This design comes from an exercise in tuning for small area, a short achievable clock period and few clock cycles per item on the open sky130 flow, not from production work. RTL that was checked went through simulation tests only; none was proved equivalent to the original. Not every run is shown, and edits may drop behaviour that the tests do not exercise. Function not checked in runs 2 to 4 and 7: the RTL went through the layout flow alone.

File: design/flow/run.sh
#!/bin/bash
# synth_recipe.tcl (not shown) runs the flow's synth.tcl, then flattens the netlist and writes it again
# the make line also repeats each setting of config.mk as NAME=value (left out here)
make -C /OpenROAD-flow-scripts/flow DESIGN_CONFIG=/design/flow/config.mk WORK_HOME=/design/flow/orfs CLKGATE_MAP_FILE= SYNTH_SCRIPT=/design/flow/synth_recipe.tcl finish
File: design/flow/config.mk
export PLATFORM = sky130hd
export DESIGN_NAME = assignment
export DESIGN_NICKNAME = assignment
export VERILOG_FILES = /design/flow/design.v
export SDC_FILE = /design/flow/constraint.sdc
export NUM_CORES = 4
export LEC_CHECK = 0
export CAP_MARGIN = 20
export CORE_MARGIN = 2
export CORE_UTILIZATION = 40
export SLEW_MARGIN = 20
File: design/flow/constraint.sdc
create_clock -name core_clock -period 12.5 [get_ports {clk}]
set_input_delay 2.5000 -clock core_clock [delete_from_list [all_inputs] [get_ports {clk}]]
set_output_delay 2.5000 -clock core_clock [all_outputs]
set_load 0.01 [all_outputs]
File: design/flow/design.v
module assignment (
    input logic clk,
    input logic NRST,
    input logic start,
    input logic [10:0] A,
    input logic [10:0] B,
    output logic [20:0] result,
    output logic ready
);
    logic [10:0] a_value;
    logic [10:0] b_value;
    int b_dec_value;
    logic [20:0] mul_value;
    logic [11:0] bcd;
    logic [10:0] binary_round_0;
    logic [10:0] binary_round_1;
    logic [10:0] binary_round_2;
    logic [20:0] accumlator;
    logic [1:0] state;
    always_ff @(posedge clk or negedge NRST) begin 
        if (NRST == 0) begin 
            result <= 0;
            ready <= 0;
            a_value <= 0;
            b_value <= 0;
            b_dec_value <= 0;
            mul_value <= 0;
            binary_round_0 <= 0;
            binary_round_1 <= 0;
            binary_round_2 <= 0;
            accumlator <= 0;
            state <= 0;
        end else if (start == 1) begin
            if (state == 0) begin 
                ready <= 0;
                accumlator <= 0;
                a_value <= A;
                b_value <= B;
                b_dec_value <= B; 
                state <= 1;
            end else if (state == 1) begin 
                binary_round_0 <= b_dec_value % 10; 
                binary_round_1 <= (b_dec_value / 10) % 10;
                binary_round_2 <= (b_dec_value / 100) % 10;
                mul_value <= $unsigned(a_value) * $unsigned(b_dec_value % 10);
                accumlator <= accumlator + $unsigned(a_value) * $unsigned(b_dec_value % 10);
                state <= 2;
            end else if (state == 2) begin 
                mul_value <= $unsigned(a_value) * $unsigned(binary_round_1) * 10;
                accumlator <= accumlator + $unsigned(a_value) * $unsigned(binary_round_1) * 10;
                state <= 3;
            end else if (state == 3) begin 
                mul_value <= $unsigned(a_value) * $unsigned(binary_round_2) * 100;
                accumlator <= accumlator + $unsigned(a_value) * $unsigned(binary_round_2) * 100;
                result <= accumlator + $unsigned(a_value) * $unsigned(binary_round_2) * 100;
                ready <= 1;
                state <= 0;
            end 
        end 
    end 
endmodule
==> run_1/met1.png <==
Scale bar: 50 um. Supply wires on this layer in grey. Cells faint in the background.
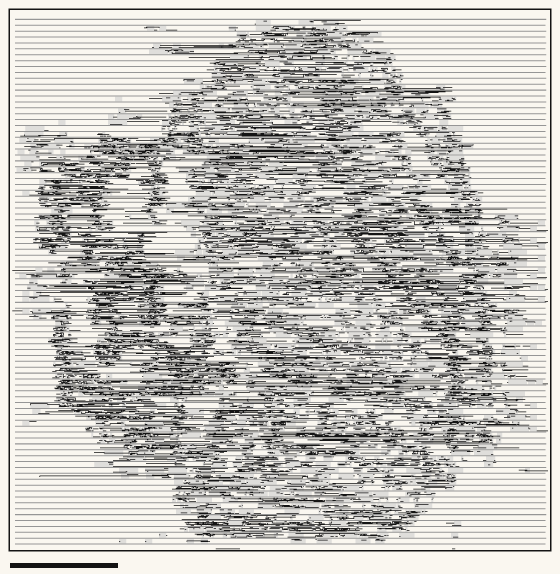
The longest straight run is 59.1 um. The layer holds 45% of the routed length. The wires run mostly horizontal. 3178 nets have wire on it. The layer carries 28.6 mm of wire.

==> run_1/met2.png <==
Scale bar: 50 um. Cells faint in the background.
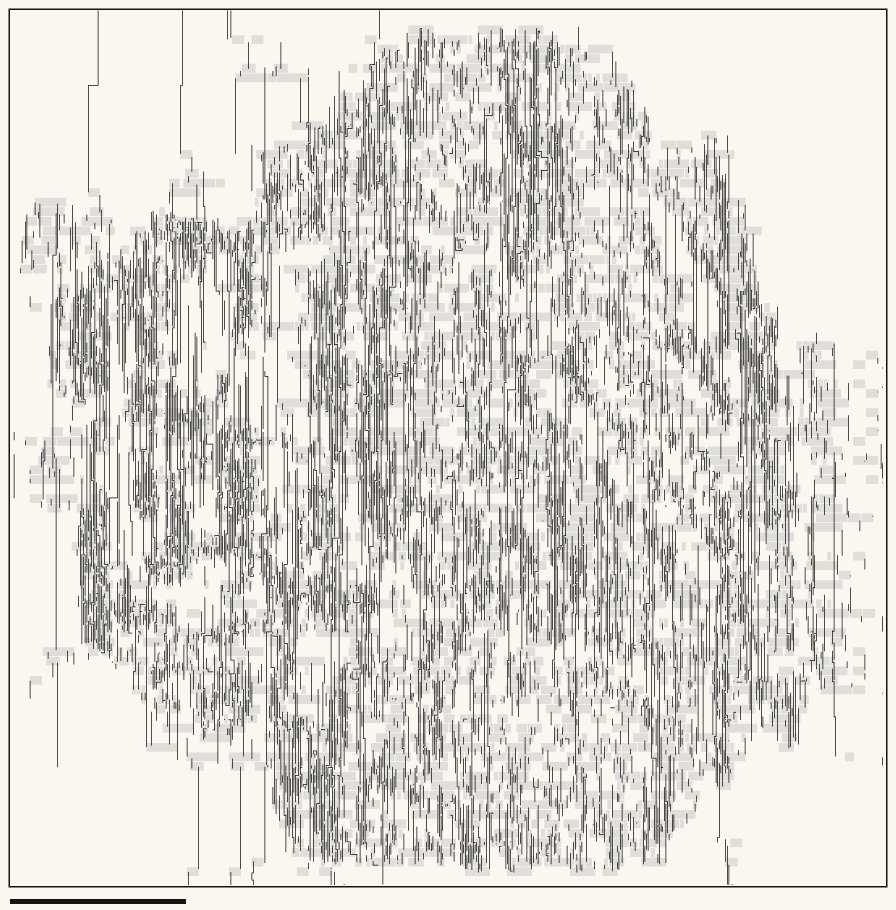
The layer holds 48% of the routed length. 2925 nets have wire on it. The layer carries 30.2 mm of wire.

==> metrics.yaml, run 1 <==
outcome:
  run_status: "finished clean"
final_layout:
  final_common_cell: "sky130_fd_sc_hd__inv_1"
  antenna-diode-count: 0
  multi_input_logic_area_um2: 19430
  fin_util_pct: 42.90
  num-nets-final: 3434
  layout_common_cells: "sky130_fd_sc_hd__inv_1 (452), sky130_fd_sc_hd__nand2_1 (383), sky130_fd_sc_hd__fa_1 (312), sky130_fd_sc_hd__ha_1 (267), sky130_fd_sc_hd__and2_1 (154)"
  n_fill_cell: 5917
  drive_above_1_share_pct: 5.679
  sequential_cell_area_um2: 2227
logic_synthesis:
  synth_cells: 2893
  synth_compound_gate_area_share_pct: 16.24
  netlist-cell-type-count: 116
  ys_warn_count: 1
  combinational_family_with_the_most_area_after_synthesis: "adder cells"
  post_synth_mux_area_share_pct: 1.655
  synth_async_sr_flop_share_pct: 100.0
  synth.ff_latch_count: 89
  synth_area_um2: 24030
  synth_edf_count: 0
  avg_cell_area_syn_um2: 8.308
  synth-simple-area-share_pct: 16.98
  ys_seq_area_share_pct: 9.266
  synthesized_area_fraction_occupied_by_xor_and_xnor_cells_pct: 5.747
  yosys.area_share.adder_pct: 40.10
  post_synthesis_net_count: 3497
place:
  finalWeightedCongestion: 0.8909
  place.detailed.hpwl_um: 50730
  port-buffer-count: 46
global_routing:
  first_global_vias: 20350
  remaining_global_route_overflow: 0
  grt_max_degree: 54
  groute.usage.overall_pct: 20.80
  antenna_found_initial: 0
  grt_first_pass_wirelength_um: 105100
clocking:
  tritoncts.num_buffers: 9
  cts-root-to-sink-buffers: 2
  clkSinkCount: 89
  clock_network_latency_to_the_later_pin_of_the_worst_skew_pair_ns: 0.40
  post_cts_resize_count: 0
  tritoncts: "yes"
  cts_setup_buffers: 0
  cts_hold_buf: 0
  clock_tree.root_cell: "sky130_fd_sc_hd__clkbuf_16"
  clk_pin_slew_worst_paths_ns: 0.07
  clock_tree.htree_level_count: 3
setup_path:
  critical_path_source_type: "flip-flop"
  critPathMaxStageDelay_ns: 0.53
  timing.critical_path.max_delay_family: "compound AO/OA/AOI/OAI gates"
  critPathCaptureType: "flip-flop"
  timing.critical_path.buf_inv: 9
  slowest_cell_on_the_critical_path: "sky130_fd_sc_hd__fa_1"
  worst-setup-path-type: "flip-flop to flip-flop"
  critPathArrivalTime_ns: 11.90
  worstPathRequired_ns: 12.75
  crit_path_max_fanout: 13
die:
  die_area_um2: 62060
  die_width_um: 249.1
  placeableCoreArea_um2: 59240
  vertical_die_dimension_um: 249.1
  initial_utilization_pct: 40.57
  row_count: 89
  io_pins: 47
sta:
  final.setup_skew_ns: 0.01784
  max_slew_margin_pct: 36.97
  finish_stage_setup_viols: 0
  timing_max_transition_violations_final: 0
  hold_viol: 0
  finalWorstPathRequiredPeriod_ns: 11.65
  finalWorstSetupSlack_ns: 0.8463
  max_slew.worst_pin.slew_ns: 0.9369
  final_min_period_over_clock_period_pct: 93.23
  achievable-frequency_ghz: 0.08581
drt:
  drt-pass1-iter-count: 6
  drc_errors: 0
  via_count: 19610
  vias_per_cell: 5.434
  drt-total-wl_um: 63030
  initialDrtViolationCount: 1319
  drt.antenna.violating_nets: 0
  detail_route.wl_per_cell_um: 17.47
flow_run:
  cap_viol_max_count: 0
worst_hold_path:
  hp-class: "flip-flop to flip-flop"
Testbench counts for the RTL of run 1, summed over its fixed seeds: cycles 6,400, items 1,600.
==> run_1/met3.png <==
Scale bar: 50 um.
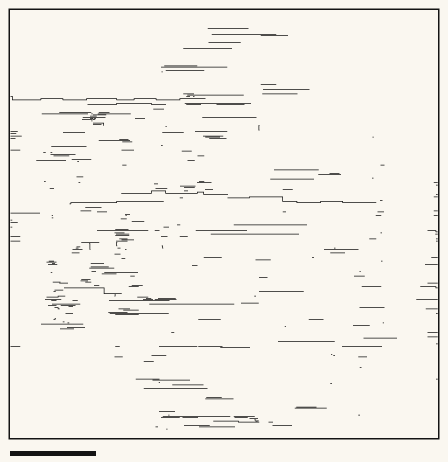
199 nets have wire on it. The wires run mostly horizontal. The longest straight run is 51.1 um. The layer carries 2760 um of wire. The layer holds 4.4% of the routed length.

-- run 1: worst reg2reg max path, delay by kind of cell (launching register included) --
family | cells | cell delay [ns]
xor+xnor | 4 | 0.76
mux | 1 | 0.33
fa+ha+maj | 7 | 2.69
buf+inv | 9 | 0.92
simple gates | 13 | 2.25
flops | 1 | 0.41
compound gates | 20 | 4.14
-- run 1: cell families (layout without fill, tap and decap cells) --
family,count (synthesis),in the layout
muxes,35,35
and+or+nand+nor,836,836
AOI/OAI and AO/OA,580,580
xor gates and xnor gates,154,154
adders and majority gates,584,584
DFF,89,89
buffers and inverters,615,557
-- run 1: final cells by class --
| type | instances | area share [%] |
|---|---|---|
| Tap cell | 773 | 3.805 |
| Timing Repair Buffer | 81 | 2.835 |
| Clock inverter | 5 | 0.3397 |
| Multi-Input combinational cell | 2189 | 76.45 |
| Clock buffer | 11 | 0.9944 |
| Sequential cell | 89 | 8.762 |
| Inverter | 460 | 6.813 |
-- run 1: sequential cells by signal, indices dropped and copies added (netlist names) --
signal,cells
accumlator,21
result,21
a_value,11
b_dec_value,11
binary_round_1,11
binary_round_2,11
state,2
ready,1
-- run 1: stage by stage --
| stage | hold slack [ns] | std cells | TNS (ns) | instance area (um^2) |
|---|---|---|---|---|
| 2_1_floorplan | 0.4610 | 2893 | 0 | 24030 |
| 3_3_place_gp | 0.4665 | 3591 | 0 | 25050 |
| 3_5_place_dp | 0.4734 | 3591 | 0 | 25050 |
| 4_1_cts | 0.4884 | 3607 | 0 | 25390 |
| 5_1_grt | 0.5158 | 3608 | -0.01169 | 25420 |
| 6_report | 0.4809 | 3608 | 0 | 25420 |
-- run 1: cells in the mapped netlist, types with 7 or more instances --
library cell	n	area (um^2)
sky130_fd_sc_hd__a22o_1	17	148.9
sky130_fd_sc_hd__nor2b_1	12	75.07
sky130_fd_sc_hd__a21boi_0	13	97.59
sky130_fd_sc_hd__nand2_1	383	1438
sky130_fd_sc_hd__o21bai_1	39	292.8
sky130_fd_sc_hd__ha_1	267	3341
sky130_fd_sc_hd__and3_1	8	50.05
sky130_fd_sc_hd__o211ai_1	12	90.09
sky130_fd_sc_hd__and2_1	154	963.4
sky130_fd_sc_hd__nor4_1	10	62.56
sky130_fd_sc_hd__buf_2	21	105.1
sky130_fd_sc_hd__fa_1	312	6246
sky130_fd_sc_hd__o31ai_2	7	87.58
sky130_fd_sc_hd__o21ai_1	15	75.07
sky130_fd_sc_hd__mux2_2	27	304.0
sky130_fd_sc_hd__xor2_1	27	236.5
sky130_fd_sc_hd__o31a_1	10	87.58
sky130_fd_sc_hd__nand3_1	29	145.1
sky130_fd_sc_hd__nand4_1	7	43.79
sky130_fd_sc_hd__o22ai_1	9	56.30
sky130_fd_sc_hd__buf_6	8	90.09
sky130_fd_sc_hd__clkbuf_1	119	446.7
sky130_fd_sc_hd__a21oi_1	154	770.7
sky130_fd_sc_hd__dfrtp_1	89	2227
sky130_fd_sc_hd__xnor2_1	125	1095
sky130_fd_sc_hd__a211oi_1	25	187.7
sky130_fd_sc_hd__a31oi_1	19	118.9
sky130_fd_sc_hd__nor2_1	117	439.2
sky130_fd_sc_hd__nand2b_1	29	181.4
sky130_fd_sc_hd__inv_1	452	1697
sky130_fd_sc_hd__or3_1	10	62.56
sky130_fd_sc_hd__nor3_1	28	140.1
sky130_fd_sc_hd__o31ai_1	10	75.07
sky130_fd_sc_hd__o21ai_0	126	630.6
sky130_fd_sc_hd__a21o_1	26	195.2
-- run 1: per-layer routing --
layer | vias to the layer above | routed length [um] | track usage [%]
met5 | - | 0 | 0
met2 | 489 | 30150 | 35.78
li1 | 9320 | - | -
met3 | 74 | 2757 | 2.341
met1 | 9723 | 28630 | 27.64
met4 | 0 | 1490 | 5.852
-- run 1: path summary, 6_finish.rpt --
check | start | to | slack [ns] | depth (start not counted)
setup reg to reg | b_dec_value[8] | accumlator[20] | 0.85 | 54
setup / recovery | b_dec_value[8] | accumlator[20] | 0.85 | 54
hold reg to reg | result[7] | result[7] | 0.48 | 2
hold / removal | result[7] | result[7] | 0.48 | 2
max in group asynchronous | NRST | b_dec_value[6] | 9.23 | 2
min in group asynchronous | NRST | result[2] | 2.19 | 1
--- run 2 (diff from run 1) ---
==> design/flow/design.v (replaced) <==
module assignment (
    input logic clk,
    input logic NRST,
    input logic start,
    input logic [10:0] A,
    input logic [10:0] B,
    output logic [20:0] result,
    output logic ready
);
    logic        busy;
    logic        accept;
    logic [10:0] a_value;
    logic [9:0]  b_mod;
    logic [9:0]  b_mod_next;
    assign accept = start & ~busy;
    always_comb begin
        if (B >= 11'd2000)      b_mod_next = 10'(B - 11'd2000);
        else if (B >= 11'd1000) b_mod_next = 10'(B - 11'd1000);
        else                    b_mod_next = B[9:0];
    end
    always_ff @(posedge clk) begin
        if (accept) begin
            a_value <= A;
            b_mod   <= b_mod_next;
        end
    end
    always_ff @(posedge clk) begin
        result <= a_value * b_mod;
    end
    always_ff @(posedge clk or negedge NRST) begin
        if (!NRST) begin
            busy  <= 1'b0;
            ready <= 1'b0;
        end else begin
            busy  <= accept;
            ready <= busy | (ready & ~start);
        end
    end
endmodule
==> run 2 against run 1 <==
  * Worst setup slack better by 6.5 ns
  * Hold slack worse by 0.0029 ns
  * Cell count is 80% lower
  * Clock-buffer cell count is 6 lower
  * Global-route usage is 4.5 points lower
  * Clock skew is 0.0068 ns lower
  * Still clean on timing, DRC and antenna
  * Area after synthesis is 78% lower
  * Critical path depth is 37 lower
  * Die area is 77% lower
  * Synthesized cell count is 82% lower
==> metrics.yaml, run 2 <==
place:
  port-buffer-count: 46  # unchanged
  cell_count_after_placement: 727  # -80%
  finalWeightedCongestion: 0.8710  # -2.2%
  placement.cell_area_um2: 5806  # -77%
  place.detailed.hpwl_um: 8954  # -82%
final_layout:
  largest_reg_flops: 21
  antenna-diode-count: 0  # unchanged
  finish.instance_area_um2: 5973  # -76%
  n_fill_cell: 1255  # -79%
  layout_top_registers: "result x21, a_value x11, b_mod x10"
  layout_common_cells: "sky130_fd_sc_hd__inv_1 (75), sky130_fd_sc_hd__and2_1 (70), sky130_fd_sc_hd__fa_1 (70), sky130_fd_sc_hd__nand2_1 (62), sky130_fd_sc_hd__ha_1 (62)"
  final_common_cell: "sky130_fd_sc_hd__inv_1"
  num-nets-final: 719  # -79%
  registers.top_by_ff_count: "result"
  syn_to_final_growth_pct: 14.35
  drive_above_1_share_pct: 4.263  # -1.4 points
sta:
  max_slew.worst_pin.slew_ns: 1.028  # +0.09120 ns
  max_slew_margin_pct: 31.39  # -5.6 points
  timing_max_transition_violations_final: 0  # unchanged
  hold_viol: 0  # unchanged
  finish_stage_setup_viols: 0  # unchanged
  final_min_period_over_clock_period_pct: 41.30  # -52 points
  final.setup_skew_ns: 0.01103  # -0.006809 ns
  achievable-frequency_ghz: 0.1937  # +130%
  rsz_0062_raised_after_global_routing: "no"
  finalHoldWorstSlack_ns: 0.4780  # -0.002927 ns
die:
  io_pins: 47  # unchanged
  placeableCoreArea_um2: 12670  # -79%
  initial_utilization_pct: 41.23  # +0.66 points
  die_width_um: 118.3  # -53%
  row_count: 41  # -54%
  vertical_die_dimension_um: 118.3  # -53%
  die_area_um2: 13990  # -77%
logic_synthesis:
  ys_top_cells_by_area: "sky130_fd_sc_hd__fa_1 (27%), sky130_fd_sc_hd__ha_1 (15%), sky130_fd_sc_hd__edfxtp_1 (12%), sky130_fd_sc_hd__and2_1 (8.4%), sky130_fd_sc_hd__dfxtp_1 (8.0%)"
  netlist-cell-type-count: 50  # -57%
  synth_async_sr_flop_share_pct: 4.545  # -95 points
  synth_edf_count: 21  # +21
  synth_cells: 532  # -82%
  combinational_family_with_the_most_area_after_synthesis: "adder cells"
  post_synthesis_net_count: 689  # -80%
  synth_compound_gate_area_share_pct: 9.581  # -6.7 points
  most_repeated_cell_in_the_gate_level_netlist_after_synthesis: "sky130_fd_sc_hd__inv_1"
  synth_top_area_share_pct: 26.83  # +0.84 points
  ys_seq_area_share_pct: 21.08  # +12 points
  synthesized_area_fraction_occupied_by_xor_and_xnor_cells_pct: 3.186  # -2.6 points
  avg_cell_area_syn_um2: 9.819  # +18%
  synth_top_flop_cell: "sky130_fd_sc_hd__edfxtp_1"
  ys_warn_count: 1  # unchanged
  synth-simple-area-share_pct: 16.48  # -0.50 points
  synth_area_um2: 5224  # -78%
  yosys.area_share.adder_pct: 41.68  # +1.6 points
  post_synth_mux_area_share_pct: 0.7665  # -0.89 points
  synth_top_area_cell: "sky130_fd_sc_hd__fa_1"
  synth.ff_latch_count: 44  # -51%
  synth_common_cells: "sky130_fd_sc_hd__inv_1 (75), sky130_fd_sc_hd__and2_1 (70), sky130_fd_sc_hd__fa_1 (70), sky130_fd_sc_hd__ha_1 (62), sky130_fd_sc_hd__nand2_1 (62)"
setup_path:
  path_cells: "nand2_1 -> fa_1 -> inv_1 -> fa_1 -> inv_1 -> fa_1 -> inv_1 -> fa_1 -> inv_1 -> fa_1 -> inv_1 -> ha_1 -> nand2_1 -> o21ai_0 -> a21oi_1 -> o311ai_1 -> xor2_1"
  critical_path_source_type: "flip-flop"
  timing.critical_path.max_delay_family: "adder cells"
  timing.critical_path.buf_inv: 5  # -4
  critPathMaxStageDelay_ns: 0.63  # +0.10 ns
  slowest_cell_on_the_critical_path: "sky130_fd_sc_hd__edfxtp_1"
  crit_path_max_fanout: 11  # -2
  critPathCaptureType: "flip-flop"
  critPathArrivalTime_ns: 5.32  # -6.58 ns
  worstPathRequired_ns: 12.66  # -0.09 ns
  worst-setup-path-type: "flip-flop to flip-flop"
global_routing:
  grt_first_pass_wirelength_um: 18170  # -83%
  groute.usage.overall_pct: 16.31  # -4.5 points
  remaining_global_route_overflow: 0  # unchanged
  grt_max_degree: 23  # -57%
  antenna_found_initial: 0  # unchanged
  first_global_vias: 3793  # -81%
clocking:
  clock_tree.htree_level_count: 2  # -1
  post_cts_resize_count: 0  # unchanged
  cts-root-to-sink-buffers: 2  # unchanged
  clock_network_latency_to_the_later_pin_of_the_worst_skew_pair_ns: 0.30  # -0.10 ns
  cts_hold_buf: 0  # unchanged
  cts_setup_buffers: 0  # unchanged
  clk_pin_slew_worst_paths_ns: 0.07  # about the same
  tritoncts.num_buffers: 5  # -4
  tritoncts: "yes"
  clkSinkCount: 44  # -51%
  clock_tree.root_cell: "sky130_fd_sc_hd__clkbuf_16"
drt:
  vias_per_cell: 4.990  # -8.2%
  drt-pass1-iter-count: 4  # -2
  via_count: 3668  # -81%
  drt.antenna.violating_nets: 0  # unchanged
  detail_route.wl_per_cell_um: 14.73  # -16%
  drt-total-wl_um: 10830  # -83%
  drc_errors: 0  # unchanged
  initialDrtViolationCount: 134  # -90%
outcome:
  run_status: "finished clean"
worst_hold_path:
  hp-class: "flip-flop to flip-flop"
flow_run:
  cap_viol_max_count: 0  # unchanged
==> run 2: cell count changes after synthesis, sizes merged, moves of 100 or more <==
| cell | before | now |
|---|---|---|
| inv | 459 | 75 |
| nand2 | 385 | 64 |
| fa | 312 | 70 |
| ha | 267 | 62 |
| a21oi | 158 | 26 |
| o21ai | 145 | 15 |
| xnor2 | 126 | 8 |
| nor2 | 120 | 10 |
| clkbuf | 119 | 19 |
==> run 2: worst paths after layout <==
kind	startpoint	to	slack (ns)	cells after the start
max reg2reg	b_mod[3]	result[18]	7.34	17
min	busy	ready	0.48	1
min in group asynchronous	NRST	busy	2.36	1
max in group asynchronous	NRST	ready	10.02	1
min reg2reg	busy	ready	0.48	1
max	b_mod[3]	result[18]	7.34	17
==> run 2: cell type report <==
| type | instances | area (um^2) | share of cell area, % |
|---|---|---|---|
| clock inverters | 3 | 42.54 | 0.7122 |
| repair buffers | 46 | 460.4 | 7.708 |
| multi-input cells | 390 | 3747 | 62.74 |
| clock buffers | 5 | 125.1 | 2.095 |
| inverters | 75 | 281.5 | 4.713 |
| well taps | 172 | 215.2 | 3.603 |
| flip-flops and latches | 44 | 1101 | 18.43 |
==> run 2: logic make-up (layout without fill, tap and decap cells) <==
family,count (synthesis),after routing
and+or+nand+nor,165,165
AOI/OAI and AO/OA,70,70
buffers and inverters,98,129
xor gates and xnor gates,19,19
muxes,4,4
DFF,44,44
adders and majority gates,132,132
==> run 2: metal layers <==
metal / vias up / track usage (%) / routed length (um)
met5: - / 0 / 0
met1: 1800 / 21.29 / 4676
met3: 10 / 3.427 / 552
met4: 0 / 5.497 / 155
met2: 85 / 26.88 / 5442
li1: 1773 / - / -
==> run 2: through the flow <==
stage                     util [%]  setup slack [ns]
after global placement       45.82             7.366
after floorplan                  -             7.871
final                        47.14             7.338
after detailed placement     45.82             7.391
after CTS                    47.14             7.357
after global routing         47.14             7.076
==> run_2/met2.png <==
Scale bar: 20 um. Cells faint in the background.
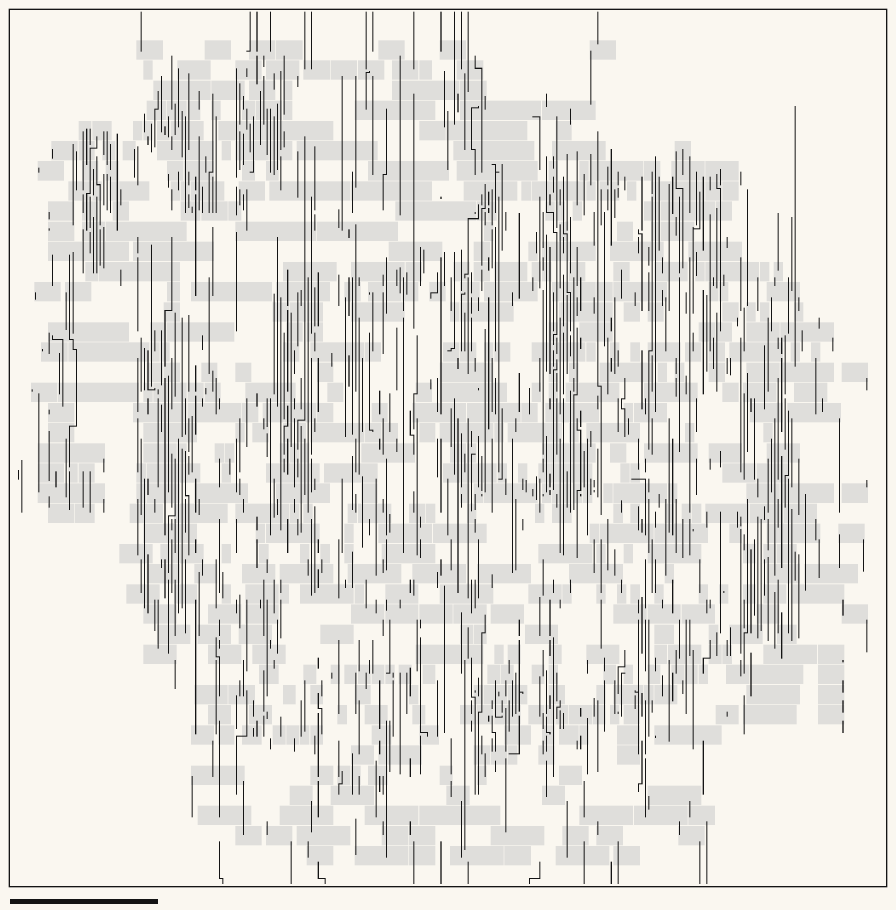
The layer carries 5440 um of wire. The layer holds 50% of the routed length. 632 nets have wire on it. The wires run mostly vertical. The longest straight run is 38.2 um.

==> run_2/final_worst_path.png <==
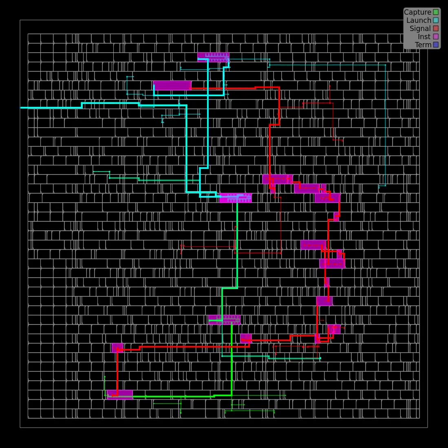
aggregate negative setup slack: 0 ns
final core occ: 47.14%
worst setup slack after layout: 7.338 ns
Final min period: 5.162 ns
final cell count without fillers: 735

==> run_2/met3.png <==
Scale bar: 20 um.
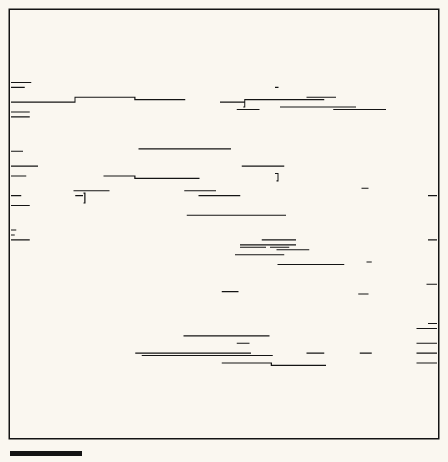
The layer holds 5.1% of the routed length. The layer carries 553 um of wire. The wires run mostly horizontal.

--- run 3 (changed files replaced; the others as in run 2) ---
==> design/flow/design.v <==
module assignment (
    input logic clk,
    input logic NRST,
    input logic start,
    input logic [10:0] A,
    input logic [10:0] B,
    output logic [20:0] result,
    output logic ready
);
    logic        busy;
    logic        accept;
    logic [10:0] a_value;
    logic [9:0]  b_mod;
    logic [9:0]  b_mod_next;
    logic [20:0] row0, row1;
    logic pp_0_0;
    logic pp_0_1;
    logic pp_0_2;
    logic pp_0_3;
    logic pp_0_4;
    logic pp_0_5;
    logic pp_0_6;
    logic pp_0_7;
    logic pp_0_8;
    logic pp_0_9;
    logic pp_1_0;
    logic pp_1_1;
    logic pp_1_2;
    logic pp_1_3;
    logic pp_1_4;
    logic pp_1_5;
    logic pp_1_6;
    logic pp_1_7;
    logic pp_1_8;
    logic pp_1_9;
    logic pp_2_0;
    logic pp_2_1;
    logic pp_2_2;
    logic pp_2_3;
    logic pp_2_4;
    logic pp_2_5;
    logic pp_2_6;
    logic pp_2_7;
    logic pp_2_8;
    logic pp_2_9;
    logic pp_3_0;
    logic pp_3_1;
    logic pp_3_2;
    logic pp_3_3;
    logic pp_3_4;
    logic pp_3_5;
    logic pp_3_6;
    logic pp_3_7;
    logic pp_3_8;
    logic pp_3_9;
    logic pp_4_0;
    logic pp_4_1;
    logic pp_4_2;
    logic pp_4_3;
    logic pp_4_4;
    logic pp_4_5;
    logic pp_4_6;
    logic pp_4_7;
    logic pp_4_8;
    logic pp_4_9;
    logic pp_5_0;
    logic pp_5_1;
    logic pp_5_2;
    logic pp_5_3;
    logic pp_5_4;
    logic pp_5_5;
    logic pp_5_6;
    logic pp_5_7;
    logic pp_5_8;
    logic pp_5_9;
    logic pp_6_0;
    logic pp_6_1;
    logic pp_6_2;
    logic pp_6_3;
    logic pp_6_4;
    logic pp_6_5;
    logic pp_6_6;
    logic pp_6_7;
    logic pp_6_8;
    logic pp_6_9;
    logic pp_7_0;
    logic pp_7_1;
    logic pp_7_2;
    logic pp_7_3;
    logic pp_7_4;
    logic pp_7_5;
    logic pp_7_6;
    logic pp_7_7;
    logic pp_7_8;
    logic pp_7_9;
    logic pp_8_0;
    logic pp_8_1;
    logic pp_8_2;
    logic pp_8_3;
    logic pp_8_4;
    logic pp_8_5;
    logic pp_8_6;
    logic pp_8_7;
    logic pp_8_8;
    logic pp_8_9;
    logic pp_9_0;
    logic pp_9_1;
    logic pp_9_2;
    logic pp_9_3;
    logic pp_9_4;
    logic pp_9_5;
    logic pp_9_6;
    logic pp_9_7;
    logic pp_9_8;
    logic pp_9_9;
    logic pp_10_0;
    logic pp_10_1;
    logic pp_10_2;
    logic pp_10_3;
    logic pp_10_4;
    logic pp_10_5;
    logic pp_10_6;
    logic pp_10_7;
    logic pp_10_8;
    logic pp_10_9;
    logic s1;
    logic c2;
    logic s3;
    logic c4;
    logic s5;
    logic c6;
    logic s7;
    logic c8;
    logic s9;
    logic c10;
    logic s11;
    logic c12;
    logic s13;
    logic c14;
    logic s15;
    logic c16;
    logic s17;
    logic c18;
    logic s19;
    logic c20;
    logic s21;
    logic c22;
    logic s23;
    logic c24;
    logic s25;
    logic c26;
    logic s27;
    logic c28;
    logic s29;
    logic c30;
    logic s31;
    logic c32;
    logic s33;
    logic c34;
    logic s35;
    logic c36;
    logic s37;
    logic c38;
    logic s39;
    logic c40;
    logic s41;
    logic c42;
    logic s43;
    logic c44;
    logic s45;
    logic c46;
    logic s47;
    logic c48;
    logic s49;
    logic c50;
    logic s51;
    logic c52;
    logic s53;
    logic c54;
    logic s55;
    logic c56;
    logic s57;
    logic c58;
    logic s59;
    logic c60;
    logic s61;
    logic c62;
    logic s63;
    logic c64;
    logic s65;
    logic c66;
    logic s67;
    logic c68;
    logic s69;
    logic c70;
    logic s71;
    logic c72;
    logic s73;
    logic c74;
    logic s75;
    logic c76;
    logic s77;
    logic c78;
    logic s79;
    logic c80;
    logic s81;
    logic c82;
    logic s83;
    logic c84;
    logic s85;
    logic c86;
    logic s87;
    logic c88;
    logic s89;
    logic c90;
    logic s91;
    logic c92;
    logic s93;
    logic c94;
    logic s95;
    logic c96;
    logic s97;
    logic c98;
    logic s99;
    logic c100;
    logic s101;
    logic c102;
    logic s103;
    logic c104;
    logic s105;
    logic c106;
    logic s107;
    logic c108;
    logic s109;
    logic c110;
    logic s111;
    logic c112;
    logic s113;
    logic c114;
    logic s115;
    logic c116;
    logic s117;
    logic c118;
    logic s119;
    logic c120;
    logic s121;
    logic c122;
    logic s123;
    logic c124;
    logic s125;
    logic c126;
    logic s127;
    logic c128;
    logic s129;
    logic c130;
    logic s131;
    logic c132;
    logic s133;
    logic c134;
    logic s135;
    logic c136;
    logic s137;
    logic c138;
    logic s139;
    logic c140;
    logic s141;
    logic c142;
    logic s143;
    logic c144;
    logic s145;
    logic c146;
    logic s147;
    logic c148;
    logic s149;
    logic c150;
    logic s151;
    logic c152;
    logic s153;
    logic c154;
    logic s155;
    logic c156;
    logic s157;
    logic c158;
    logic s159;
    logic c160;
    assign accept = start & ~busy;
    always_comb begin
        if (B >= 11'd2000)      b_mod_next = 10'(B - 11'd2000);
        else if (B >= 11'd1000) b_mod_next = 10'(B - 11'd1000);
        else                    b_mod_next = B[9:0];
    end
    always_ff @(posedge clk) begin
        if (accept) begin
            a_value <= A;
            b_mod   <= b_mod_next;
        end
    end
    assign pp_0_0 = a_value[0] & b_mod[0];
    assign pp_0_1 = a_value[0] & b_mod[1];
    assign pp_0_2 = a_value[0] & b_mod[2];
    assign pp_0_3 = a_value[0] & b_mod[3];
    assign pp_0_4 = a_value[0] & b_mod[4];
    assign pp_0_5 = a_value[0] & b_mod[5];
    assign pp_0_6 = a_value[0] & b_mod[6];
    assign pp_0_7 = a_value[0] & b_mod[7];
    assign pp_0_8 = a_value[0] & b_mod[8];
    assign pp_0_9 = a_value[0] & b_mod[9];
    assign pp_1_0 = a_value[1] & b_mod[0];
    assign pp_1_1 = a_value[1] & b_mod[1];
    assign pp_1_2 = a_value[1] & b_mod[2];
    assign pp_1_3 = a_value[1] & b_mod[3];
    assign pp_1_4 = a_value[1] & b_mod[4];
    assign pp_1_5 = a_value[1] & b_mod[5];
    assign pp_1_6 = a_value[1] & b_mod[6];
    assign pp_1_7 = a_value[1] & b_mod[7];
    assign pp_1_8 = a_value[1] & b_mod[8];
    assign pp_1_9 = a_value[1] & b_mod[9];
    assign pp_2_0 = a_value[2] & b_mod[0];
    assign pp_2_1 = a_value[2] & b_mod[1];
    assign pp_2_2 = a_value[2] & b_mod[2];
    assign pp_2_3 = a_value[2] & b_mod[3];
    assign pp_2_4 = a_value[2] & b_mod[4];
    assign pp_2_5 = a_value[2] & b_mod[5];
    assign pp_2_6 = a_value[2] & b_mod[6];
    assign pp_2_7 = a_value[2] & b_mod[7];
    assign pp_2_8 = a_value[2] & b_mod[8];
    assign pp_2_9 = a_value[2] & b_mod[9];
    assign pp_3_0 = a_value[3] & b_mod[0];
    assign pp_3_1 = a_value[3] & b_mod[1];
    assign pp_3_2 = a_value[3] & b_mod[2];
    assign pp_3_3 = a_value[3] & b_mod[3];
    assign pp_3_4 = a_value[3] & b_mod[4];
    assign pp_3_5 = a_value[3] & b_mod[5];
    assign pp_3_6 = a_value[3] & b_mod[6];
    assign pp_3_7 = a_value[3] & b_mod[7];
    assign pp_3_8 = a_value[3] & b_mod[8];
    assign pp_3_9 = a_value[3] & b_mod[9];
    assign pp_4_0 = a_value[4] & b_mod[0];
    assign pp_4_1 = a_value[4] & b_mod[1];
    assign pp_4_2 = a_value[4] & b_mod[2];
    assign pp_4_3 = a_value[4] & b_mod[3];
    assign pp_4_4 = a_value[4] & b_mod[4];
    assign pp_4_5 = a_value[4] & b_mod[5];
    assign pp_4_6 = a_value[4] & b_mod[6];
    assign pp_4_7 = a_value[4] & b_mod[7];
    assign pp_4_8 = a_value[4] & b_mod[8];
    assign pp_4_9 = a_value[4] & b_mod[9];
    assign pp_5_0 = a_value[5] & b_mod[0];
    assign pp_5_1 = a_value[5] & b_mod[1];
    assign pp_5_2 = a_value[5] & b_mod[2];
    assign pp_5_3 = a_value[5] & b_mod[3];
    assign pp_5_4 = a_value[5] & b_mod[4];
    assign pp_5_5 = a_value[5] & b_mod[5];
    assign pp_5_6 = a_value[5] & b_mod[6];
    assign pp_5_7 = a_value[5] & b_mod[7];
    assign pp_5_8 = a_value[5] & b_mod[8];
    assign pp_5_9 = a_value[5] & b_mod[9];
    assign pp_6_0 = a_value[6] & b_mod[0];
    assign pp_6_1 = a_value[6] & b_mod[1];
    assign pp_6_2 = a_value[6] & b_mod[2];
    assign pp_6_3 = a_value[6] & b_mod[3];
    assign pp_6_4 = a_value[6] & b_mod[4];
    assign pp_6_5 = a_value[6] & b_mod[5];
    assign pp_6_6 = a_value[6] & b_mod[6];
    assign pp_6_7 = a_value[6] & b_mod[7];
    assign pp_6_8 = a_value[6] & b_mod[8];
    assign pp_6_9 = a_value[6] & b_mod[9];
    assign pp_7_0 = a_value[7] & b_mod[0];
    assign pp_7_1 = a_value[7] & b_mod[1];
    assign pp_7_2 = a_value[7] & b_mod[2];
    assign pp_7_3 = a_value[7] & b_mod[3];
    assign pp_7_4 = a_value[7] & b_mod[4];
    assign pp_7_5 = a_value[7] & b_mod[5];
    assign pp_7_6 = a_value[7] & b_mod[6];
    assign pp_7_7 = a_value[7] & b_mod[7];
    assign pp_7_8 = a_value[7] & b_mod[8];
    assign pp_7_9 = a_value[7] & b_mod[9];
    assign pp_8_0 = a_value[8] & b_mod[0];
    assign pp_8_1 = a_value[8] & b_mod[1];
    assign pp_8_2 = a_value[8] & b_mod[2];
    assign pp_8_3 = a_value[8] & b_mod[3];
    assign pp_8_4 = a_value[8] & b_mod[4];
    assign pp_8_5 = a_value[8] & b_mod[5];
    assign pp_8_6 = a_value[8] & b_mod[6];
    assign pp_8_7 = a_value[8] & b_mod[7];
    assign pp_8_8 = a_value[8] & b_mod[8];
    assign pp_8_9 = a_value[8] & b_mod[9];
    assign pp_9_0 = a_value[9] & b_mod[0];
    assign pp_9_1 = a_value[9] & b_mod[1];
    assign pp_9_2 = a_value[9] & b_mod[2];
    assign pp_9_3 = a_value[9] & b_mod[3];
    assign pp_9_4 = a_value[9] & b_mod[4];
    assign pp_9_5 = a_value[9] & b_mod[5];
    assign pp_9_6 = a_value[9] & b_mod[6];
    assign pp_9_7 = a_value[9] & b_mod[7];
    assign pp_9_8 = a_value[9] & b_mod[8];
    assign pp_9_9 = a_value[9] & b_mod[9];
    assign pp_10_0 = a_value[10] & b_mod[0];
    assign pp_10_1 = a_value[10] & b_mod[1];
    assign pp_10_2 = a_value[10] & b_mod[2];
    assign pp_10_3 = a_value[10] & b_mod[3];
    assign pp_10_4 = a_value[10] & b_mod[4];
    assign pp_10_5 = a_value[10] & b_mod[5];
    assign pp_10_6 = a_value[10] & b_mod[6];
    assign pp_10_7 = a_value[10] & b_mod[7];
    assign pp_10_8 = a_value[10] & b_mod[8];
    assign pp_10_9 = a_value[10] & b_mod[9];
    assign s1 = pp_0_2 ^ pp_1_1 ^ pp_2_0;
    assign c2 = (pp_0_2 & pp_1_1) | (pp_0_2 & pp_2_0) | (pp_1_1 & pp_2_0);
    assign s3 = pp_0_3 ^ pp_1_2 ^ pp_2_1;
    assign c4 = (pp_0_3 & pp_1_2) | (pp_0_3 & pp_2_1) | (pp_1_2 & pp_2_1);
    assign s5 = pp_3_0 ^ c2 ^ s3;
    assign c6 = (pp_3_0 & c2) | (pp_3_0 & s3) | (c2 & s3);
    assign s7 = pp_0_4 ^ pp_1_3 ^ pp_2_2;
    assign c8 = (pp_0_4 & pp_1_3) | (pp_0_4 & pp_2_2) | (pp_1_3 & pp_2_2);
    assign s9 = pp_3_1 ^ pp_4_0 ^ c4;
    assign c10 = (pp_3_1 & pp_4_0) | (pp_3_1 & c4) | (pp_4_0 & c4);
    assign s11 = s7 ^ c6 ^ s9;
    assign c12 = (s7 & c6) | (s7 & s9) | (c6 & s9);
    assign s13 = pp_0_5 ^ pp_1_4 ^ pp_2_3;
    assign c14 = (pp_0_5 & pp_1_4) | (pp_0_5 & pp_2_3) | (pp_1_4 & pp_2_3);
    assign s15 = pp_3_2 ^ pp_4_1 ^ pp_5_0;
    assign c16 = (pp_3_2 & pp_4_1) | (pp_3_2 & pp_5_0) | (pp_4_1 & pp_5_0);
    assign s17 = c8 ^ s13 ^ s15;
    assign c18 = (c8 & s13) | (c8 & s15) | (s13 & s15);
    assign s19 = c10 ^ s17 ^ c12;
    assign c20 = (c10 & s17) | (c10 & c12) | (s17 & c12);
    assign s21 = pp_0_6 ^ pp_1_5 ^ pp_2_4;
    assign c22 = (pp_0_6 & pp_1_5) | (pp_0_6 & pp_2_4) | (pp_1_5 & pp_2_4);
    assign s23 = pp_3_3 ^ pp_4_2 ^ pp_5_1;
    assign c24 = (pp_3_3 & pp_4_2) | (pp_3_3 & pp_5_1) | (pp_4_2 & pp_5_1);
    assign s25 = pp_6_0 ^ c14 ^ c16;
    assign c26 = (pp_6_0 & c14) | (pp_6_0 & c16) | (c14 & c16);
    assign s27 = s21 ^ s23 ^ c18;
    assign c28 = (s21 & s23) | (s21 & c18) | (s23 & c18);
    assign s29 = s25 ^ s27 ^ c20;
    assign c30 = (s25 & s27) | (s25 & c20) | (s27 & c20);
    assign s31 = pp_0_7 ^ pp_1_6 ^ pp_2_5;
    assign c32 = (pp_0_7 & pp_1_6) | (pp_0_7 & pp_2_5) | (pp_1_6 & pp_2_5);
    assign s33 = pp_3_4 ^ pp_4_3 ^ pp_5_2;
    assign c34 = (pp_3_4 & pp_4_3) | (pp_3_4 & pp_5_2) | (pp_4_3 & pp_5_2);
    assign s35 = pp_6_1 ^ pp_7_0 ^ c22;
    assign c36 = (pp_6_1 & pp_7_0) | (pp_6_1 & c22) | (pp_7_0 & c22);
    assign s37 = c24 ^ s31 ^ s33;
    assign c38 = (c24 & s31) | (c24 & s33) | (s31 & s33);
    assign s39 = c26 ^ s35 ^ s37;
    assign c40 = (c26 & s35) | (c26 & s37) | (s35 & s37);
    assign s41 = c28 ^ s39 ^ c30;
    assign c42 = (c28 & s39) | (c28 & c30) | (s39 & c30);
    assign s43 = pp_0_8 ^ pp_1_7 ^ pp_2_6;
    assign c44 = (pp_0_8 & pp_1_7) | (pp_0_8 & pp_2_6) | (pp_1_7 & pp_2_6);
    assign s45 = pp_3_5 ^ pp_4_4 ^ pp_5_3;
    assign c46 = (pp_3_5 & pp_4_4) | (pp_3_5 & pp_5_3) | (pp_4_4 & pp_5_3);
    assign s47 = pp_6_2 ^ pp_7_1 ^ pp_8_0;
    assign c48 = (pp_6_2 & pp_7_1) | (pp_6_2 & pp_8_0) | (pp_7_1 & pp_8_0);
    assign s49 = c32 ^ c34 ^ s43;
    assign c50 = (c32 & c34) | (c32 & s43) | (c34 & s43);
    assign s51 = s45 ^ s47 ^ c36;
    assign c52 = (s45 & s47) | (s45 & c36) | (s47 & c36);
    assign s53 = c38 ^ s49 ^ s51;
    assign c54 = (c38 & s49) | (c38 & s51) | (s49 & s51);
    assign s55 = c40 ^ s53 ^ c42;
    assign c56 = (c40 & s53) | (c40 & c42) | (s53 & c42);
    assign s57 = pp_0_9 ^ pp_1_8 ^ pp_2_7;
    assign c58 = (pp_0_9 & pp_1_8) | (pp_0_9 & pp_2_7) | (pp_1_8 & pp_2_7);
    assign s59 = pp_3_6 ^ pp_4_5 ^ pp_5_4;
    assign c60 = (pp_3_6 & pp_4_5) | (pp_3_6 & pp_5_4) | (pp_4_5 & pp_5_4);
    assign s61 = pp_6_3 ^ pp_7_2 ^ pp_8_1;
    assign c62 = (pp_6_3 & pp_7_2) | (pp_6_3 & pp_8_1) | (pp_7_2 & pp_8_1);
    assign s63 = pp_9_0 ^ c44 ^ c46;
    assign c64 = (pp_9_0 & c44) | (pp_9_0 & c46) | (c44 & c46);
    assign s65 = c48 ^ s57 ^ s59;
    assign c66 = (c48 & s57) | (c48 & s59) | (s57 & s59);
    assign s67 = s61 ^ c50 ^ s63;
    assign c68 = (s61 & c50) | (s61 & s63) | (c50 & s63);
    assign s69 = s65 ^ c52 ^ s67;
    assign c70 = (s65 & c52) | (s65 & s67) | (c52 & s67);
    assign s71 = c54 ^ s69 ^ c56;
    assign c72 = (c54 & s69) | (c54 & c56) | (s69 & c56);
    assign s73 = pp_10_0 ^ pp_1_9 ^ pp_2_8;
    assign c74 = (pp_10_0 & pp_1_9) | (pp_10_0 & pp_2_8) | (pp_1_9 & pp_2_8);
    assign s75 = pp_3_7 ^ pp_4_6 ^ pp_5_5;
    assign c76 = (pp_3_7 & pp_4_6) | (pp_3_7 & pp_5_5) | (pp_4_6 & pp_5_5);
    assign s77 = pp_6_4 ^ pp_7_3 ^ pp_8_2;
    assign c78 = (pp_6_4 & pp_7_3) | (pp_6_4 & pp_8_2) | (pp_7_3 & pp_8_2);
    assign s79 = pp_9_1 ^ c58 ^ c60;
    assign c80 = (pp_9_1 & c58) | (pp_9_1 & c60) | (c58 & c60);
    assign s81 = c62 ^ s73 ^ s75;
    assign c82 = (c62 & s73) | (c62 & s75) | (s73 & s75);
    assign s83 = s77 ^ c64 ^ c66;
    assign c84 = (s77 & c64) | (s77 & c66) | (c64 & c66);
    assign s85 = s79 ^ s81 ^ c68;
    assign c86 = (s79 & s81) | (s79 & c68) | (s81 & c68);
    assign s87 = s83 ^ c70 ^ s85;
    assign c88 = (s83 & c70) | (s83 & s85) | (c70 & s85);
    assign s89 = pp_10_1 ^ pp_2_9 ^ pp_3_8;
    assign c90 = (pp_10_1 & pp_2_9) | (pp_10_1 & pp_3_8) | (pp_2_9 & pp_3_8);
    assign s91 = pp_4_7 ^ pp_5_6 ^ pp_6_5;
    assign c92 = (pp_4_7 & pp_5_6) | (pp_4_7 & pp_6_5) | (pp_5_6 & pp_6_5);
    assign s93 = pp_7_4 ^ pp_8_3 ^ pp_9_2;
    assign c94 = (pp_7_4 & pp_8_3) | (pp_7_4 & pp_9_2) | (pp_8_3 & pp_9_2);
    assign s95 = c74 ^ c76 ^ c78;
    assign c96 = (c74 & c76) | (c74 & c78) | (c76 & c78);
    assign s97 = s89 ^ s91 ^ s93;
    assign c98 = (s89 & s91) | (s89 & s93) | (s91 & s93);
    assign s99 = c80 ^ c82 ^ s95;
    assign c100 = (c80 & c82) | (c80 & s95) | (c82 & s95);
    assign s101 = s97 ^ c84 ^ s99;
    assign c102 = (s97 & c84) | (s97 & s99) | (c84 & s99);
    assign s103 = c86 ^ s101 ^ c88;
    assign c104 = (c86 & s101) | (c86 & c88) | (s101 & c88);
    assign s105 = pp_10_2 ^ pp_3_9 ^ pp_4_8;
    assign c106 = (pp_10_2 & pp_3_9) | (pp_10_2 & pp_4_8) | (pp_3_9 & pp_4_8);
    assign s107 = pp_5_7 ^ pp_6_6 ^ pp_7_5;
    assign c108 = (pp_5_7 & pp_6_6) | (pp_5_7 & pp_7_5) | (pp_6_6 & pp_7_5);
    assign s109 = pp_8_4 ^ pp_9_3 ^ c90;
    assign c110 = (pp_8_4 & pp_9_3) | (pp_8_4 & c90) | (pp_9_3 & c90);
    assign s111 = c92 ^ c94 ^ s105;
    assign c112 = (c92 & c94) | (c92 & s105) | (c94 & s105);
    assign s113 = s107 ^ c96 ^ c98;
    assign c114 = (s107 & c96) | (s107 & c98) | (c96 & c98);
    assign s115 = s109 ^ s111 ^ c100;
    assign c116 = (s109 & s111) | (s109 & c100) | (s111 & c100);
    assign s117 = s113 ^ c102 ^ s115;
    assign c118 = (s113 & c102) | (s113 & s115) | (c102 & s115);
    assign s119 = pp_10_3 ^ pp_4_9 ^ pp_5_8;
    assign c120 = (pp_10_3 & pp_4_9) | (pp_10_3 & pp_5_8) | (pp_4_9 & pp_5_8);
    assign s121 = pp_6_7 ^ pp_7_6 ^ pp_8_5;
    assign c122 = (pp_6_7 & pp_7_6) | (pp_6_7 & pp_8_5) | (pp_7_6 & pp_8_5);
    assign s123 = pp_9_4 ^ c106 ^ c108;
    assign c124 = (pp_9_4 & c106) | (pp_9_4 & c108) | (c106 & c108);
    assign s125 = s119 ^ s121 ^ c110;
    assign c126 = (s119 & s121) | (s119 & c110) | (s121 & c110);
    assign s127 = c112 ^ s123 ^ c114;
    assign c128 = (c112 & s123) | (c112 & c114) | (s123 & c114);
    assign s129 = s125 ^ c116 ^ s127;
    assign c130 = (s125 & c116) | (s125 & s127) | (c116 & s127);
    assign s131 = pp_10_4 ^ pp_5_9 ^ pp_6_8;
    assign c132 = (pp_10_4 & pp_5_9) | (pp_10_4 & pp_6_8) | (pp_5_9 & pp_6_8);
    assign s133 = pp_7_7 ^ pp_8_6 ^ pp_9_5;
    assign c134 = (pp_7_7 & pp_8_6) | (pp_7_7 & pp_9_5) | (pp_8_6 & pp_9_5);
    assign s135 = c120 ^ c122 ^ s131;
    assign c136 = (c120 & c122) | (c120 & s131) | (c122 & s131);
    assign s137 = s133 ^ c124 ^ s135;
    assign c138 = (s133 & c124) | (s133 & s135) | (c124 & s135);
    assign s139 = c126 ^ s137 ^ c128;
    assign c140 = (c126 & s137) | (c126 & c128) | (s137 & c128);
    assign s141 = pp_10_5 ^ pp_6_9 ^ pp_7_8;
    assign c142 = (pp_10_5 & pp_6_9) | (pp_10_5 & pp_7_8) | (pp_6_9 & pp_7_8);
    assign s143 = pp_8_7 ^ pp_9_6 ^ c132;
    assign c144 = (pp_8_7 & pp_9_6) | (pp_8_7 & c132) | (pp_9_6 & c132);
    assign s145 = c134 ^ s141 ^ c136;
    assign c146 = (c134 & s141) | (c134 & c136) | (s141 & c136);
    assign s147 = s143 ^ c138 ^ s145;
    assign c148 = (s143 & c138) | (s143 & s145) | (c138 & s145);
    assign s149 = pp_10_6 ^ pp_7_9 ^ pp_8_8;
    assign c150 = (pp_10_6 & pp_7_9) | (pp_10_6 & pp_8_8) | (pp_7_9 & pp_8_8);
    assign s151 = pp_9_7 ^ c142 ^ s149;
    assign c152 = (pp_9_7 & c142) | (pp_9_7 & s149) | (c142 & s149);
    assign s153 = c144 ^ s151 ^ c146;
    assign c154 = (c144 & s151) | (c144 & c146) | (s151 & c146);
    assign s155 = pp_10_7 ^ pp_8_9 ^ pp_9_8;
    assign c156 = (pp_10_7 & pp_8_9) | (pp_10_7 & pp_9_8) | (pp_8_9 & pp_9_8);
    assign s157 = c150 ^ s155 ^ c152;
    assign c158 = (c150 & s155) | (c150 & c152) | (s155 & c152);
    assign s159 = pp_10_8 ^ pp_9_9 ^ c156;
    assign c160 = (pp_10_8 & pp_9_9) | (pp_10_8 & c156) | (pp_9_9 & c156);
    assign row0 = {1'b0, pp_10_9, s159, s157, c148, s147, c130, c118, s117, s103, s87, s71, s55, s41, s29, s19, s11, s5, s1, pp_0_1, pp_0_0};
    assign row1 = {1'b0, c160, c158, c154, s153, c140, s139, s129, c104, 1'b0, c72, 1'b0, 1'b0, 1'b0, 1'b0, 1'b0, 1'b0, 1'b0, 1'b0, pp_1_0, 1'b0};
    always_ff @(posedge clk) begin
        result <= row0 + row1;
    end
    always_ff @(posedge clk or negedge NRST) begin
        if (!NRST) begin
            busy  <= 1'b0;
            ready <= 1'b0;
        end else begin
            busy  <= accept;
            ready <= busy | (ready & ~start);
        end
    end
endmodule
==> run 3 against run 2 <==
  * First-iteration DRC count is 4.5% lower
  * Cell count decreased by 14%
  * Maximum frequency decreased by 5.9%
  * Synthesized cell count fell by 15%
  * Critical path depth did not move
  * Global-route usage shrank 0.23 points
  * Area after synthesis decreased by 12%
  * Hold slack worse by 0.013 ns
  * Core utilization up 0.13 points
==> metrics.yaml, run 3 <==
outcome:
  run_status: "finished clean"
global_routing:
  first_global_vias: 3372  # -11%
  grt_max_degree: 23  # unchanged
  antenna_found_initial: 0  # unchanged
  remaining_global_route_overflow: 0  # unchanged
  grt_first_pass_wirelength_um: 16150  # -11%
  groute.usage.overall_pct: 16.08  # -0.23 points
logic_synthesis:
  synth_edf_count: 21  # unchanged
  synth_common_cells: "sky130_fd_sc_hd__fa_1 (80), sky130_fd_sc_hd__and2_1 (77), sky130_fd_sc_hd__inv_1 (70), sky130_fd_sc_hd__nand2_1 (41)"
  avg_cell_area_syn_um2: 10.24  # +4.3%
  ys_top_cells_by_area: "sky130_fd_sc_hd__fa_1 (35%), sky130_fd_sc_hd__edfxtp_1 (14%), sky130_fd_sc_hd__and2_1 (10%), sky130_fd_sc_hd__dfxtp_1 (9.1%), sky130_fd_sc_hd__inv_1 (5.7%)"
  synth_async_sr_flop_share_pct: 4.545  # unchanged
  most_repeated_cell_in_the_gate_level_netlist_after_synthesis: "sky130_fd_sc_hd__fa_1"
  synth_area_um2: 4609  # -12%
  ys_warn_count: 1  # unchanged
  synth_top_area_share_pct: 34.74  # +7.9 points
  synth_top_area_cell: "sky130_fd_sc_hd__fa_1"
  synth_top_flop_cell: "sky130_fd_sc_hd__edfxtp_1"
  netlist-cell-type-count: 52  # +4.0%
  ys_seq_area_share_pct: 23.89  # +2.8 points
  synth.ff_latch_count: 44  # unchanged
  post_synthesis_net_count: 572  # -17%
  synth_cells: 450  # -15%
setup_path:
  critPathMaxStageDelay_ns: 0.55  # -0.08 ns
  critical_path_source_type: "flip-flop"
  path_cells: "and2_1 -> fa_1 -> fa_1 -> fa_1 -> fa_1 -> inv_1 -> fa_1 -> inv_1 -> fa_1 -> fa_1 -> inv_1 -> fa_1 -> nor4bb_2 -> a41oi_1 -> o22ai_1 -> a21boi_1 -> xnor2_1"
  critPathArrivalTime_ns: 5.67  # +0.35 ns
  slowest_cell_on_the_critical_path: "sky130_fd_sc_hd__edfxtp_1"
  crit_path_max_fanout: 11  # unchanged
  cpMostUsedCell: "sky130_fd_sc_hd__fa_1"
  critPathCaptureType: "flip-flop"
  worst-setup-path-type: "flip-flop to flip-flop"
  worstPathRequired_ns: 12.68  # +0.02 ns
sta:
  max_slew.worst_pin.slew_ns: 0.4651  # -0.5630 ns
  rsz_0062_raised_after_global_routing: "no"
  final.setup.tns_ns: 0  # unchanged
  hold_viol: 0  # unchanged
  max_slew_margin_pct: 68.59  # +37 points
  achievable-frequency_ghz: 0.1823  # -5.9%
  finalWorstPathRequiredPeriod_ns: 5.486  # +0.3237 ns
  finish_stage_setup_viols: 0  # unchanged
  finalHoldWorstSlack_ns: 0.4654  # -0.01266 ns
  final.setup_skew_ns: 0.006808  # -0.004220 ns
  final_min_period_over_clock_period_pct: 43.89  # +2.6 points
  timing_max_transition_violations_final: 0  # unchanged
clocking:
  clk_pin_slew_worst_paths_ns: 0.06  # about the same
  cts_setup_buffers: 0  # unchanged
  cts-root-to-sink-buffers: 2  # unchanged
  clock_tree.htree_level_count: 2  # unchanged
  tritoncts.num_buffers: 5  # unchanged
  cts_hold_buf: 0  # unchanged
  clock_tree.root_cell: "sky130_fd_sc_hd__clkbuf_16"
  post_cts_resize_count: 0  # unchanged
  clkSinkCount: 44  # unchanged
  tritoncts: "yes"
  clock_network_latency_to_the_later_pin_of_the_worst_skew_pair_ns: 0.30  # about the same
final_layout:
  n_fill_cell: 1088  # -13%
  syn_to_final_growth_pct: 16.10
  num-nets-final: 607  # -16%
  multi_input_logic_area_um2: 3166  # -16%
  layout_common_cells: "sky130_fd_sc_hd__fa_1 (80), sky130_fd_sc_hd__and2_1 (77), sky130_fd_sc_hd__inv_1 (70), sky130_fd_sc_hd__clkdlybuf4s50_1 (46), sky130_fd_sc_hd__nand2_1 (41)"
  drive_above_1_share_pct: 3.292  # -0.97 points
  sequential_cell_area_um2: 1101  # unchanged
  largest_reg_flops: 21  # unchanged
  finish.instance_area_um2: 5351  # -10%
  antenna-diode-count: 0  # unchanged
  registers.top_by_ff_count: "result"
  final_common_cell: "sky130_fd_sc_hd__fa_1"
  layout_top_registers: "result x21, a_value x11, b_mod x10"
drt:
  detail_route.wl_per_cell_um: 14.80  # +0.47%
  drt.antenna.violating_nets: 0  # unchanged
  drt-pass1-iter-count: 4  # unchanged
  drc_errors: 0  # unchanged
  initialDrtViolationCount: 128  # -4.5%
  via_count: 3118  # -15%
  vias_per_cell: 4.957  # -0.67%
  drt-total-wl_um: 9308  # -14%
place:
  placement.cell_area_um2: 5180  # -11%
  port-buffer-count: 46  # unchanged
  finalWeightedCongestion: 0.8410  # -3.4%
  preCtsSetupSlack_ns: 6.998  # -0.3930 ns
  place.detailed.hpwl_um: 7491  # -16%
die:
  vertical_die_dimension_um: 111.3  # -5.9%
  row_count: 39  # -4.9%
  die_area_um2: 12400  # -11%
  die_width_um: 111.3  # -5.9%
  initial_utilization_pct: 40.72  # -0.51 points
  io_pins: 47  # unchanged
  placeableCoreArea_um2: 11320  # -11%
worst_hold_path:
  hp-class: "flip-flop to flip-flop"
flow_run:
  cap_viol_max_count: 0  # unchanged
-- run 3: changes by cell type after synthesis, moves of 5 or more --
| cell | before | now |
|---|---|---|
| sky130_fd_sc_hd__a21oi_1 | 25 | 10 |
| sky130_fd_sc_hd__and2_1 | 70 | 77 |
| sky130_fd_sc_hd__fa_1 | 70 | 80 |
| sky130_fd_sc_hd__ha_1 | 62 | 17 |
| sky130_fd_sc_hd__inv_1 | 75 | 70 |
| sky130_fd_sc_hd__nand2_1 | 62 | 41 |
| sky130_fd_sc_hd__o21ai_0 | 11 | 4 |
| sky130_fd_sc_hd__xor2_1 | 11 | 6 |
-- run 3: path summary, 6_finish.rpt --
path	start	to	slack, ns	cells after the start
max in group asynchronous	NRST	busy	10.02	1
setup reg to reg	b_mod[2]	result[18]	7.01	17
hold / removal	busy	ready	0.47	1
min in group asynchronous	NRST	ready	2.37	1
hold reg to reg	busy	ready	0.47	1
setup / recovery	b_mod[2]	result[18]	7.01	17
-- run 3: cell type report --
type,instances,area share [%]
clock buffer,5,2.338
multi-input combinational,316,59.15
tap,143,3.343
timing repair buffer,47,8.744
inverter,71,4.980
clock inverter,3,0.8651
sequential,44,20.58
-- run 3: critical path, delay by kind of cell (launching register included) --
family | cells | cell delay (ns)
flip-flops | 1 | 0.55
XOR/XNOR | 1 | 0.14
buffers and inverters | 3 | 0.21
AND/OR/NAND/NOR | 2 | 0.69
AO/OA/AOI/OAI | 3 | 0.71
adder cells (fa/ha/maj) | 8 | 3.08
-- run 3: kinds of logic (layout without fill, tap and decap cells) --
family,after synthesis,after routing,share of synthesized area [%]
compound gates,42,42,6.461
xor+xnor,18,18,3.420
buf+inv,90,126,7.437
simple gates,155,155,18.46
flops,44,44,23.89
fa+ha+maj,98,98,39.58
mux,3,3,0.7600
-- run 3: metrics by stage --
stage	util [%]	cells
floorplan	-	450
global route	47.27	629
detailed placement	45.76	621
global placement	45.76	621
finish	47.27	629
CTS	47.27	629
-- run 3: routing by layer --
metal	part of all wire, %	up-vias	wire [um]	global-route usage [%]
li1	-	1472	-	-
met1	43	1570	3974	20.76
met2	52	66	4877	28.29
met3	2.9	10	268	1.960
met4	2.0	0	188	5.267
met5	0	-	0	0
==> run_3/met1.png <==
Scale bar: 20 um. Supply wires on this layer in grey. Cells faint in the background.
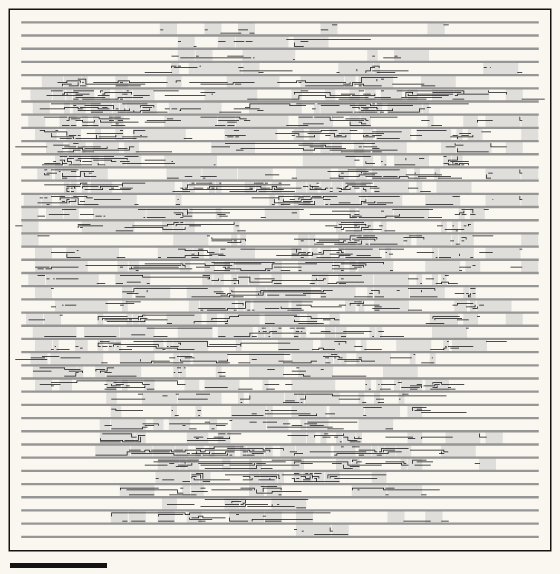
The layer holds 43% of the routed length. The longest straight run is 30.8 um. The wires run mostly horizontal.

==> run_3/final_worst_path.png <==
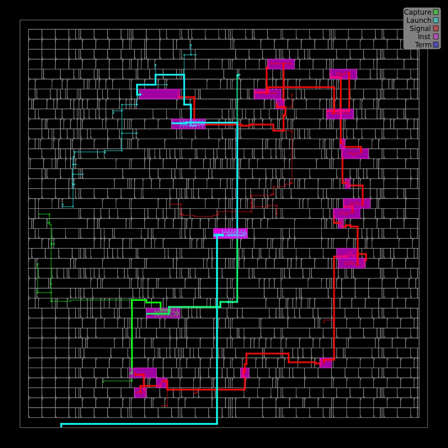
final cell count without fillers: 629
worst setup slack after layout: 7.014 ns

==> run_3/met2.png <==
Scale bar: 20 um. Cells faint in the background.
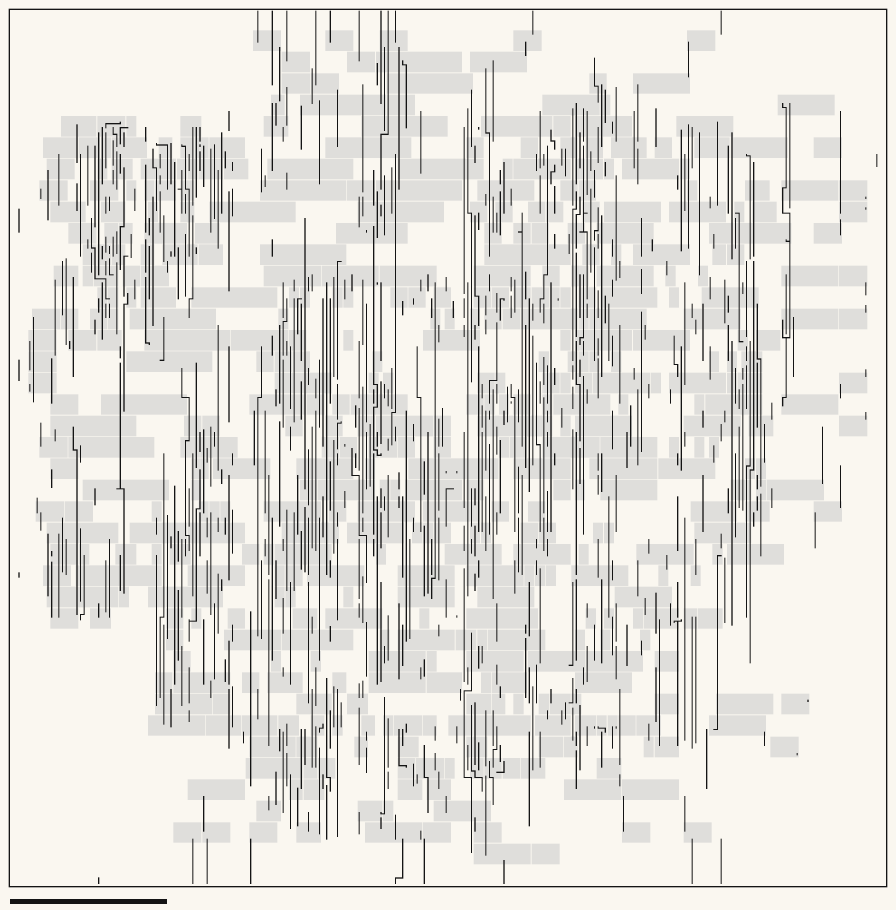
The layer holds 52% of the routed length. The longest straight run is 39.8 um. The layer carries 4880 um of wire.

--- run 4 (diff from run 3) ---
--- a/design/flow/design.v
+++ b/design/flow/design.v
@@ -295,116 +295,116 @@
             b_mod   <= b_mod_next;
         end
     end
-    assign pp_0_0 = a_value[0] & b_mod[0];
-    assign pp_0_1 = a_value[0] & b_mod[1];
-    assign pp_0_2 = a_value[0] & b_mod[2];
-    assign pp_0_3 = a_value[0] & b_mod[3];
-    assign pp_0_4 = a_value[0] & b_mod[4];
-    assign pp_0_5 = a_value[0] & b_mod[5];
-    assign pp_0_6 = a_value[0] & b_mod[6];
-    assign pp_0_7 = a_value[0] & b_mod[7];
-    assign pp_0_8 = a_value[0] & b_mod[8];
-    assign pp_0_9 = a_value[0] & b_mod[9];
-    assign pp_1_0 = a_value[1] & b_mod[0];
-    assign pp_1_1 = a_value[1] & b_mod[1];
-    assign pp_1_2 = a_value[1] & b_mod[2];
-    assign pp_1_3 = a_value[1] & b_mod[3];
-    assign pp_1_4 = a_value[1] & b_mod[4];
-    assign pp_1_5 = a_value[1] & b_mod[5];
-    assign pp_1_6 = a_value[1] & b_mod[6];
-    assign pp_1_7 = a_value[1] & b_mod[7];
-    assign pp_1_8 = a_value[1] & b_mod[8];
-    assign pp_1_9 = a_value[1] & b_mod[9];
-    assign pp_2_0 = a_value[2] & b_mod[0];
-    assign pp_2_1 = a_value[2] & b_mod[1];
-    assign pp_2_2 = a_value[2] & b_mod[2];
-    assign pp_2_3 = a_value[2] & b_mod[3];
-    assign pp_2_4 = a_value[2] & b_mod[4];
-    assign pp_2_5 = a_value[2] & b_mod[5];
-    assign pp_2_6 = a_value[2] & b_mod[6];
-    assign pp_2_7 = a_value[2] & b_mod[7];
-    assign pp_2_8 = a_value[2] & b_mod[8];
-    assign pp_2_9 = a_value[2] & b_mod[9];
-    assign pp_3_0 = a_value[3] & b_mod[0];
-    assign pp_3_1 = a_value[3] & b_mod[1];
-    assign pp_3_2 = a_value[3] & b_mod[2];
-    assign pp_3_3 = a_value[3] & b_mod[3];
-    assign pp_3_4 = a_value[3] & b_mod[4];
-    assign pp_3_5 = a_value[3] & b_mod[5];
-    assign pp_3_6 = a_value[3] & b_mod[6];
-    assign pp_3_7 = a_value[3] & b_mod[7];
-    assign pp_3_8 = a_value[3] & b_mod[8];
-    assign pp_3_9 = a_value[3] & b_mod[9];
-    assign pp_4_0 = a_value[4] & b_mod[0];
-    assign pp_4_1 = a_value[4] & b_mod[1];
-    assign pp_4_2 = a_value[4] & b_mod[2];
-    assign pp_4_3 = a_value[4] & b_mod[3];
-    assign pp_4_4 = a_value[4] & b_mod[4];
-    assign pp_4_5 = a_value[4] & b_mod[5];
-    assign pp_4_6 = a_value[4] & b_mod[6];
-    assign pp_4_7 = a_value[4] & b_mod[7];
-    assign pp_4_8 = a_value[4] & b_mod[8];
-    assign pp_4_9 = a_value[4] & b_mod[9];
-    assign pp_5_0 = a_value[5] & b_mod[0];
-    assign pp_5_1 = a_value[5] & b_mod[1];
-    assign pp_5_2 = a_value[5] & b_mod[2];
-    assign pp_5_3 = a_value[5] & b_mod[3];
-    assign pp_5_4 = a_value[5] & b_mod[4];
-    assign pp_5_5 = a_value[5] & b_mod[5];
-    assign pp_5_6 = a_value[5] & b_mod[6];
-    assign pp_5_7 = a_value[5] & b_mod[7];
-    assign pp_5_8 = a_value[5] & b_mod[8];
-    assign pp_5_9 = a_value[5] & b_mod[9];
-    assign pp_6_0 = a_value[6] & b_mod[0];
-    assign pp_6_1 = a_value[6] & b_mod[1];
-    assign pp_6_2 = a_value[6] & b_mod[2];
-    assign pp_6_3 = a_value[6] & b_mod[3];
-    assign pp_6_4 = a_value[6] & b_mod[4];
-    assign pp_6_5 = a_value[6] & b_mod[5];
-    assign pp_6_6 = a_value[6] & b_mod[6];
-    assign pp_6_7 = a_value[6] & b_mod[7];
-    assign pp_6_8 = a_value[6] & b_mod[8];
-    assign pp_6_9 = a_value[6] & b_mod[9];
-    assign pp_7_0 = a_value[7] & b_mod[0];
-    assign pp_7_1 = a_value[7] & b_mod[1];
-    assign pp_7_2 = a_value[7] & b_mod[2];
-    assign pp_7_3 = a_value[7] & b_mod[3];
-    assign pp_7_4 = a_value[7] & b_mod[4];
-    assign pp_7_5 = a_value[7] & b_mod[5];
-    assign pp_7_6 = a_value[7] & b_mod[6];
-    assign pp_7_7 = a_value[7] & b_mod[7];
-    assign pp_7_8 = a_value[7] & b_mod[8];
-    assign pp_7_9 = a_value[7] & b_mod[9];
-    assign pp_8_0 = a_value[8] & b_mod[0];
-    assign pp_8_1 = a_value[8] & b_mod[1];
-    assign pp_8_2 = a_value[8] & b_mod[2];
-    assign pp_8_3 = a_value[8] & b_mod[3];
-    assign pp_8_4 = a_value[8] & b_mod[4];
-    assign pp_8_5 = a_value[8] & b_mod[5];
-    assign pp_8_6 = a_value[8] & b_mod[6];
-    assign pp_8_7 = a_value[8] & b_mod[7];
-    assign pp_8_8 = a_value[8] & b_mod[8];
-    assign pp_8_9 = a_value[8] & b_mod[9];
-    assign pp_9_0 = a_value[9] & b_mod[0];
-    assign pp_9_1 = a_value[9] & b_mod[1];
-    assign pp_9_2 = a_value[9] & b_mod[2];
-    assign pp_9_3 = a_value[9] & b_mod[3];
-    assign pp_9_4 = a_value[9] & b_mod[4];
-    assign pp_9_5 = a_value[9] & b_mod[5];
-    assign pp_9_6 = a_value[9] & b_mod[6];
-    assign pp_9_7 = a_value[9] & b_mod[7];
-    assign pp_9_8 = a_value[9] & b_mod[8];
-    assign pp_9_9 = a_value[9] & b_mod[9];
-    assign pp_10_0 = a_value[10] & b_mod[0];
-    assign pp_10_1 = a_value[10] & b_mod[1];
-    assign pp_10_2 = a_value[10] & b_mod[2];
-    assign pp_10_3 = a_value[10] & b_mod[3];
-    assign pp_10_4 = a_value[10] & b_mod[4];
-    assign pp_10_5 = a_value[10] & b_mod[5];
-    assign pp_10_6 = a_value[10] & b_mod[6];
-    assign pp_10_7 = a_value[10] & b_mod[7];
-    assign pp_10_8 = a_value[10] & b_mod[8];
-    assign pp_10_9 = a_value[10] & b_mod[9];
+    assign pp_0_0 = ~(a_value[0] & b_mod[0]);
+    assign pp_0_1 = ~(a_value[0] & b_mod[1]);
+    assign pp_0_2 = ~(a_value[0] & b_mod[2]);
+    assign pp_0_3 = ~(a_value[0] & b_mod[3]);
+    assign pp_0_4 = ~(a_value[0] & b_mod[4]);
+    assign pp_0_5 = ~(a_value[0] & b_mod[5]);
+    assign pp_0_6 = ~(a_value[0] & b_mod[6]);
+    assign pp_0_7 = ~(a_value[0] & b_mod[7]);
+    assign pp_0_8 = ~(a_value[0] & b_mod[8]);
+    assign pp_0_9 = ~(a_value[0] & b_mod[9]);
+    assign pp_1_0 = ~(a_value[1] & b_mod[0]);
+    assign pp_1_1 = ~(a_value[1] & b_mod[1]);
+    assign pp_1_2 = ~(a_value[1] & b_mod[2]);
+    assign pp_1_3 = ~(a_value[1] & b_mod[3]);
+    assign pp_1_4 = ~(a_value[1] & b_mod[4]);
+    assign pp_1_5 = ~(a_value[1] & b_mod[5]);
+    assign pp_1_6 = ~(a_value[1] & b_mod[6]);
+    assign pp_1_7 = ~(a_value[1] & b_mod[7]);
+    assign pp_1_8 = ~(a_value[1] & b_mod[8]);
+    assign pp_1_9 = ~(a_value[1] & b_mod[9]);
+    assign pp_2_0 = ~(a_value[2] & b_mod[0]);
+    assign pp_2_1 = ~(a_value[2] & b_mod[1]);
+    assign pp_2_2 = ~(a_value[2] & b_mod[2]);
+    assign pp_2_3 = ~(a_value[2] & b_mod[3]);
+    assign pp_2_4 = ~(a_value[2] & b_mod[4]);
+    assign pp_2_5 = ~(a_value[2] & b_mod[5]);
+    assign pp_2_6 = ~(a_value[2] & b_mod[6]);
+    assign pp_2_7 = ~(a_value[2] & b_mod[7]);
+    assign pp_2_8 = ~(a_value[2] & b_mod[8]);
+    assign pp_2_9 = ~(a_value[2] & b_mod[9]);
+    assign pp_3_0 = ~(a_value[3] & b_mod[0]);
+    assign pp_3_1 = ~(a_value[3] & b_mod[1]);
+    assign pp_3_2 = ~(a_value[3] & b_mod[2]);
+    assign pp_3_3 = ~(a_value[3] & b_mod[3]);
+    assign pp_3_4 = ~(a_value[3] & b_mod[4]);
+    assign pp_3_5 = ~(a_value[3] & b_mod[5]);
+    assign pp_3_6 = ~(a_value[3] & b_mod[6]);
+    assign pp_3_7 = ~(a_value[3] & b_mod[7]);
+    assign pp_3_8 = ~(a_value[3] & b_mod[8]);
+    assign pp_3_9 = ~(a_value[3] & b_mod[9]);
+    assign pp_4_0 = ~(a_value[4] & b_mod[0]);
+    assign pp_4_1 = ~(a_value[4] & b_mod[1]);
+    assign pp_4_2 = ~(a_value[4] & b_mod[2]);
+    assign pp_4_3 = ~(a_value[4] & b_mod[3]);
+    assign pp_4_4 = ~(a_value[4] & b_mod[4]);
+    assign pp_4_5 = ~(a_value[4] & b_mod[5]);
+    assign pp_4_6 = ~(a_value[4] & b_mod[6]);
+    assign pp_4_7 = ~(a_value[4] & b_mod[7]);
+    assign pp_4_8 = ~(a_value[4] & b_mod[8]);
+    assign pp_4_9 = ~(a_value[4] & b_mod[9]);
+    assign pp_5_0 = ~(a_value[5] & b_mod[0]);
+    assign pp_5_1 = ~(a_value[5] & b_mod[1]);
+    assign pp_5_2 = ~(a_value[5] & b_mod[2]);
+    assign pp_5_3 = ~(a_value[5] & b_mod[3]);
+    assign pp_5_4 = ~(a_value[5] & b_mod[4]);
+    assign pp_5_5 = ~(a_value[5] & b_mod[5]);
+    assign pp_5_6 = ~(a_value[5] & b_mod[6]);
+    assign pp_5_7 = ~(a_value[5] & b_mod[7]);
+    assign pp_5_8 = ~(a_value[5] & b_mod[8]);
+    assign pp_5_9 = ~(a_value[5] & b_mod[9]);
+    assign pp_6_0 = ~(a_value[6] & b_mod[0]);
+    assign pp_6_1 = ~(a_value[6] & b_mod[1]);
+    assign pp_6_2 = ~(a_value[6] & b_mod[2]);
+    assign pp_6_3 = ~(a_value[6] & b_mod[3]);
+    assign pp_6_4 = ~(a_value[6] & b_mod[4]);
+    assign pp_6_5 = ~(a_value[6] & b_mod[5]);
+    assign pp_6_6 = ~(a_value[6] & b_mod[6]);
+    assign pp_6_7 = ~(a_value[6] & b_mod[7]);
+    assign pp_6_8 = ~(a_value[6] & b_mod[8]);
+    assign pp_6_9 = ~(a_value[6] & b_mod[9]);
+    assign pp_7_0 = ~(a_value[7] & b_mod[0]);
+    assign pp_7_1 = ~(a_value[7] & b_mod[1]);
+    assign pp_7_2 = ~(a_value[7] & b_mod[2]);
+    assign pp_7_3 = ~(a_value[7] & b_mod[3]);
+    assign pp_7_4 = ~(a_value[7] & b_mod[4]);
+    assign pp_7_5 = ~(a_value[7] & b_mod[5]);
+    assign pp_7_6 = ~(a_value[7] & b_mod[6]);
+    assign pp_7_7 = ~(a_value[7] & b_mod[7]);
+    assign pp_7_8 = ~(a_value[7] & b_mod[8]);
+    assign pp_7_9 = ~(a_value[7] & b_mod[9]);
+    assign pp_8_0 = ~(a_value[8] & b_mod[0]);
+    assign pp_8_1 = ~(a_value[8] & b_mod[1]);
+    assign pp_8_2 = ~(a_value[8] & b_mod[2]);
+    assign pp_8_3 = ~(a_value[8] & b_mod[3]);
+    assign pp_8_4 = ~(a_value[8] & b_mod[4]);
+    assign pp_8_5 = ~(a_value[8] & b_mod[5]);
+    assign pp_8_6 = ~(a_value[8] & b_mod[6]);
+    assign pp_8_7 = ~(a_value[8] & b_mod[7]);
+    assign pp_8_8 = ~(a_value[8] & b_mod[8]);
+    assign pp_8_9 = ~(a_value[8] & b_mod[9]);
+    assign pp_9_0 = ~(a_value[9] & b_mod[0]);
+    assign pp_9_1 = ~(a_value[9] & b_mod[1]);
+    assign pp_9_2 = ~(a_value[9] & b_mod[2]);
+    assign pp_9_3 = ~(a_value[9] & b_mod[3]);
+    assign pp_9_4 = ~(a_value[9] & b_mod[4]);
+    assign pp_9_5 = ~(a_value[9] & b_mod[5]);
+    assign pp_9_6 = ~(a_value[9] & b_mod[6]);
+    assign pp_9_7 = ~(a_value[9] & b_mod[7]);
+    assign pp_9_8 = ~(a_value[9] & b_mod[8]);
+    assign pp_9_9 = ~(a_value[9] & b_mod[9]);
+    assign pp_10_0 = ~(a_value[10] & b_mod[0]);
+    assign pp_10_1 = ~(a_value[10] & b_mod[1]);
+    assign pp_10_2 = ~(a_value[10] & b_mod[2]);
+    assign pp_10_3 = ~(a_value[10] & b_mod[3]);
+    assign pp_10_4 = ~(a_value[10] & b_mod[4]);
+    assign pp_10_5 = ~(a_value[10] & b_mod[5]);
+    assign pp_10_6 = ~(a_value[10] & b_mod[6]);
+    assign pp_10_7 = ~(a_value[10] & b_mod[7]);
+    assign pp_10_8 = ~(a_value[10] & b_mod[8]);
+    assign pp_10_9 = ~(a_value[10] & b_mod[9]);
     assign s1 = pp_0_2 ^ pp_1_1 ^ pp_2_0;
     assign c2 = (pp_0_2 & pp_1_1) | (pp_0_2 & pp_2_0) | (pp_1_1 & pp_2_0);
     assign s3 = pp_0_3 ^ pp_1_2 ^ pp_2_1;
@@ -565,8 +565,8 @@
     assign c158 = (c150 & s155) | (c150 & c152) | (s155 & c152);
     assign s159 = pp_10_8 ^ pp_9_9 ^ c156;
     assign c160 = (pp_10_8 & pp_9_9) | (pp_10_8 & c156) | (pp_9_9 & c156);
-    assign row0 = {1'b0, pp_10_9, s159, s157, c148, s147, c130, c118, s117, s103, s87, s71, s55, s41, s29, s19, s11, s5, s1, pp_0_1, pp_0_0};
-    assign row1 = {1'b0, c160, c158, c154, s153, c140, s139, s129, c104, 1'b0, c72, 1'b0, 1'b0, 1'b0, 1'b0, 1'b0, 1'b0, 1'b0, 1'b0, pp_1_0, 1'b0};
+    assign row0 = {1'b0, ~pp_10_9, ~s159, ~s157, ~c148, ~s147, ~c130, ~c118, ~s117, ~s103, ~s87, ~s71, ~s55, ~s41, ~s29, ~s19, ~s11, ~s5, ~s1, ~pp_0_1, ~pp_0_0};
+    assign row1 = {1'b0, ~c160, ~c158, ~c154, ~s153, ~c140, ~s139, ~s129, ~c104, 1'b0, ~c72, 1'b0, 1'b0, 1'b0, 1'b0, 1'b0, 1'b0, 1'b0, 1'b0, ~pp_1_0, 1'b0};
     always_ff @(posedge clk) begin
         result <= row0 + row1;
     end
==> run 4 against run 3 <==
  * Via count shrank 1.1%
  * First-iteration DRC count grew 27%
  * Hold slack gained 0.0082 ns
  * Synthesized cell count grew 0.22%
  * Cell count grew 0.79%
  * Maximum frequency grew 3.4%
  * Clock-buffer cell count is the same
  * Wire length shrank 3.1%
==> metrics.yaml, run 4 <==
sta:
  final.setup_skew_ns: 0.008904  # +0.002095 ns
  max_slew_margin_pct: 61.05  # -7.5 points
  final.setup.tns_ns: 0  # unchanged
  timing_max_transition_violations_final: 0  # unchanged
  finish_stage_setup_viols: 0  # unchanged
  achievable-frequency_ghz: 0.1885  # +3.4%
  hold_viol: 0  # unchanged
  rsz_0062_raised_after_global_routing: "no"
  max_slew.worst_pin.slew_ns: 0.5781  # +0.1131 ns
  final_min_period_over_clock_period_pct: 42.44  # -1.4 points
final_layout:
  layout_common_cells: "sky130_fd_sc_hd__inv_1 (85), sky130_fd_sc_hd__fa_1 (80), sky130_fd_sc_hd__and2_1 (78), sky130_fd_sc_hd__clkdlybuf4s50_1 (46), sky130_fd_sc_hd__nand2_1 (39)"
  largest_reg_flops: 21  # unchanged
  drive_above_1_share_pct: 3.055  # -0.24 points
  multi_input_logic_area_um2: 3103  # -2.0%
  num-nets-final: 612  # +0.82%
  layout_top_registers: "result x21, a_value x11, b_mod x10"
  antenna-diode-count: 0  # unchanged
  n_fill_cell: 1060  # -2.6%
  sequential_cell_area_um2: 1101  # unchanged
  finish.instance_area_um2: 5349  # about the same
  registers.top_by_ff_count: "result"
  syn_to_final_growth_pct: 16.87
  final_common_cell: "sky130_fd_sc_hd__inv_1"
logic_synthesis:
  post_synth_mux_area_share_pct: 0.2187  # -0.54 points
  synth_top_flop_cell: "sky130_fd_sc_hd__edfxtp_1"
  most_repeated_cell_in_the_gate_level_netlist_after_synthesis: "sky130_fd_sc_hd__inv_1"
  synth_cells: 451  # +0.22%
  synthesized_area_fraction_occupied_by_xor_and_xnor_cells_pct: 3.636  # +0.22 points
  synth-simple-area-share_pct: 18.97  # +0.51 points
  ys_top_cells_by_area: "sky130_fd_sc_hd__fa_1 (35%), sky130_fd_sc_hd__edfxtp_1 (14%), sky130_fd_sc_hd__and2_1 (11%), sky130_fd_sc_hd__dfxtp_1 (9.2%), sky130_fd_sc_hd__inv_1 (7.0%)"
  ys_warn_count: 1  # unchanged
  synth_top_area_share_pct: 34.99  # +0.25 points
  synth_common_cells: "sky130_fd_sc_hd__inv_1 (85), sky130_fd_sc_hd__fa_1 (80), sky130_fd_sc_hd__and2_1 (78), sky130_fd_sc_hd__nand2_1 (39)"
  avg_cell_area_syn_um2: 10.15  # -0.93%
  synth_area_um2: 4577  # -0.71%
  combinational_family_with_the_most_area_after_synthesis: "adder cells"
  synth_async_sr_flop_share_pct: 4.545  # unchanged
  yosys.area_share.adder_pct: 39.64  # +0.063 points
  synth_top_area_cell: "sky130_fd_sc_hd__fa_1"
  ys_seq_area_share_pct: 24.06  # +0.17 points
  netlist-cell-type-count: 44  # -15%
  post_synthesis_net_count: 573  # +0.17%
  synth_edf_count: 21  # unchanged
  synth.ff_latch_count: 44  # unchanged
  synth_compound_gate_area_share_pct: 5.276  # -1.2 points
die:
  row_count: 39  # unchanged
  die_width_um: 111.0  # -0.34%
  initial_utilization_pct: 40.60  # -0.11 points
  die_area_um2: 12310  # -0.67%
  placeableCoreArea_um2: 11270  # -0.43%
  io_pins: 47  # unchanged
  vertical_die_dimension_um: 111.0  # -0.34%
setup_path:
  slowest_cell_on_the_critical_path: "sky130_fd_sc_hd__edfxtp_1"
  timing.critical_path.buf_inv: 6  # +3
  timing.critical_path.max_delay_family: "adder cells"
  path_cells: "and2_1 -> fa_1 -> fa_1 -> fa_1 -> inv_1 -> fa_1 -> inv_1 -> fa_1 -> inv_1 -> fa_1 -> inv_1 -> fa_1 -> inv_1 -> fa_1 -> inv_1 -> ha_1 -> and3b_1 -> and4_1 -> a221oi_1 -> a21oi_1 -> xor2_1"
  worstPathRequired_ns: 12.68  # about the same
  worst-setup-path-type: "flip-flop to flip-flop"
  crit_path_max_fanout: 10  # -1
  critical_path_source_type: "flip-flop"
  cpMostUsedCell: "sky130_fd_sc_hd__fa_1"
  critPathMaxStageDelay_ns: 0.53  # -0.02 ns
  critPathArrivalTime_ns: 5.48  # -0.19 ns
  critPathCaptureType: "flip-flop"
global_routing:
  groute.usage.overall_pct: 15.76  # -0.33 points
  grt_max_degree: 23  # unchanged
  grt_first_pass_wirelength_um: 15690  # -2.8%
  first_global_vias: 3316  # -1.7%
  antenna_found_initial: 0  # unchanged
  remaining_global_route_overflow: 0  # unchanged
drt:
  drt-total-wl_um: 9017  # -3.1%
  drt.antenna.violating_nets: 0  # unchanged
  drt-pass1-iter-count: 4  # unchanged
  drc_errors: 0  # unchanged
  detail_route.wl_per_cell_um: 14.22  # -3.9%
  vias_per_cell: 4.863  # -1.9%
  via_count: 3083  # -1.1%
  initialDrtViolationCount: 163  # +27%
clocking:
  clock_network_latency_to_the_later_pin_of_the_worst_skew_pair_ns: 0.30  # about the same
  tritoncts.num_buffers: 5  # unchanged
  cts-root-to-sink-buffers: 2  # unchanged
  clock_tree.root_cell: "sky130_fd_sc_hd__clkbuf_16"
  cts_setup_buffers: 0  # unchanged
  cts_hold_buf: 0  # unchanged
  post_cts_resize_count: 0  # unchanged
  tritoncts: "yes"
  clock_tree.htree_level_count: 2  # unchanged
  clk_pin_slew_worst_paths_ns: 0.07  # about the same
  clkSinkCount: 44  # unchanged
place:
  port-buffer-count: 46  # unchanged
  place.detailed.hpwl_um: 7265  # -3.0%
  placement.cell_area_um2: 5162  # -0.34%
  finalWeightedCongestion: 0.8563  # +1.8%
  cell_count_after_placement: 625  # +0.64%
worst_hold_path:
  hp-class: "flip-flop to flip-flop"
outcome:
  run_status: "finished clean"
flow_run:
  cap_viol_max_count: 0  # unchanged
==> run 4: cell types whose count changed after synthesis, sizes merged, moves of 2 or more <==
cell / change
and3b: +3
o211ai: -2
a41oi: -2
xnor2: -3
inv: +14
a21oi: -2
or3: +2
nand2b: -4
and3: -2
xor2: +4
nand2: -2
buf: -4
==> run 4: logic make-up after synthesis <==
logic type      count (synthesis)
flops                          44
xor+xnor                       19
buf+inv                       100
fa+ha+maj                      97
simple gates                  156
mux                             1
compound gates                 34
==> run 4: cell type report <==
cell class | instances | area share (%)
inverter | 85 | 5.965
multi-input combinational | 307 | 58.01
clock buffer | 5 | 2.339
clock inverter | 3 | 0.8655
tap | 143 | 3.345
sequential | 44 | 20.58
timing repair buffer | 47 | 8.889
==> run 4: worst paths after layout <==
check	start	to	slack (ns)	depth (start not counted)
hold reg to reg	busy	ready	0.47	1
min in group asynchronous	NRST	busy	2.36	1
max in group asynchronous	NRST	ready	10.02	1
setup / recovery	a_value[0]	result[19]	7.19	21
setup reg to reg	a_value[0]	result[19]	7.19	21
hold / removal	busy	ready	0.47	1
==> run 4: layer usage <==
layer | vias to the layer above | wire (um) | global-route usage (%)
met5 | - | 0 | 0
met4 | 0 | 255 | 5.917
met3 | 18 | 337 | 2.460
met2 | 86 | 4289 | 25.81
met1 | 1525 | 4136 | 21.25
li1 | 1454 | - | -
==> run 4: through the flow <==
step / hold WS, ns / utilization, % / worst slack, ns
CTS: 0.4812 / 47.32 / 7.179
floorplan: 0.4287 / - / 7.586
global placement: 0.4589 / 45.80 / 7.298
detailed placement: 0.4656 / 45.80 / 7.206
global route: 0.4925 / 47.45 / 6.848
finish: 0.4736 / 47.45 / 7.195
==> run_4/final_worst_path.png <==
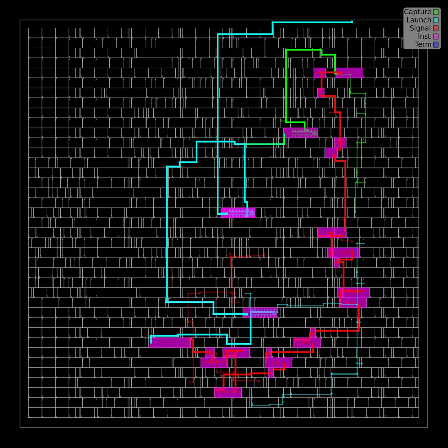
Final min period: 5.305 ns
final core occ: 47.45%
final cell count without fillers: 634
worst setup slack after layout: 7.195 ns

==> run_4/met1.png <==
Scale bar: 20 um. Supply wires on this layer in grey. Cells faint in the background.
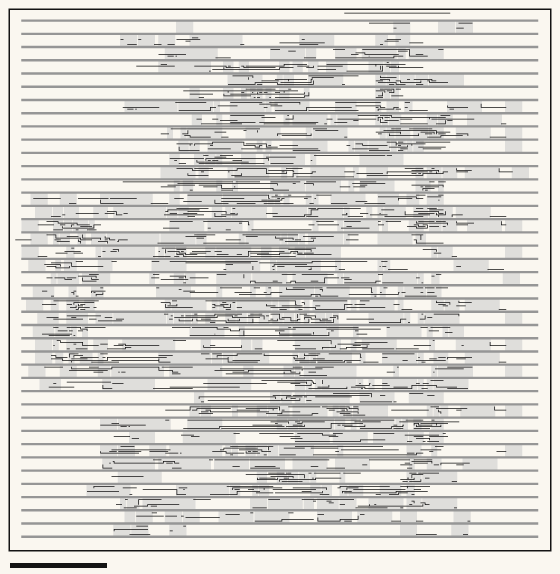
The layer carries 4140 um of wire. The wires run mostly horizontal. The layer holds 46% of the routed length. The longest straight run is 35.4 um.

==> run_4/met4.png <==
Supply wires on this layer in grey. Cells faint in the background.
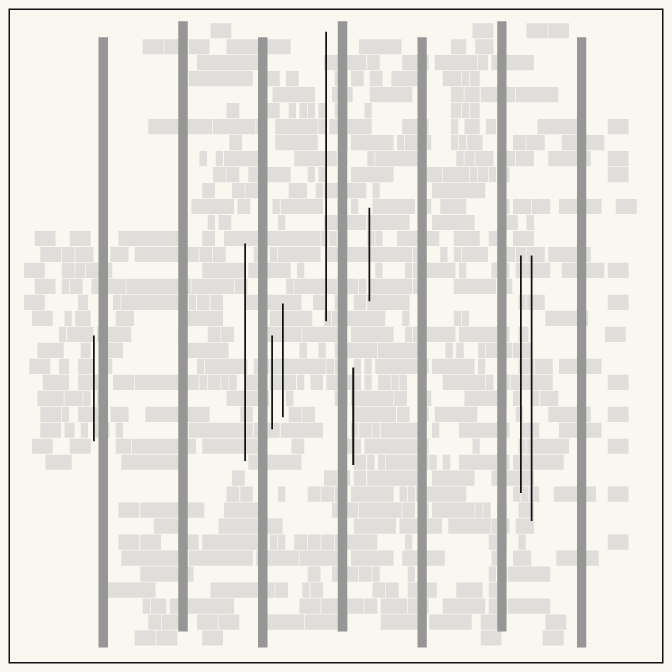
The layer holds 2.8% of the routed length. The wires run mostly vertical.

## Run 5: large edit since run 4, in outline
design/flow/design.v: 582 -> 530 lines; modules unchanged: 0
  fa_cell: new, 10 lines
  ha_cell: new, 9 lines
  hai_cell: new, 9 lines
  assignment: edited, 582 -> 502 lines
==> module fa_cell as of run 5 <==
module fa_cell (
    input  logic a,
    input  logic b,
    input  logic ci,
    output logic s,
    output logic co
);
    assign s  = a ^ b ^ ci;
    assign co = (a & b) | (a & ci) | (b & ci);
endmodule
==> module hai_cell as of run 5 <==
module hai_cell (
    input  logic a,
    input  logic b,
    output logic s,
    output logic co
);
    assign s  = ~(a ^ b);
    assign co = a | b;
endmodule
==> module ha_cell as of run 5 <==
module ha_cell (
    input  logic a,
    input  logic b,
    output logic s,
    output logic co
);
    assign s  = a ^ b;
    assign co = a & b;
endmodule
--- a/design/flow/config.mk
+++ b/design/flow/config.mk
@@ -10,2 +10,4 @@
 export CORE_UTILIZATION = 40
 export SLEW_MARGIN = 20
+export SYNTH_HIERARCHICAL = 1
+export SYNTH_MINIMUM_KEEP_SIZE = 0
==> run 5 against run 4 <==
  * Still clean on timing, DRC and antenna
  * Hold slack lost 0.013 ns
  * Clock-buffer cell count is the same
  * Cell area down 0.40%
  * Largest cell class unchanged
==> metrics.yaml, run 5 <==
place:
  preCtsSetupSlack_ns: 7.814  # +0.6074 ns
  port-buffer-count: 46  # unchanged
  cell_count_after_placement: 655  # +4.8%
  finalWeightedCongestion: 0.8424  # -1.6%
logic_synthesis:
  synth_area_um2: 4592  # +0.33%
  synth_edf_count: 21  # unchanged
  synth_top_area_share_pct: 31.39  # -3.6 points
  avg_cell_area_syn_um2: 9.429  # -7.1%
  synth_top_flop_cell: "sky130_fd_sc_hd__edfxtp_1"
  ys_seq_area_share_pct: 23.98  # -0.079 points
  synth_top_area_cell: "sky130_fd_sc_hd__fa_1"
  ys_top_cells_by_area: "sky130_fd_sc_hd__fa_1 (31%), sky130_fd_sc_hd__edfxtp_1 (14%), sky130_fd_sc_hd__nand2_1 (9.7%), sky130_fd_sc_hd__ha_1 (9.3%), sky130_fd_sc_hd__dfxtp_1 (9.2%)"
  most_repeated_cell_in_the_gate_level_netlist_after_synthesis: "sky130_fd_sc_hd__nand2_1"
  synth_common_cells: "sky130_fd_sc_hd__nand2_1 (119), sky130_fd_sc_hd__inv_1 (81), sky130_fd_sc_hd__fa_1 (72), sky130_fd_sc_hd__ha_1 (34), sky130_fd_sc_hd__clkbuf_1 (22)"
  synth_cells: 487  # +8.0%
  netlist-cell-type-count: 43  # -2.3%
  synth.ff_latch_count: 44  # unchanged
die:
  die_width_um: 111.1  # +0.16%
  placeableCoreArea_um2: 11320  # +0.43%
  die_area_um2: 12350  # +0.32%
  io_pins: 47  # unchanged
final_layout:
  syn_to_final_growth_pct: 16.02
  num-nets-final: 650  # +6.2%
  largest_reg_flops: 21  # unchanged
  registers.top_by_ff_count: "result"
  finish.instance_area_um2: 5328  # -0.40%
  antenna-diode-count: 0  # unchanged
  fin_util_pct: 47.06  # -0.39 points
  layout_common_cells: "sky130_fd_sc_hd__nand2_1 (119), sky130_fd_sc_hd__inv_1 (81), sky130_fd_sc_hd__fa_1 (72), sky130_fd_sc_hd__clkdlybuf4s50_1 (46), sky130_fd_sc_hd__ha_1 (34)"
  final_common_cell: "sky130_fd_sc_hd__nand2_1"
  instances_no_fill: 663  # +4.6%
setup_path:
  critPathCaptureType: "flip-flop"
  worst-setup-path-type: "flip-flop to flip-flop"
  worstPathRequired_ns: 12.68  # about the same
  critical_path_source_type: "flip-flop"
  regToRegSetupSlack_ns: 7.78  # +0.58 ns
  critPathArrivalTime_ns: 4.90  # -0.58 ns
clocking:
  cts-root-to-sink-buffers: 2  # unchanged
  clock_tree.root_cell: "sky130_fd_sc_hd__clkbuf_16"
  cts_hold_buf: 0  # unchanged
  clk_pin_slew_worst_paths_ns: 0.07  # about the same
  tritoncts: "yes"
  clock_network_latency_to_the_later_pin_of_the_worst_skew_pair_ns: 0.29  # about the same
  post_cts_resize_count: 0  # unchanged
  clkSinkCount: 44  # unchanged
global_routing:
  remaining_global_route_overflow: 0  # unchanged
  groute.usage.overall_pct: 16.29  # +0.54 points
  grt_first_pass_wirelength_um: 16190  # +3.2%
  grt_max_degree: 23  # unchanged
  first_global_vias: 3458  # +4.3%
drt:
  initialDrtViolationCount: 155  # -4.9%
  vias_per_cell: 4.953  # +1.9%
  drt-pass1-iter-count: 4  # unchanged
  detail_route.wl_per_cell_um: 14.19  # -0.21%
  drc_errors: 0  # unchanged
outcome:
  run_status: "finished clean"
sta:
  final.setup.tns_ns: 0  # unchanged
  finish_stage_setup_viols: 0  # unchanged
  final.setup_skew_ns: 0.004102  # -0.004801 ns
  finalWorstSetupSlack_ns: 7.779  # +0.5840 ns
  timing_max_transition_violations_final: 0  # unchanged
  finalHoldWorstSlack_ns: 0.4605  # -0.01309 ns
  max_slew_margin_pct: 64.50  # +3.4 points
  achievable-frequency_ghz: 0.2118  # +12%
flow_run:
  cap_viol_max_count: 0  # unchanged
Testbench counts for the RTL of run 5, summed over its fixed seeds: cycles 3,200, items 1,600.
run 5: cell types whose count changed after synthesis, sizes merged, moves of 6 or more:
cell / delta
nand2: +80
and2: -71
ha: +17
a21oi: +12
fa: -8
clkbuf: +7
o21ai: +6
run 5: metal layers:
metal  track usage [%]  share of wire, %  up-vias
met3             2.679               5.1       10
met5                 0                 0        -
met4             4.527               1.3        0
met2             28.51                49       88
li1                  -                 -     1582
met1             20.99                44     1604
run 5: path summary, 6_finish.rpt:
check / startpoint / end / cells after the start
min in group asynchronous: NRST / ready / 1
setup reg to reg: b_mod[0] / result[18] / 13
max in group asynchronous: NRST / busy / 1
setup / recovery: b_mod[0] / result[18] / 13
hold reg to reg: busy / ready / 1
hold / removal: busy / ready / 1
run 5: critical path, stage by stage (launching register included):
cell and delay, ns:
sky130_fd_sc_hd__edfxtp_1 0.57, sky130_fd_sc_hd__nand2_1 0.14, sky130_fd_sc_hd__fa_1 0.50, sky130_fd_sc_hd__fa_1 0.41, sky130_fd_sc_hd__fa_1 0.56, sky130_fd_sc_hd__fa_1 0.44, sky130_fd_sc_hd__fa_1 0.49, sky130_fd_sc_hd__inv_1 0.04
sky130_fd_sc_hd__ha_1 0.34, sky130_fd_sc_hd__and2_2 0.20, sky130_fd_sc_hd__and3_1 0.17, sky130_fd_sc_hd__a31oi_1 0.16, sky130_fd_sc_hd__o21ai_1 0.21, sky130_fd_sc_hd__o311a_1 0.39
run 5: modules after synthesis (local to each module, per instance):
module / cells / times used / area [um^2] / flops+latches
assignment: 371 / 1 / 2923 / 44
hai_cell: 5 / 9 / 27.53 / 0
fa_cell: 1 / 71 / 20.02 / 0
run 5: cell families (layout without fill, tap and decap cells):
kind of cell    after synthesis  in the layout  synth area share (%)
simple gates                153            153                 13.92
buf+inv                     103            136                 8.420
fa+ha+maj                   107            107                 40.87
compound gates               59             59                 8.747
flops                        44             44                 23.98
mux                           2              2                0.4360
xor+xnor                     19             19                 3.624
run 5: layout make-up:
cell class	count	area, um^2	area share [%]
clock buffer	5	125.1	2.349
clock inverter	3	46.29	0.8690
inverter	81	304.0	5.707
multi-input combinational	340	3104	58.27
sequential	44	1101	20.67
tap	143	178.9	3.358
timing repair buffer	47	467.9	8.783
==> run_5/met1.png <==
Scale bar: 20 um. Supply wires on this layer in grey. Cells faint in the background.
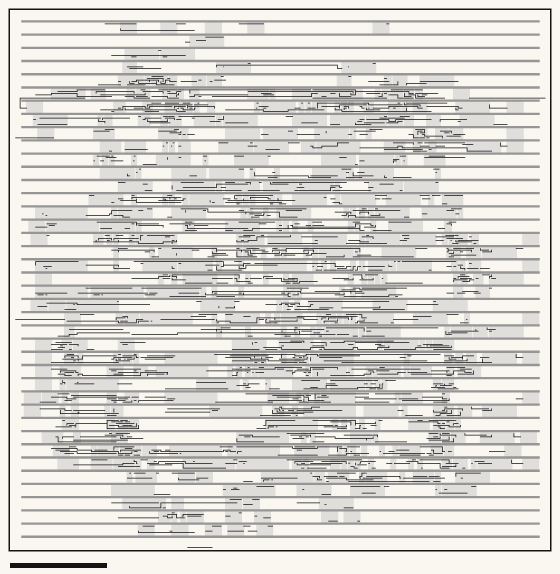
The wires run mostly horizontal. The layer carries 4170 um of wire. The longest straight run is 31.3 um.

==> run_5/clock_map.png <==
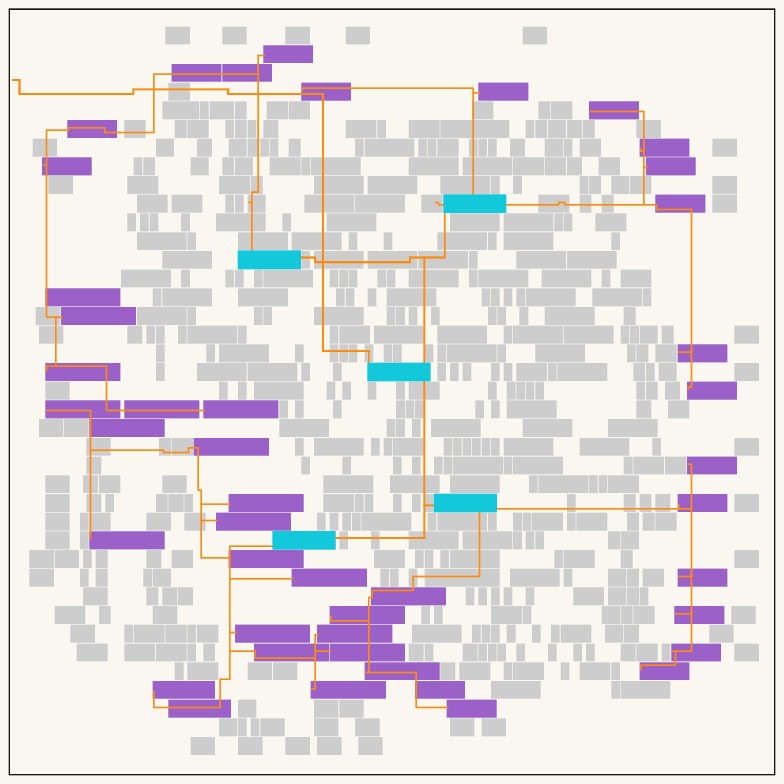
cells driving clock nets: in cyan, count 5. flip-flops: in purple, count 44. clock wires: in orange, length 767 um.
There are 6 routed clock nets. Position of the flops: spread over the die.

==> run_5/met3.png <==
Scale bar: 20 um.
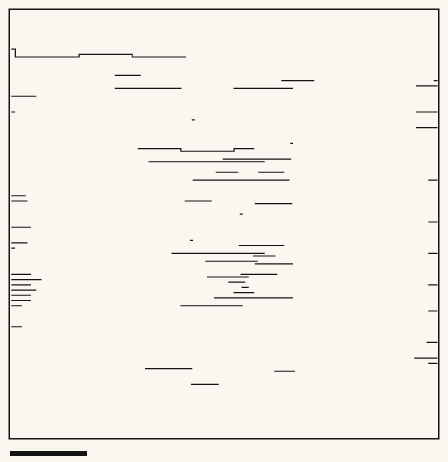
The wires run mostly horizontal. 50 nets have wire on it. The layer carries 482 um of wire. The layer holds 5.1% of the routed length.

--- run 6 (diff from run 5) ---
==> design/flow/flow/run.sh (new file) <==
#!/bin/bash
# The standard layout (standard.sh: ORFS synthesis to final layout),
# with smaller port buffers and no clock-tree dummy loads.
set -euo pipefail
export BUFFER_PORTS_ARGS="-buffer_cell ${PORT_BUF:-sky130_fd_sc_hd__buf_1}"
export CTS_ARGS="-sink_clustering_enable -repair_clock_nets -dont_use_dummy_load"
bash standard.sh > standard.log 2>&1
==> design/flow/standard.sh (new file) <==
#!/bin/bash
# synth_recipe.tcl (not shown) runs the flow's synth.tcl, then flattens the netlist and writes it again
# the make line also repeats each setting of config.mk as NAME=value (left out here)
make -C /OpenROAD-flow-scripts/flow DESIGN_CONFIG=/design/flow/config.mk WORK_HOME=/design/flow/orfs CLKGATE_MAP_FILE= SYNTH_SCRIPT=/design/flow/synth_recipe.tcl "${@:-finish}"
removed: design/flow/run.sh
==> run 6 against run 5 <==
  * Core utilization down 3.0 points
  * Clock-buffer cell count unchanged
  * Synthesized cell count unchanged
  * Maximum frequency up 1.4%
  * Area after synthesis unchanged
==> metrics.yaml, run 6 <==
sta:
  finish_stage_setup_viols: 0  # unchanged
  max_slew_margin_pct: 63.33  # -1.2 points
  finalHoldWorstSlack_ns: 0.4563  # -0.004134 ns
  timing_max_transition_violations_final: 0  # unchanged
  achievable-frequency_ghz: 0.2147  # +1.4%
  rsz_0062_raised_after_global_routing: "no"
  hold_viol: 0
  final.setup.tns_ns: 0  # unchanged
  max_slew.worst_pin.slew_ns: 0.5443
  final.setup_skew_ns: 0.01333  # +0.009232 ns
  finalWorstPathRequiredPeriod_ns: 4.657
  final_min_period_over_clock_period_pct: 37.26
setup_path:
  rr_startpoint: "b_mod[0]"
  worst-r2r-cell-count: 13  # unchanged
  slowest_cell_on_the_critical_path: "sky130_fd_sc_hd__edfxtp_1"
  critical_path_source_type: "flip-flop"
  cpMostUsedCell: "sky130_fd_sc_hd__fa_1"
  timing.critical_path.buf_inv: 1  # unchanged
  worst-setup-path-type: "flip-flop to flip-flop"
  regToRegSetupSlack_ns: 7.84  # +0.06 ns
  timing.critical_path.max_delay_family: "adder cells"
  crit_path_max_fanout: 11
  path_cells: "nand2_1 -> fa_1 -> fa_1 -> fa_1 -> fa_1 -> fa_1 -> inv_1 -> ha_1 -> and2_2 -> and3_1 -> a31oi_1 -> o21ai_1 -> o311a_1"
  crit_cells: 13  # unchanged
  timing.rr.end: "result[18]"
  critPathArrivalTime_ns: 4.83  # -0.07 ns
  critPathMaxStageDelay_ns: 0.55  # -0.02 ns
  critPathCaptureType: "flip-flop"
  last_element_of_the_critical_path: "result[18]"
  worstPathRequired_ns: 12.68  # about the same
  worstSetupStartpoint: "b_mod[0]"
drt:
  initialDrtViolationCount: 158  # +1.9%
  vias_per_cell: 5.070  # +2.4%
  drc_errors: 0  # unchanged
  detail_route.wl_per_cell_um: 15.07  # +6.2%
  via_count: 3346
  drt.antenna.violating_nets: 0
  drt-total-wl_um: 9946
  drt-pass1-iter-count: 4  # unchanged
global_routing:
  grt_first_pass_wirelength_um: 17280  # +6.7%
  remaining_global_route_overflow: 0  # unchanged
  antenna_found_initial: 0
  grt_max_degree: 23  # unchanged
  groute.usage.overall_pct: 17.38  # +1.1 points
  first_global_vias: 3608  # +4.3%
logic_synthesis:
  ys_seq_area_share_pct: 23.98  # unchanged
  ys_top_cells_by_area: "sky130_fd_sc_hd__fa_1 (31%), sky130_fd_sc_hd__edfxtp_1 (14%), sky130_fd_sc_hd__nand2_1 (9.7%), sky130_fd_sc_hd__ha_1 (9.3%), sky130_fd_sc_hd__dfxtp_1 (9.2%)"
  ys_warn_count: 7
  synth.ff_latch_count: 44  # unchanged
  synth_cells: 487  # unchanged
  avg_cell_area_syn_um2: 9.429  # unchanged
  synth_async_sr_flop_share_pct: 4.545
  synth_top_area_cell: "sky130_fd_sc_hd__fa_1"
  synth_common_cells: "sky130_fd_sc_hd__nand2_1 (119), sky130_fd_sc_hd__inv_1 (81), sky130_fd_sc_hd__fa_1 (72), sky130_fd_sc_hd__ha_1 (34), sky130_fd_sc_hd__clkbuf_1 (22)"
  most_repeated_cell_in_the_gate_level_netlist_after_synthesis: "sky130_fd_sc_hd__nand2_1"
  netlist-cell-type-count: 43  # unchanged
  synth_area_um2: 4592  # unchanged
  synth_edf_count: 21  # unchanged
  synth_top_area_share_pct: 31.39  # unchanged
  synth_top_flop_cell: "sky130_fd_sc_hd__edfxtp_1"
  post_synthesis_net_count: 618
clocking:
  cts-root-to-sink-buffers: 2  # unchanged
  tritoncts: "yes"
  clock_network_latency_to_the_later_pin_of_the_worst_skew_pair_ns: 0.29  # about the same
  cts_hold_buf: 0  # unchanged
  tritoncts.num_buffers: 5
  cts_setup_buffers: 0
  clock_tree.htree_level_count: 2
  post_cts_resize_count: 0  # unchanged
  clkSinkCount: 44  # unchanged
  clock_tree.root_cell: "sky130_fd_sc_hd__clkbuf_16"
  clk_pin_slew_worst_paths_ns: 0.07  # about the same
final_layout:
  num-nets-final: 650  # unchanged
  syn_to_final_growth_pct: 8.747
  layout_top_registers: "result x21, a_value x11, b_mod x10"
  multi_input_logic_area_um2: 3104  # unchanged
  finish.instance_area_um2: 4994  # -6.3%
  registers.top_by_ff_count: "result"
  drive_above_1_share_pct: 2.128
  antenna-diode-count: 0  # unchanged
  n_fill_cell: 1131
  largest_reg_flops: 21  # unchanged
  layout_common_cells: "sky130_fd_sc_hd__nand2_1 (119), sky130_fd_sc_hd__inv_1 (81), sky130_fd_sc_hd__fa_1 (72), sky130_fd_sc_hd__buf_1 (46), sky130_fd_sc_hd__ha_1 (34)"
  sequential_cell_area_um2: 1101  # unchanged
  final_common_cell: "sky130_fd_sc_hd__nand2_1"
place:
  place.detailed.hpwl_um: 7756
  port-buffer-count: 46  # unchanged
  placement.cell_area_um2: 4868
  cell_count_after_placement: 655  # unchanged
  preCtsSetupSlack_ns: 7.874  # +0.06023 ns
  finalWeightedCongestion: 0.8335  # -1.1%
die:
  row_count: 39
  vertical_die_dimension_um: 111.1
  die_area_um2: 12350  # unchanged
  initial_utilization_pct: 40.56
  io_pins: 47  # unchanged
  die_width_um: 111.1  # unchanged
  placeableCoreArea_um2: 11320  # unchanged
worst_hold_path:
  hp-class: "flip-flop to flip-flop"
  hold-path-cell-count: 1  # unchanged
flow_run:
  cap_viol_max_count: 0  # unchanged
outcome:
  run_status: "finished clean"
## run 6: changes by cell type in the layout (fill, tap and decap cells not counted)
cell                              change
sky130_fd_sc_hd__clkdlybuf4s50_1     -46
sky130_fd_sc_hd__buf_1               +46
sky130_fd_sc_hd__inv_6                -1
sky130_fd_sc_hd__clkinvlp_4           -1
sky130_fd_sc_hd__bufinv_16            -1
## run 6: area by class of cell
type | instances | share of cell area (%)
sequential | 44 | 22.05
inverter | 81 | 6.089
multi-input combinational | 340 | 62.16
clock buffer | 5 | 2.506
tap | 143 | 3.583
timing repair buffer | 47 | 3.608
## run 6: routing by layer
metal | GRT usage, % | vias to the layer above | part of all wire (%)
met3 | 2.570 | 10 | 5.2
met2 | 31.12 | 92 | 51
li1 | - | 1583 | -
met1 | 21.98 | 1661 | 42
met5 | 0 | - | 0
met4 | 4.774 | 0 | 1.2
## run 6: worst min-delay path by stage
stage / from / end / slack, ns
floorplan: busy / ready / 0.43
global placement: busy / ready / 0.44
detailed placement: busy / ready / 0.44
CTS: busy / ready / 0.46
global route: busy / ready / 0.49
finish: busy / ready / 0.46
## run 6: logic make-up (layout without fill, tap and decap cells)
kind of cell             count (synthesis)  in the layout  synth area share, %
AND/OR/NAND/NOR                        153            153                13.92
adder cells (fa/ha/maj)                107            107                40.87
buffers and inverters                  103            133                8.420
AO/OA/AOI/OAI                           59             59                8.747
flip-flops                              44             44                23.98
XOR/XNOR                                19             19                3.624
multiplexers                             2              2               0.4360
## run 6: worst reg2reg max path, stage by stage, from the launching register on
cell	delay, ns
sky130_fd_sc_hd__edfxtp_1	0.55
sky130_fd_sc_hd__nand2_1	0.14
sky130_fd_sc_hd__fa_1	0.51
sky130_fd_sc_hd__fa_1	0.41
sky130_fd_sc_hd__fa_1	0.54
sky130_fd_sc_hd__fa_1	0.43
sky130_fd_sc_hd__fa_1	0.49
sky130_fd_sc_hd__inv_1	0.04
sky130_fd_sc_hd__ha_1	0.33
sky130_fd_sc_hd__and2_2	0.20
sky130_fd_sc_hd__and3_1	0.17
sky130_fd_sc_hd__a31oi_1	0.17
sky130_fd_sc_hd__o21ai_1	0.20
sky130_fd_sc_hd__o311a_1	0.38
## run 6: stage by stage
step                util, %
floorplan                 -
global placement      43.00
detailed placement    43.00
CTS                   44.11
global route          44.11
finish                44.11
## run 6: Yosys stat by module (local to each module, per instance)
| module | times used | area [um^2] | flops+latches | cells |
|---|---|---|---|---|
| hai_cell | 9 | 27.53 | 0 | 5 |
| assignment | 1 | 2923 | 44 | 371 |
| fa_cell | 71 | 20.02 | 0 | 1 |
==> run_6/final_worst_path.png <==
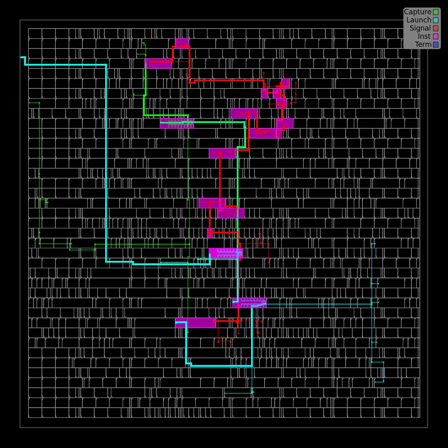
final cell count without fillers: 660
worst setup slack after layout: 7.843 ns
final core occ: 44.11%

==> run_6/met1.png <==
Scale bar: 20 um. Supply wires on this layer in grey. Cells faint in the background.
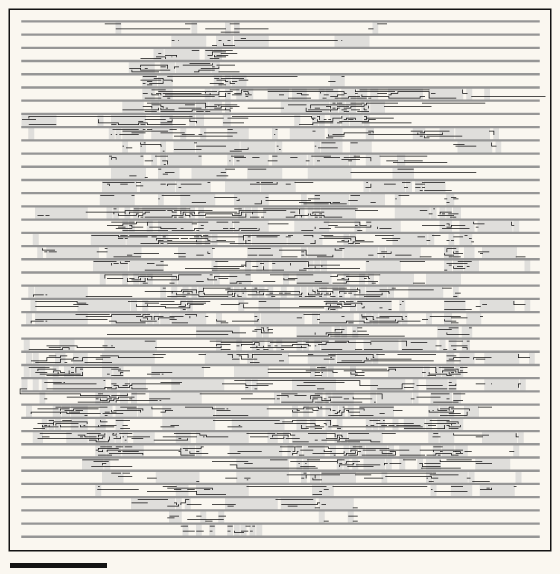
The longest straight run is 33.6 um. The layer holds 42% of the routed length. The layer carries 4190 um of wire.

==> run_6/met2.png <==
Scale bar: 20 um. Cells faint in the background.
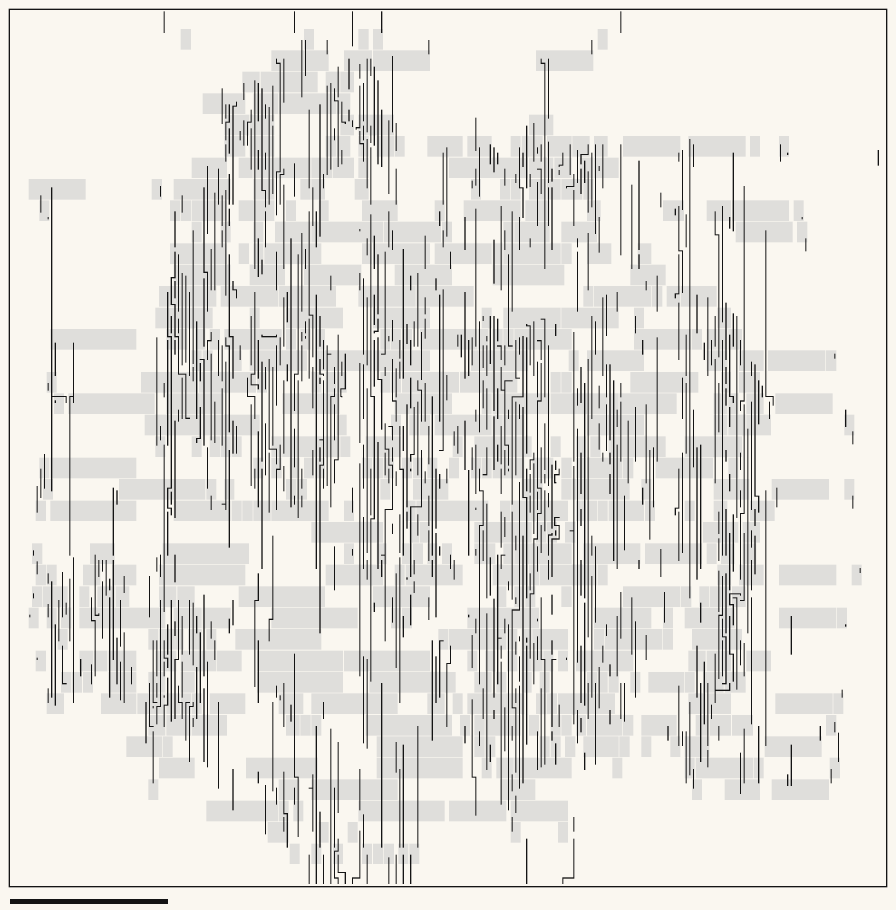
The wires run mostly vertical. The layer holds 51% of the routed length. The longest straight run is 58.1 um.

--- run 7 (diff from run 6) ---
--- a/design/flow/design.v
+++ b/design/flow/design.v
@@ -513,10 +513,10 @@
     fa_cell u_fa69 (.a(c94), .b(s123), .ci(c122), .s(s155), .co(c156));
     fa_cell u_fa70 (.a(c96), .b(s125), .ci(c124), .s(s157), .co(c158));
     fa_cell u_fa71 (.a(pp_10_8), .b(pp_9_9), .ci(c126), .s(s159), .co(c160));
-    assign row0 = {1'b0, ~pp_10_9, ~s159, ~s157, ~s155, ~s153, ~s151, ~c148, ~c146, ~c144, ~c142, ~c140, ~c138, ~c136, ~c134, ~c132, ~c130, ~c128, ~pp_2_0, ~pp_0_1, ~pp_0_0};
-    assign row1 = {1'b0, ~c160, ~c158, ~c156, ~c154, ~c152, ~c150, ~s149, ~s147, ~s145, ~s143, ~s141, ~s139, ~s137, ~s135, ~s133, ~s131, ~s129, ~s127, ~pp_1_0, 1'b0};
+    assign row0 = {1'b1, pp_10_9, s159, s157, s155, s153, s151, c148, c146, c144, c142, c140, c138, c136, c134, c132, c130, c128, pp_2_0, pp_0_1, pp_0_0};
+    assign row1 = {1'b1, c160, c158, c156, c154, c152, c150, s149, s147, s145, s143, s141, s139, s137, s135, s133, s131, s129, s127, pp_1_0, 1'b1};
     always_ff @(posedge clk) begin
-        result <= row0 + row1;
+        result <= ~(row0 + row1 + 21'd1);
     end
     always_ff @(posedge clk or negedge NRST) begin
         if (!NRST) begin
==> design/flow/run.sh (new file) <==
#!/bin/bash
# synth_recipe.tcl (not shown) runs the flow's synth.tcl, then flattens the netlist and writes it again
# the make line also repeats each setting of config.mk as NAME=value (left out here)
make -C /OpenROAD-flow-scripts/flow DESIGN_CONFIG=/design/flow/config.mk WORK_HOME=/design/flow/orfs CLKGATE_MAP_FILE= SYNTH_SCRIPT=/design/flow/synth_recipe.tcl finish
removed: design/flow/flow/run.sh
removed: design/flow/standard.sh
==> run 7 against run 6 <==
  * Cell area rose by 4.4%
  * First-iteration DRC count rose by 9.5%
  * Largest cell class unchanged
==> metrics.yaml, run 7 <==
outcome:
  run_status: "finished clean"
sta:
  max_slew.worst_pin.slew_ns: 0.4958  # -0.04855 ns
  timing_max_transition_violations_final: 0  # unchanged
  finish_stage_setup_viols: 0  # unchanged
  max_slew_margin_pct: 66.95  # +3.6 points
  final.setup.tns_ns: 0  # unchanged
  achievable-frequency_ghz: 0.2100  # -2.2%
  final.setup_skew_ns: 0.008710  # -0.004624 ns
  finalHoldWorstSlack_ns: 0.4651  # +0.008754 ns
  hold_viol: 0  # unchanged
  final_min_period_over_clock_period_pct: 38.10  # +0.85 points
  rsz_0062_raised_after_global_routing: "no"
die:
  row_count: 38  # -2.6%
  vertical_die_dimension_um: 110.1  # -0.93%
  io_pins: 47  # unchanged
  die_width_um: 110.1  # -0.93%
  placeableCoreArea_um2: 10940  # -3.4%
  initial_utilization_pct: 41.19  # +0.63 points
logic_synthesis:
  ys_seq_area_share_pct: 24.44  # +0.47 points
  ys_warn_count: 7  # unchanged
  synth_area_um2: 4504  # -1.9%
  synth_cells: 456  # -6.4%
  synth_top_area_share_pct: 32.00  # +0.61 points
  synth_edf_count: 21  # unchanged
  ys_top_cells_by_area: "sky130_fd_sc_hd__fa_1 (32%), sky130_fd_sc_hd__edfxtp_1 (14%), sky130_fd_sc_hd__nand2_1 (9.7%), sky130_fd_sc_hd__ha_1 (9.4%), sky130_fd_sc_hd__dfxtp_1 (9.3%)"
  netlist-cell-type-count: 48  # +12%
  synth_top_flop_cell: "sky130_fd_sc_hd__edfxtp_1"
  synth_top_area_cell: "sky130_fd_sc_hd__fa_1"
  synth.ff_latch_count: 44  # unchanged
  most_repeated_cell_in_the_gate_level_netlist_after_synthesis: "sky130_fd_sc_hd__nand2_1"
  post_synthesis_net_count: 587  # -5.0%
  avg_cell_area_syn_um2: 9.878  # +4.8%
  synth_async_sr_flop_share_pct: 4.545  # unchanged
place:
  port-buffer-count: 46  # unchanged
  place.detailed.hpwl_um: 7595  # -2.1%
  preCtsSetupSlack_ns: 7.625  # -0.2491 ns
final_layout:
  drive_above_1_share_pct: 3.061  # +0.93 points
  final_common_cell: "sky130_fd_sc_hd__nand2_1"
  layout_common_cells: "sky130_fd_sc_hd__nand2_1 (116), sky130_fd_sc_hd__fa_1 (72), sky130_fd_sc_hd__inv_1 (47), sky130_fd_sc_hd__clkdlybuf4s50_1 (46), sky130_fd_sc_hd__ha_1 (34)"
  layout_top_registers: "result x21, a_value x11, b_mod x10"
  sequential_cell_area_um2: 1101  # unchanged
  syn_to_final_growth_pct: 15.72
  n_fill_cell: 1053  # -6.9%
  fin_util_pct: 47.67  # +3.6 points
  antenna-diode-count: 0  # unchanged
  multi_input_logic_area_um2: 3148  # +1.4%
  registers.top_by_ff_count: "result"
  largest_reg_flops: 21  # unchanged
clocking:
  clock_network_latency_to_the_later_pin_of_the_worst_skew_pair_ns: 0.29  # about the same
  clk_pin_slew_worst_paths_ns: 0.07  # about the same
  cts_setup_buffers: 0  # unchanged
  clock_tree.root_cell: "sky130_fd_sc_hd__clkbuf_16"
  cts_hold_buf: 0  # unchanged
  post_cts_resize_count: 0  # unchanged
  clkSinkCount: 44  # unchanged
  cts-root-to-sink-buffers: 2  # unchanged
setup_path:
  critical_path_source_type: "flip-flop"
  worstSetupStartpoint: "b_mod[0]"
  rr_startpoint: "b_mod[0]"
  worst-r2r-cell-count: 13  # unchanged
  regToRegSetupSlack_ns: 7.74  # -0.11 ns
  worstPathRequired_ns: 12.72  # +0.04 ns
  critPathArrivalTime_ns: 4.98  # +0.15 ns
  critPathCaptureType: "flip-flop"
  worst-setup-path-type: "flip-flop to flip-flop"
drt:
  initialDrtViolationCount: 173  # +9.5%
  drt-pass1-iter-count: 4  # unchanged
  detail_route.wl_per_cell_um: 15.60  # +3.6%
  drt.antenna.violating_nets: 0  # unchanged
  via_count: 3306  # -1.2%
  vias_per_cell: 5.248  # +3.5%
global_routing:
  groute.usage.overall_pct: 17.78  # +0.40 points
  grt_max_degree: 23  # unchanged
  grt_first_pass_wirelength_um: 16500  # -4.5%
  antenna_found_initial: 0  # unchanged
worst_hold_path:
  hold-path-cell-count: 1  # unchanged
  hp-class: "flip-flop to flip-flop"
flow_run:
  cap_viol_max_count: 0  # unchanged
-- run 7: cell types whose count changed after synthesis, moves of 4 or more --
cell / change
sky130_fd_sc_hd__o21a_1: +4
sky130_fd_sc_hd__o211ai_1: -4
sky130_fd_sc_hd__a21oi_1: -4
sky130_fd_sc_hd__o21ai_0: -5
sky130_fd_sc_hd__o21bai_1: +4
sky130_fd_sc_hd__inv_1: -34
sky130_fd_sc_hd__a21boi_0: -4
-- run 7: per-stage QoR --
step	instance area (um^2)	std cells
after floorplan	4504	456
after global placement	5069	622
after detailed placement	5069	622
after CTS	5213	630
after global routing	5213	630
final	5213	630
-- run 7: final timing paths --
kind                              endpoint
worst max-delay path            result[18]
worst min register to register       ready
min in group asynchronous             busy
worst min-delay path                 ready
max in group asynchronous            ready
worst max register to register  result[18]
-- run 7: kinds of logic (layout without fill, tap and decap cells) --
group / after synthesis / count (layout) / synth area share (%)
adders and majority gates: 107 / 107 / 41.67
muxes: 2 / 2 / 0.4445
xor gates and xnor gates: 19 / 19 / 3.694
and+or+nand+nor: 154 / 154 / 14.22
DFF: 44 / 44 / 24.44
buffers and inverters: 68 / 102 / 5.667
AOI/OAI and AO/OA: 62 / 62 / 9.862
-- run 7: final cells by class --
class	instances	share of cell area, %
clock inverters	3	0.3601
well taps	140	3.361
repair buffers	47	8.977
clock buffers	5	2.400
inverters	47	3.385
multi-input cells	344	60.39
flip-flops and latches	44	21.12
-- run 7: routing by layer --
metal / vias up / global-route usage, % / part of all wire [%]
met4: 0 / 4.018 / 1.2
li1: 1542 / - / -
met2: 92 / 32.34 / 53
met3: 10 / 2.822 / 4.8
met1: 1662 / 22.22 / 41
met5: - / 0 / 0
-- run 7: Yosys stat by module, one instance, submodules excluded --
module      cell area (um^2)  flip-flops and latches
assignment              2835                      44
hai_cell               27.53                       0
fa_cell                20.02                       0
-- run 7: worst max-delay path, stage by stage, from the launching register on --
cell                       delay, ns
sky130_fd_sc_hd__edfxtp_1       0.58
sky130_fd_sc_hd__nand2_1        0.14
sky130_fd_sc_hd__fa_1           0.51
sky130_fd_sc_hd__fa_1           0.40
sky130_fd_sc_hd__fa_1           0.50
sky130_fd_sc_hd__fa_1           0.53
sky130_fd_sc_hd__fa_1           0.42
sky130_fd_sc_hd__ha_1           0.35
sky130_fd_sc_hd__a21oi_1        0.26
sky130_fd_sc_hd__nor2_1         0.08
sky130_fd_sc_hd__o31ai_1        0.34
sky130_fd_sc_hd__o311ai_1       0.21
sky130_fd_sc_hd__mux2i_1        0.23
sky130_fd_sc_hd__xnor2_1        0.14
==> run_7/met2.png <==
Scale bar: 20 um. Cells faint in the background.
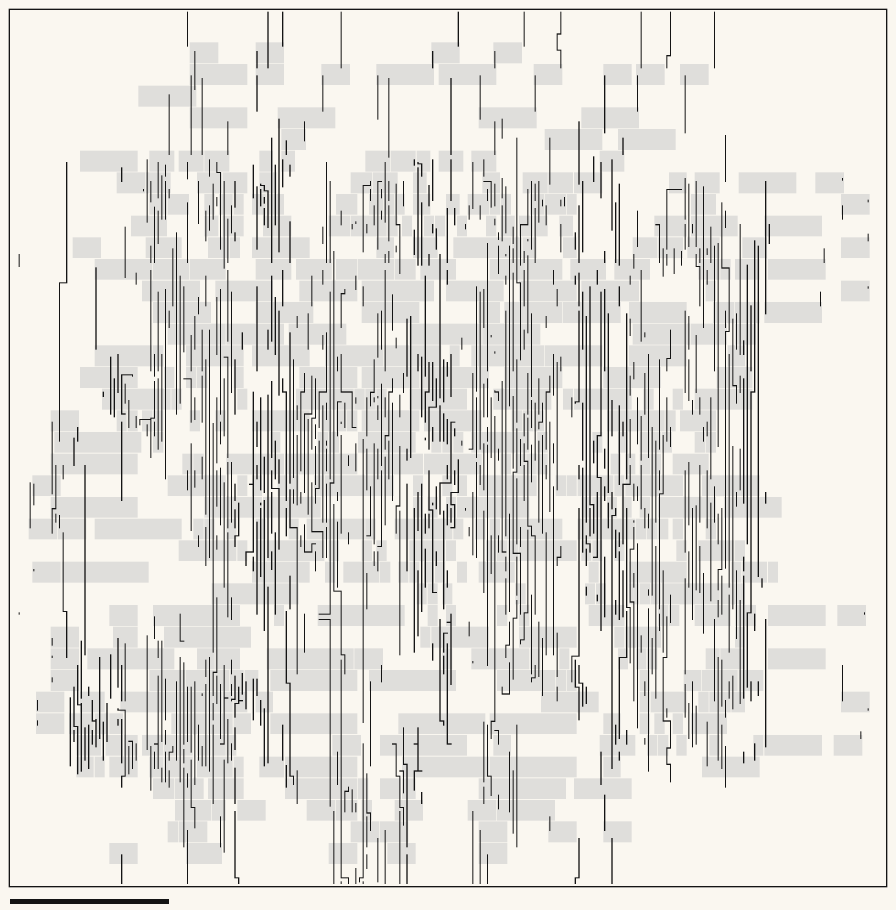
The longest straight run is 41.5 um. The layer carries 5250 um of wire. The wires run mostly vertical. 535 nets have wire on it. The layer holds 53% of the routed length.

==> run_7/final_worst_path.png <==
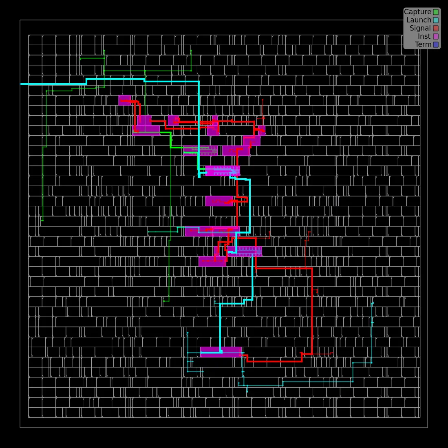
Final min period: 4.763 ns
final cell count without fillers: 630
worst setup slack after layout: 7.737 ns

==> run_7/clock_map.png <==
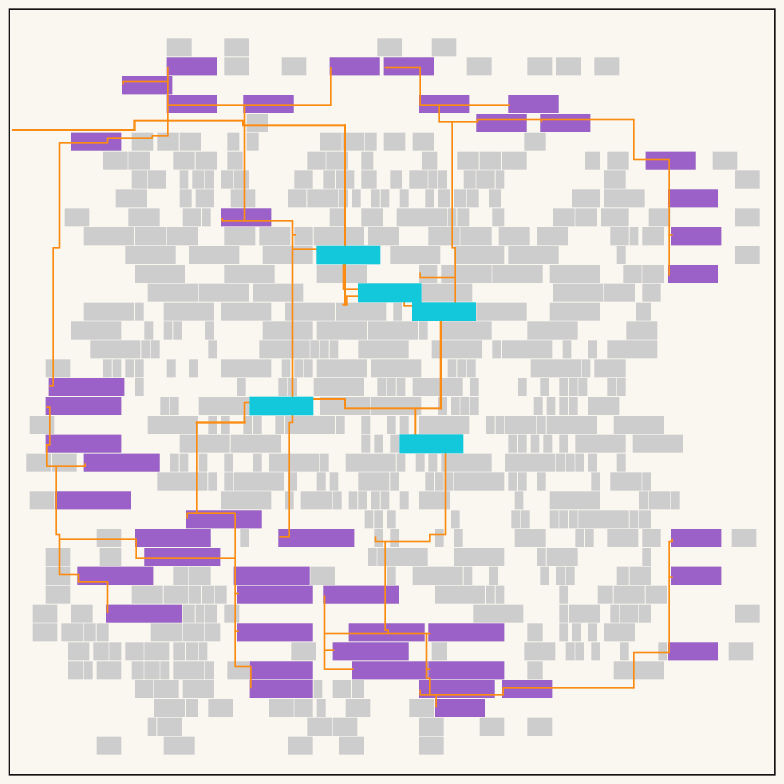
clock wires: in orange, length 735 um. cells driving clock nets: in cyan, count 5. flip-flops: in purple, count 44.
Position of the flops: spread over the die.

## separate check: timing with driven ports
The flow's constraints put no driver on any port. The routed layouts listed below were extracted and timed again, unchanged, in two steps.
Step 1 (the two cells are an assumption about what drives the block):
set clk [get_ports {clk}]
set_driving_cell -lib_cell sky130_fd_sc_hd__clkbuf_16 $clk
set_driving_cell -lib_cell sky130_fd_sc_hd__buf_2 [delete_from_list [all_inputs] $clk]
Step 2 also shifts input and output timing later by t, the mid clock arrival at the registers, as if the neighbouring blocks saw the same clock.
Three values: no drivers, after step 1, after step 2; two values: the first two.
run	t (ns)	setup WS [ns]	worst setup path at the end	worst slew at a driven data input, ns	cell pins on the clock port's net
run 1	0.443	0.846 / 0.846 / 0.846	register to register	0.05	1
run 2	0.334	7.338 / 7.338 / 7.338	register to register	0.04	1
run 3	0.329	7.014 / 7.014 / 7.014	register to register	0.04	1
run 4	0.330	7.195 / 7.195 / 7.195	register to register	0.04	1
run 5	0.327	7.779 / 7.779 / 7.779	register to register	0.03	1
run 6	0.323	7.843 / 7.843 / 7.843	register to register	0.04	1
run 7	0.319	7.737 / 7.737 / 7.615	input to register	0.04	1
After both steps every run listed still meets setup and hold. For run 7, which loses most, drivers alone change the setup slack by 0.000 ns; drivers and shift together by -0.122 ns.
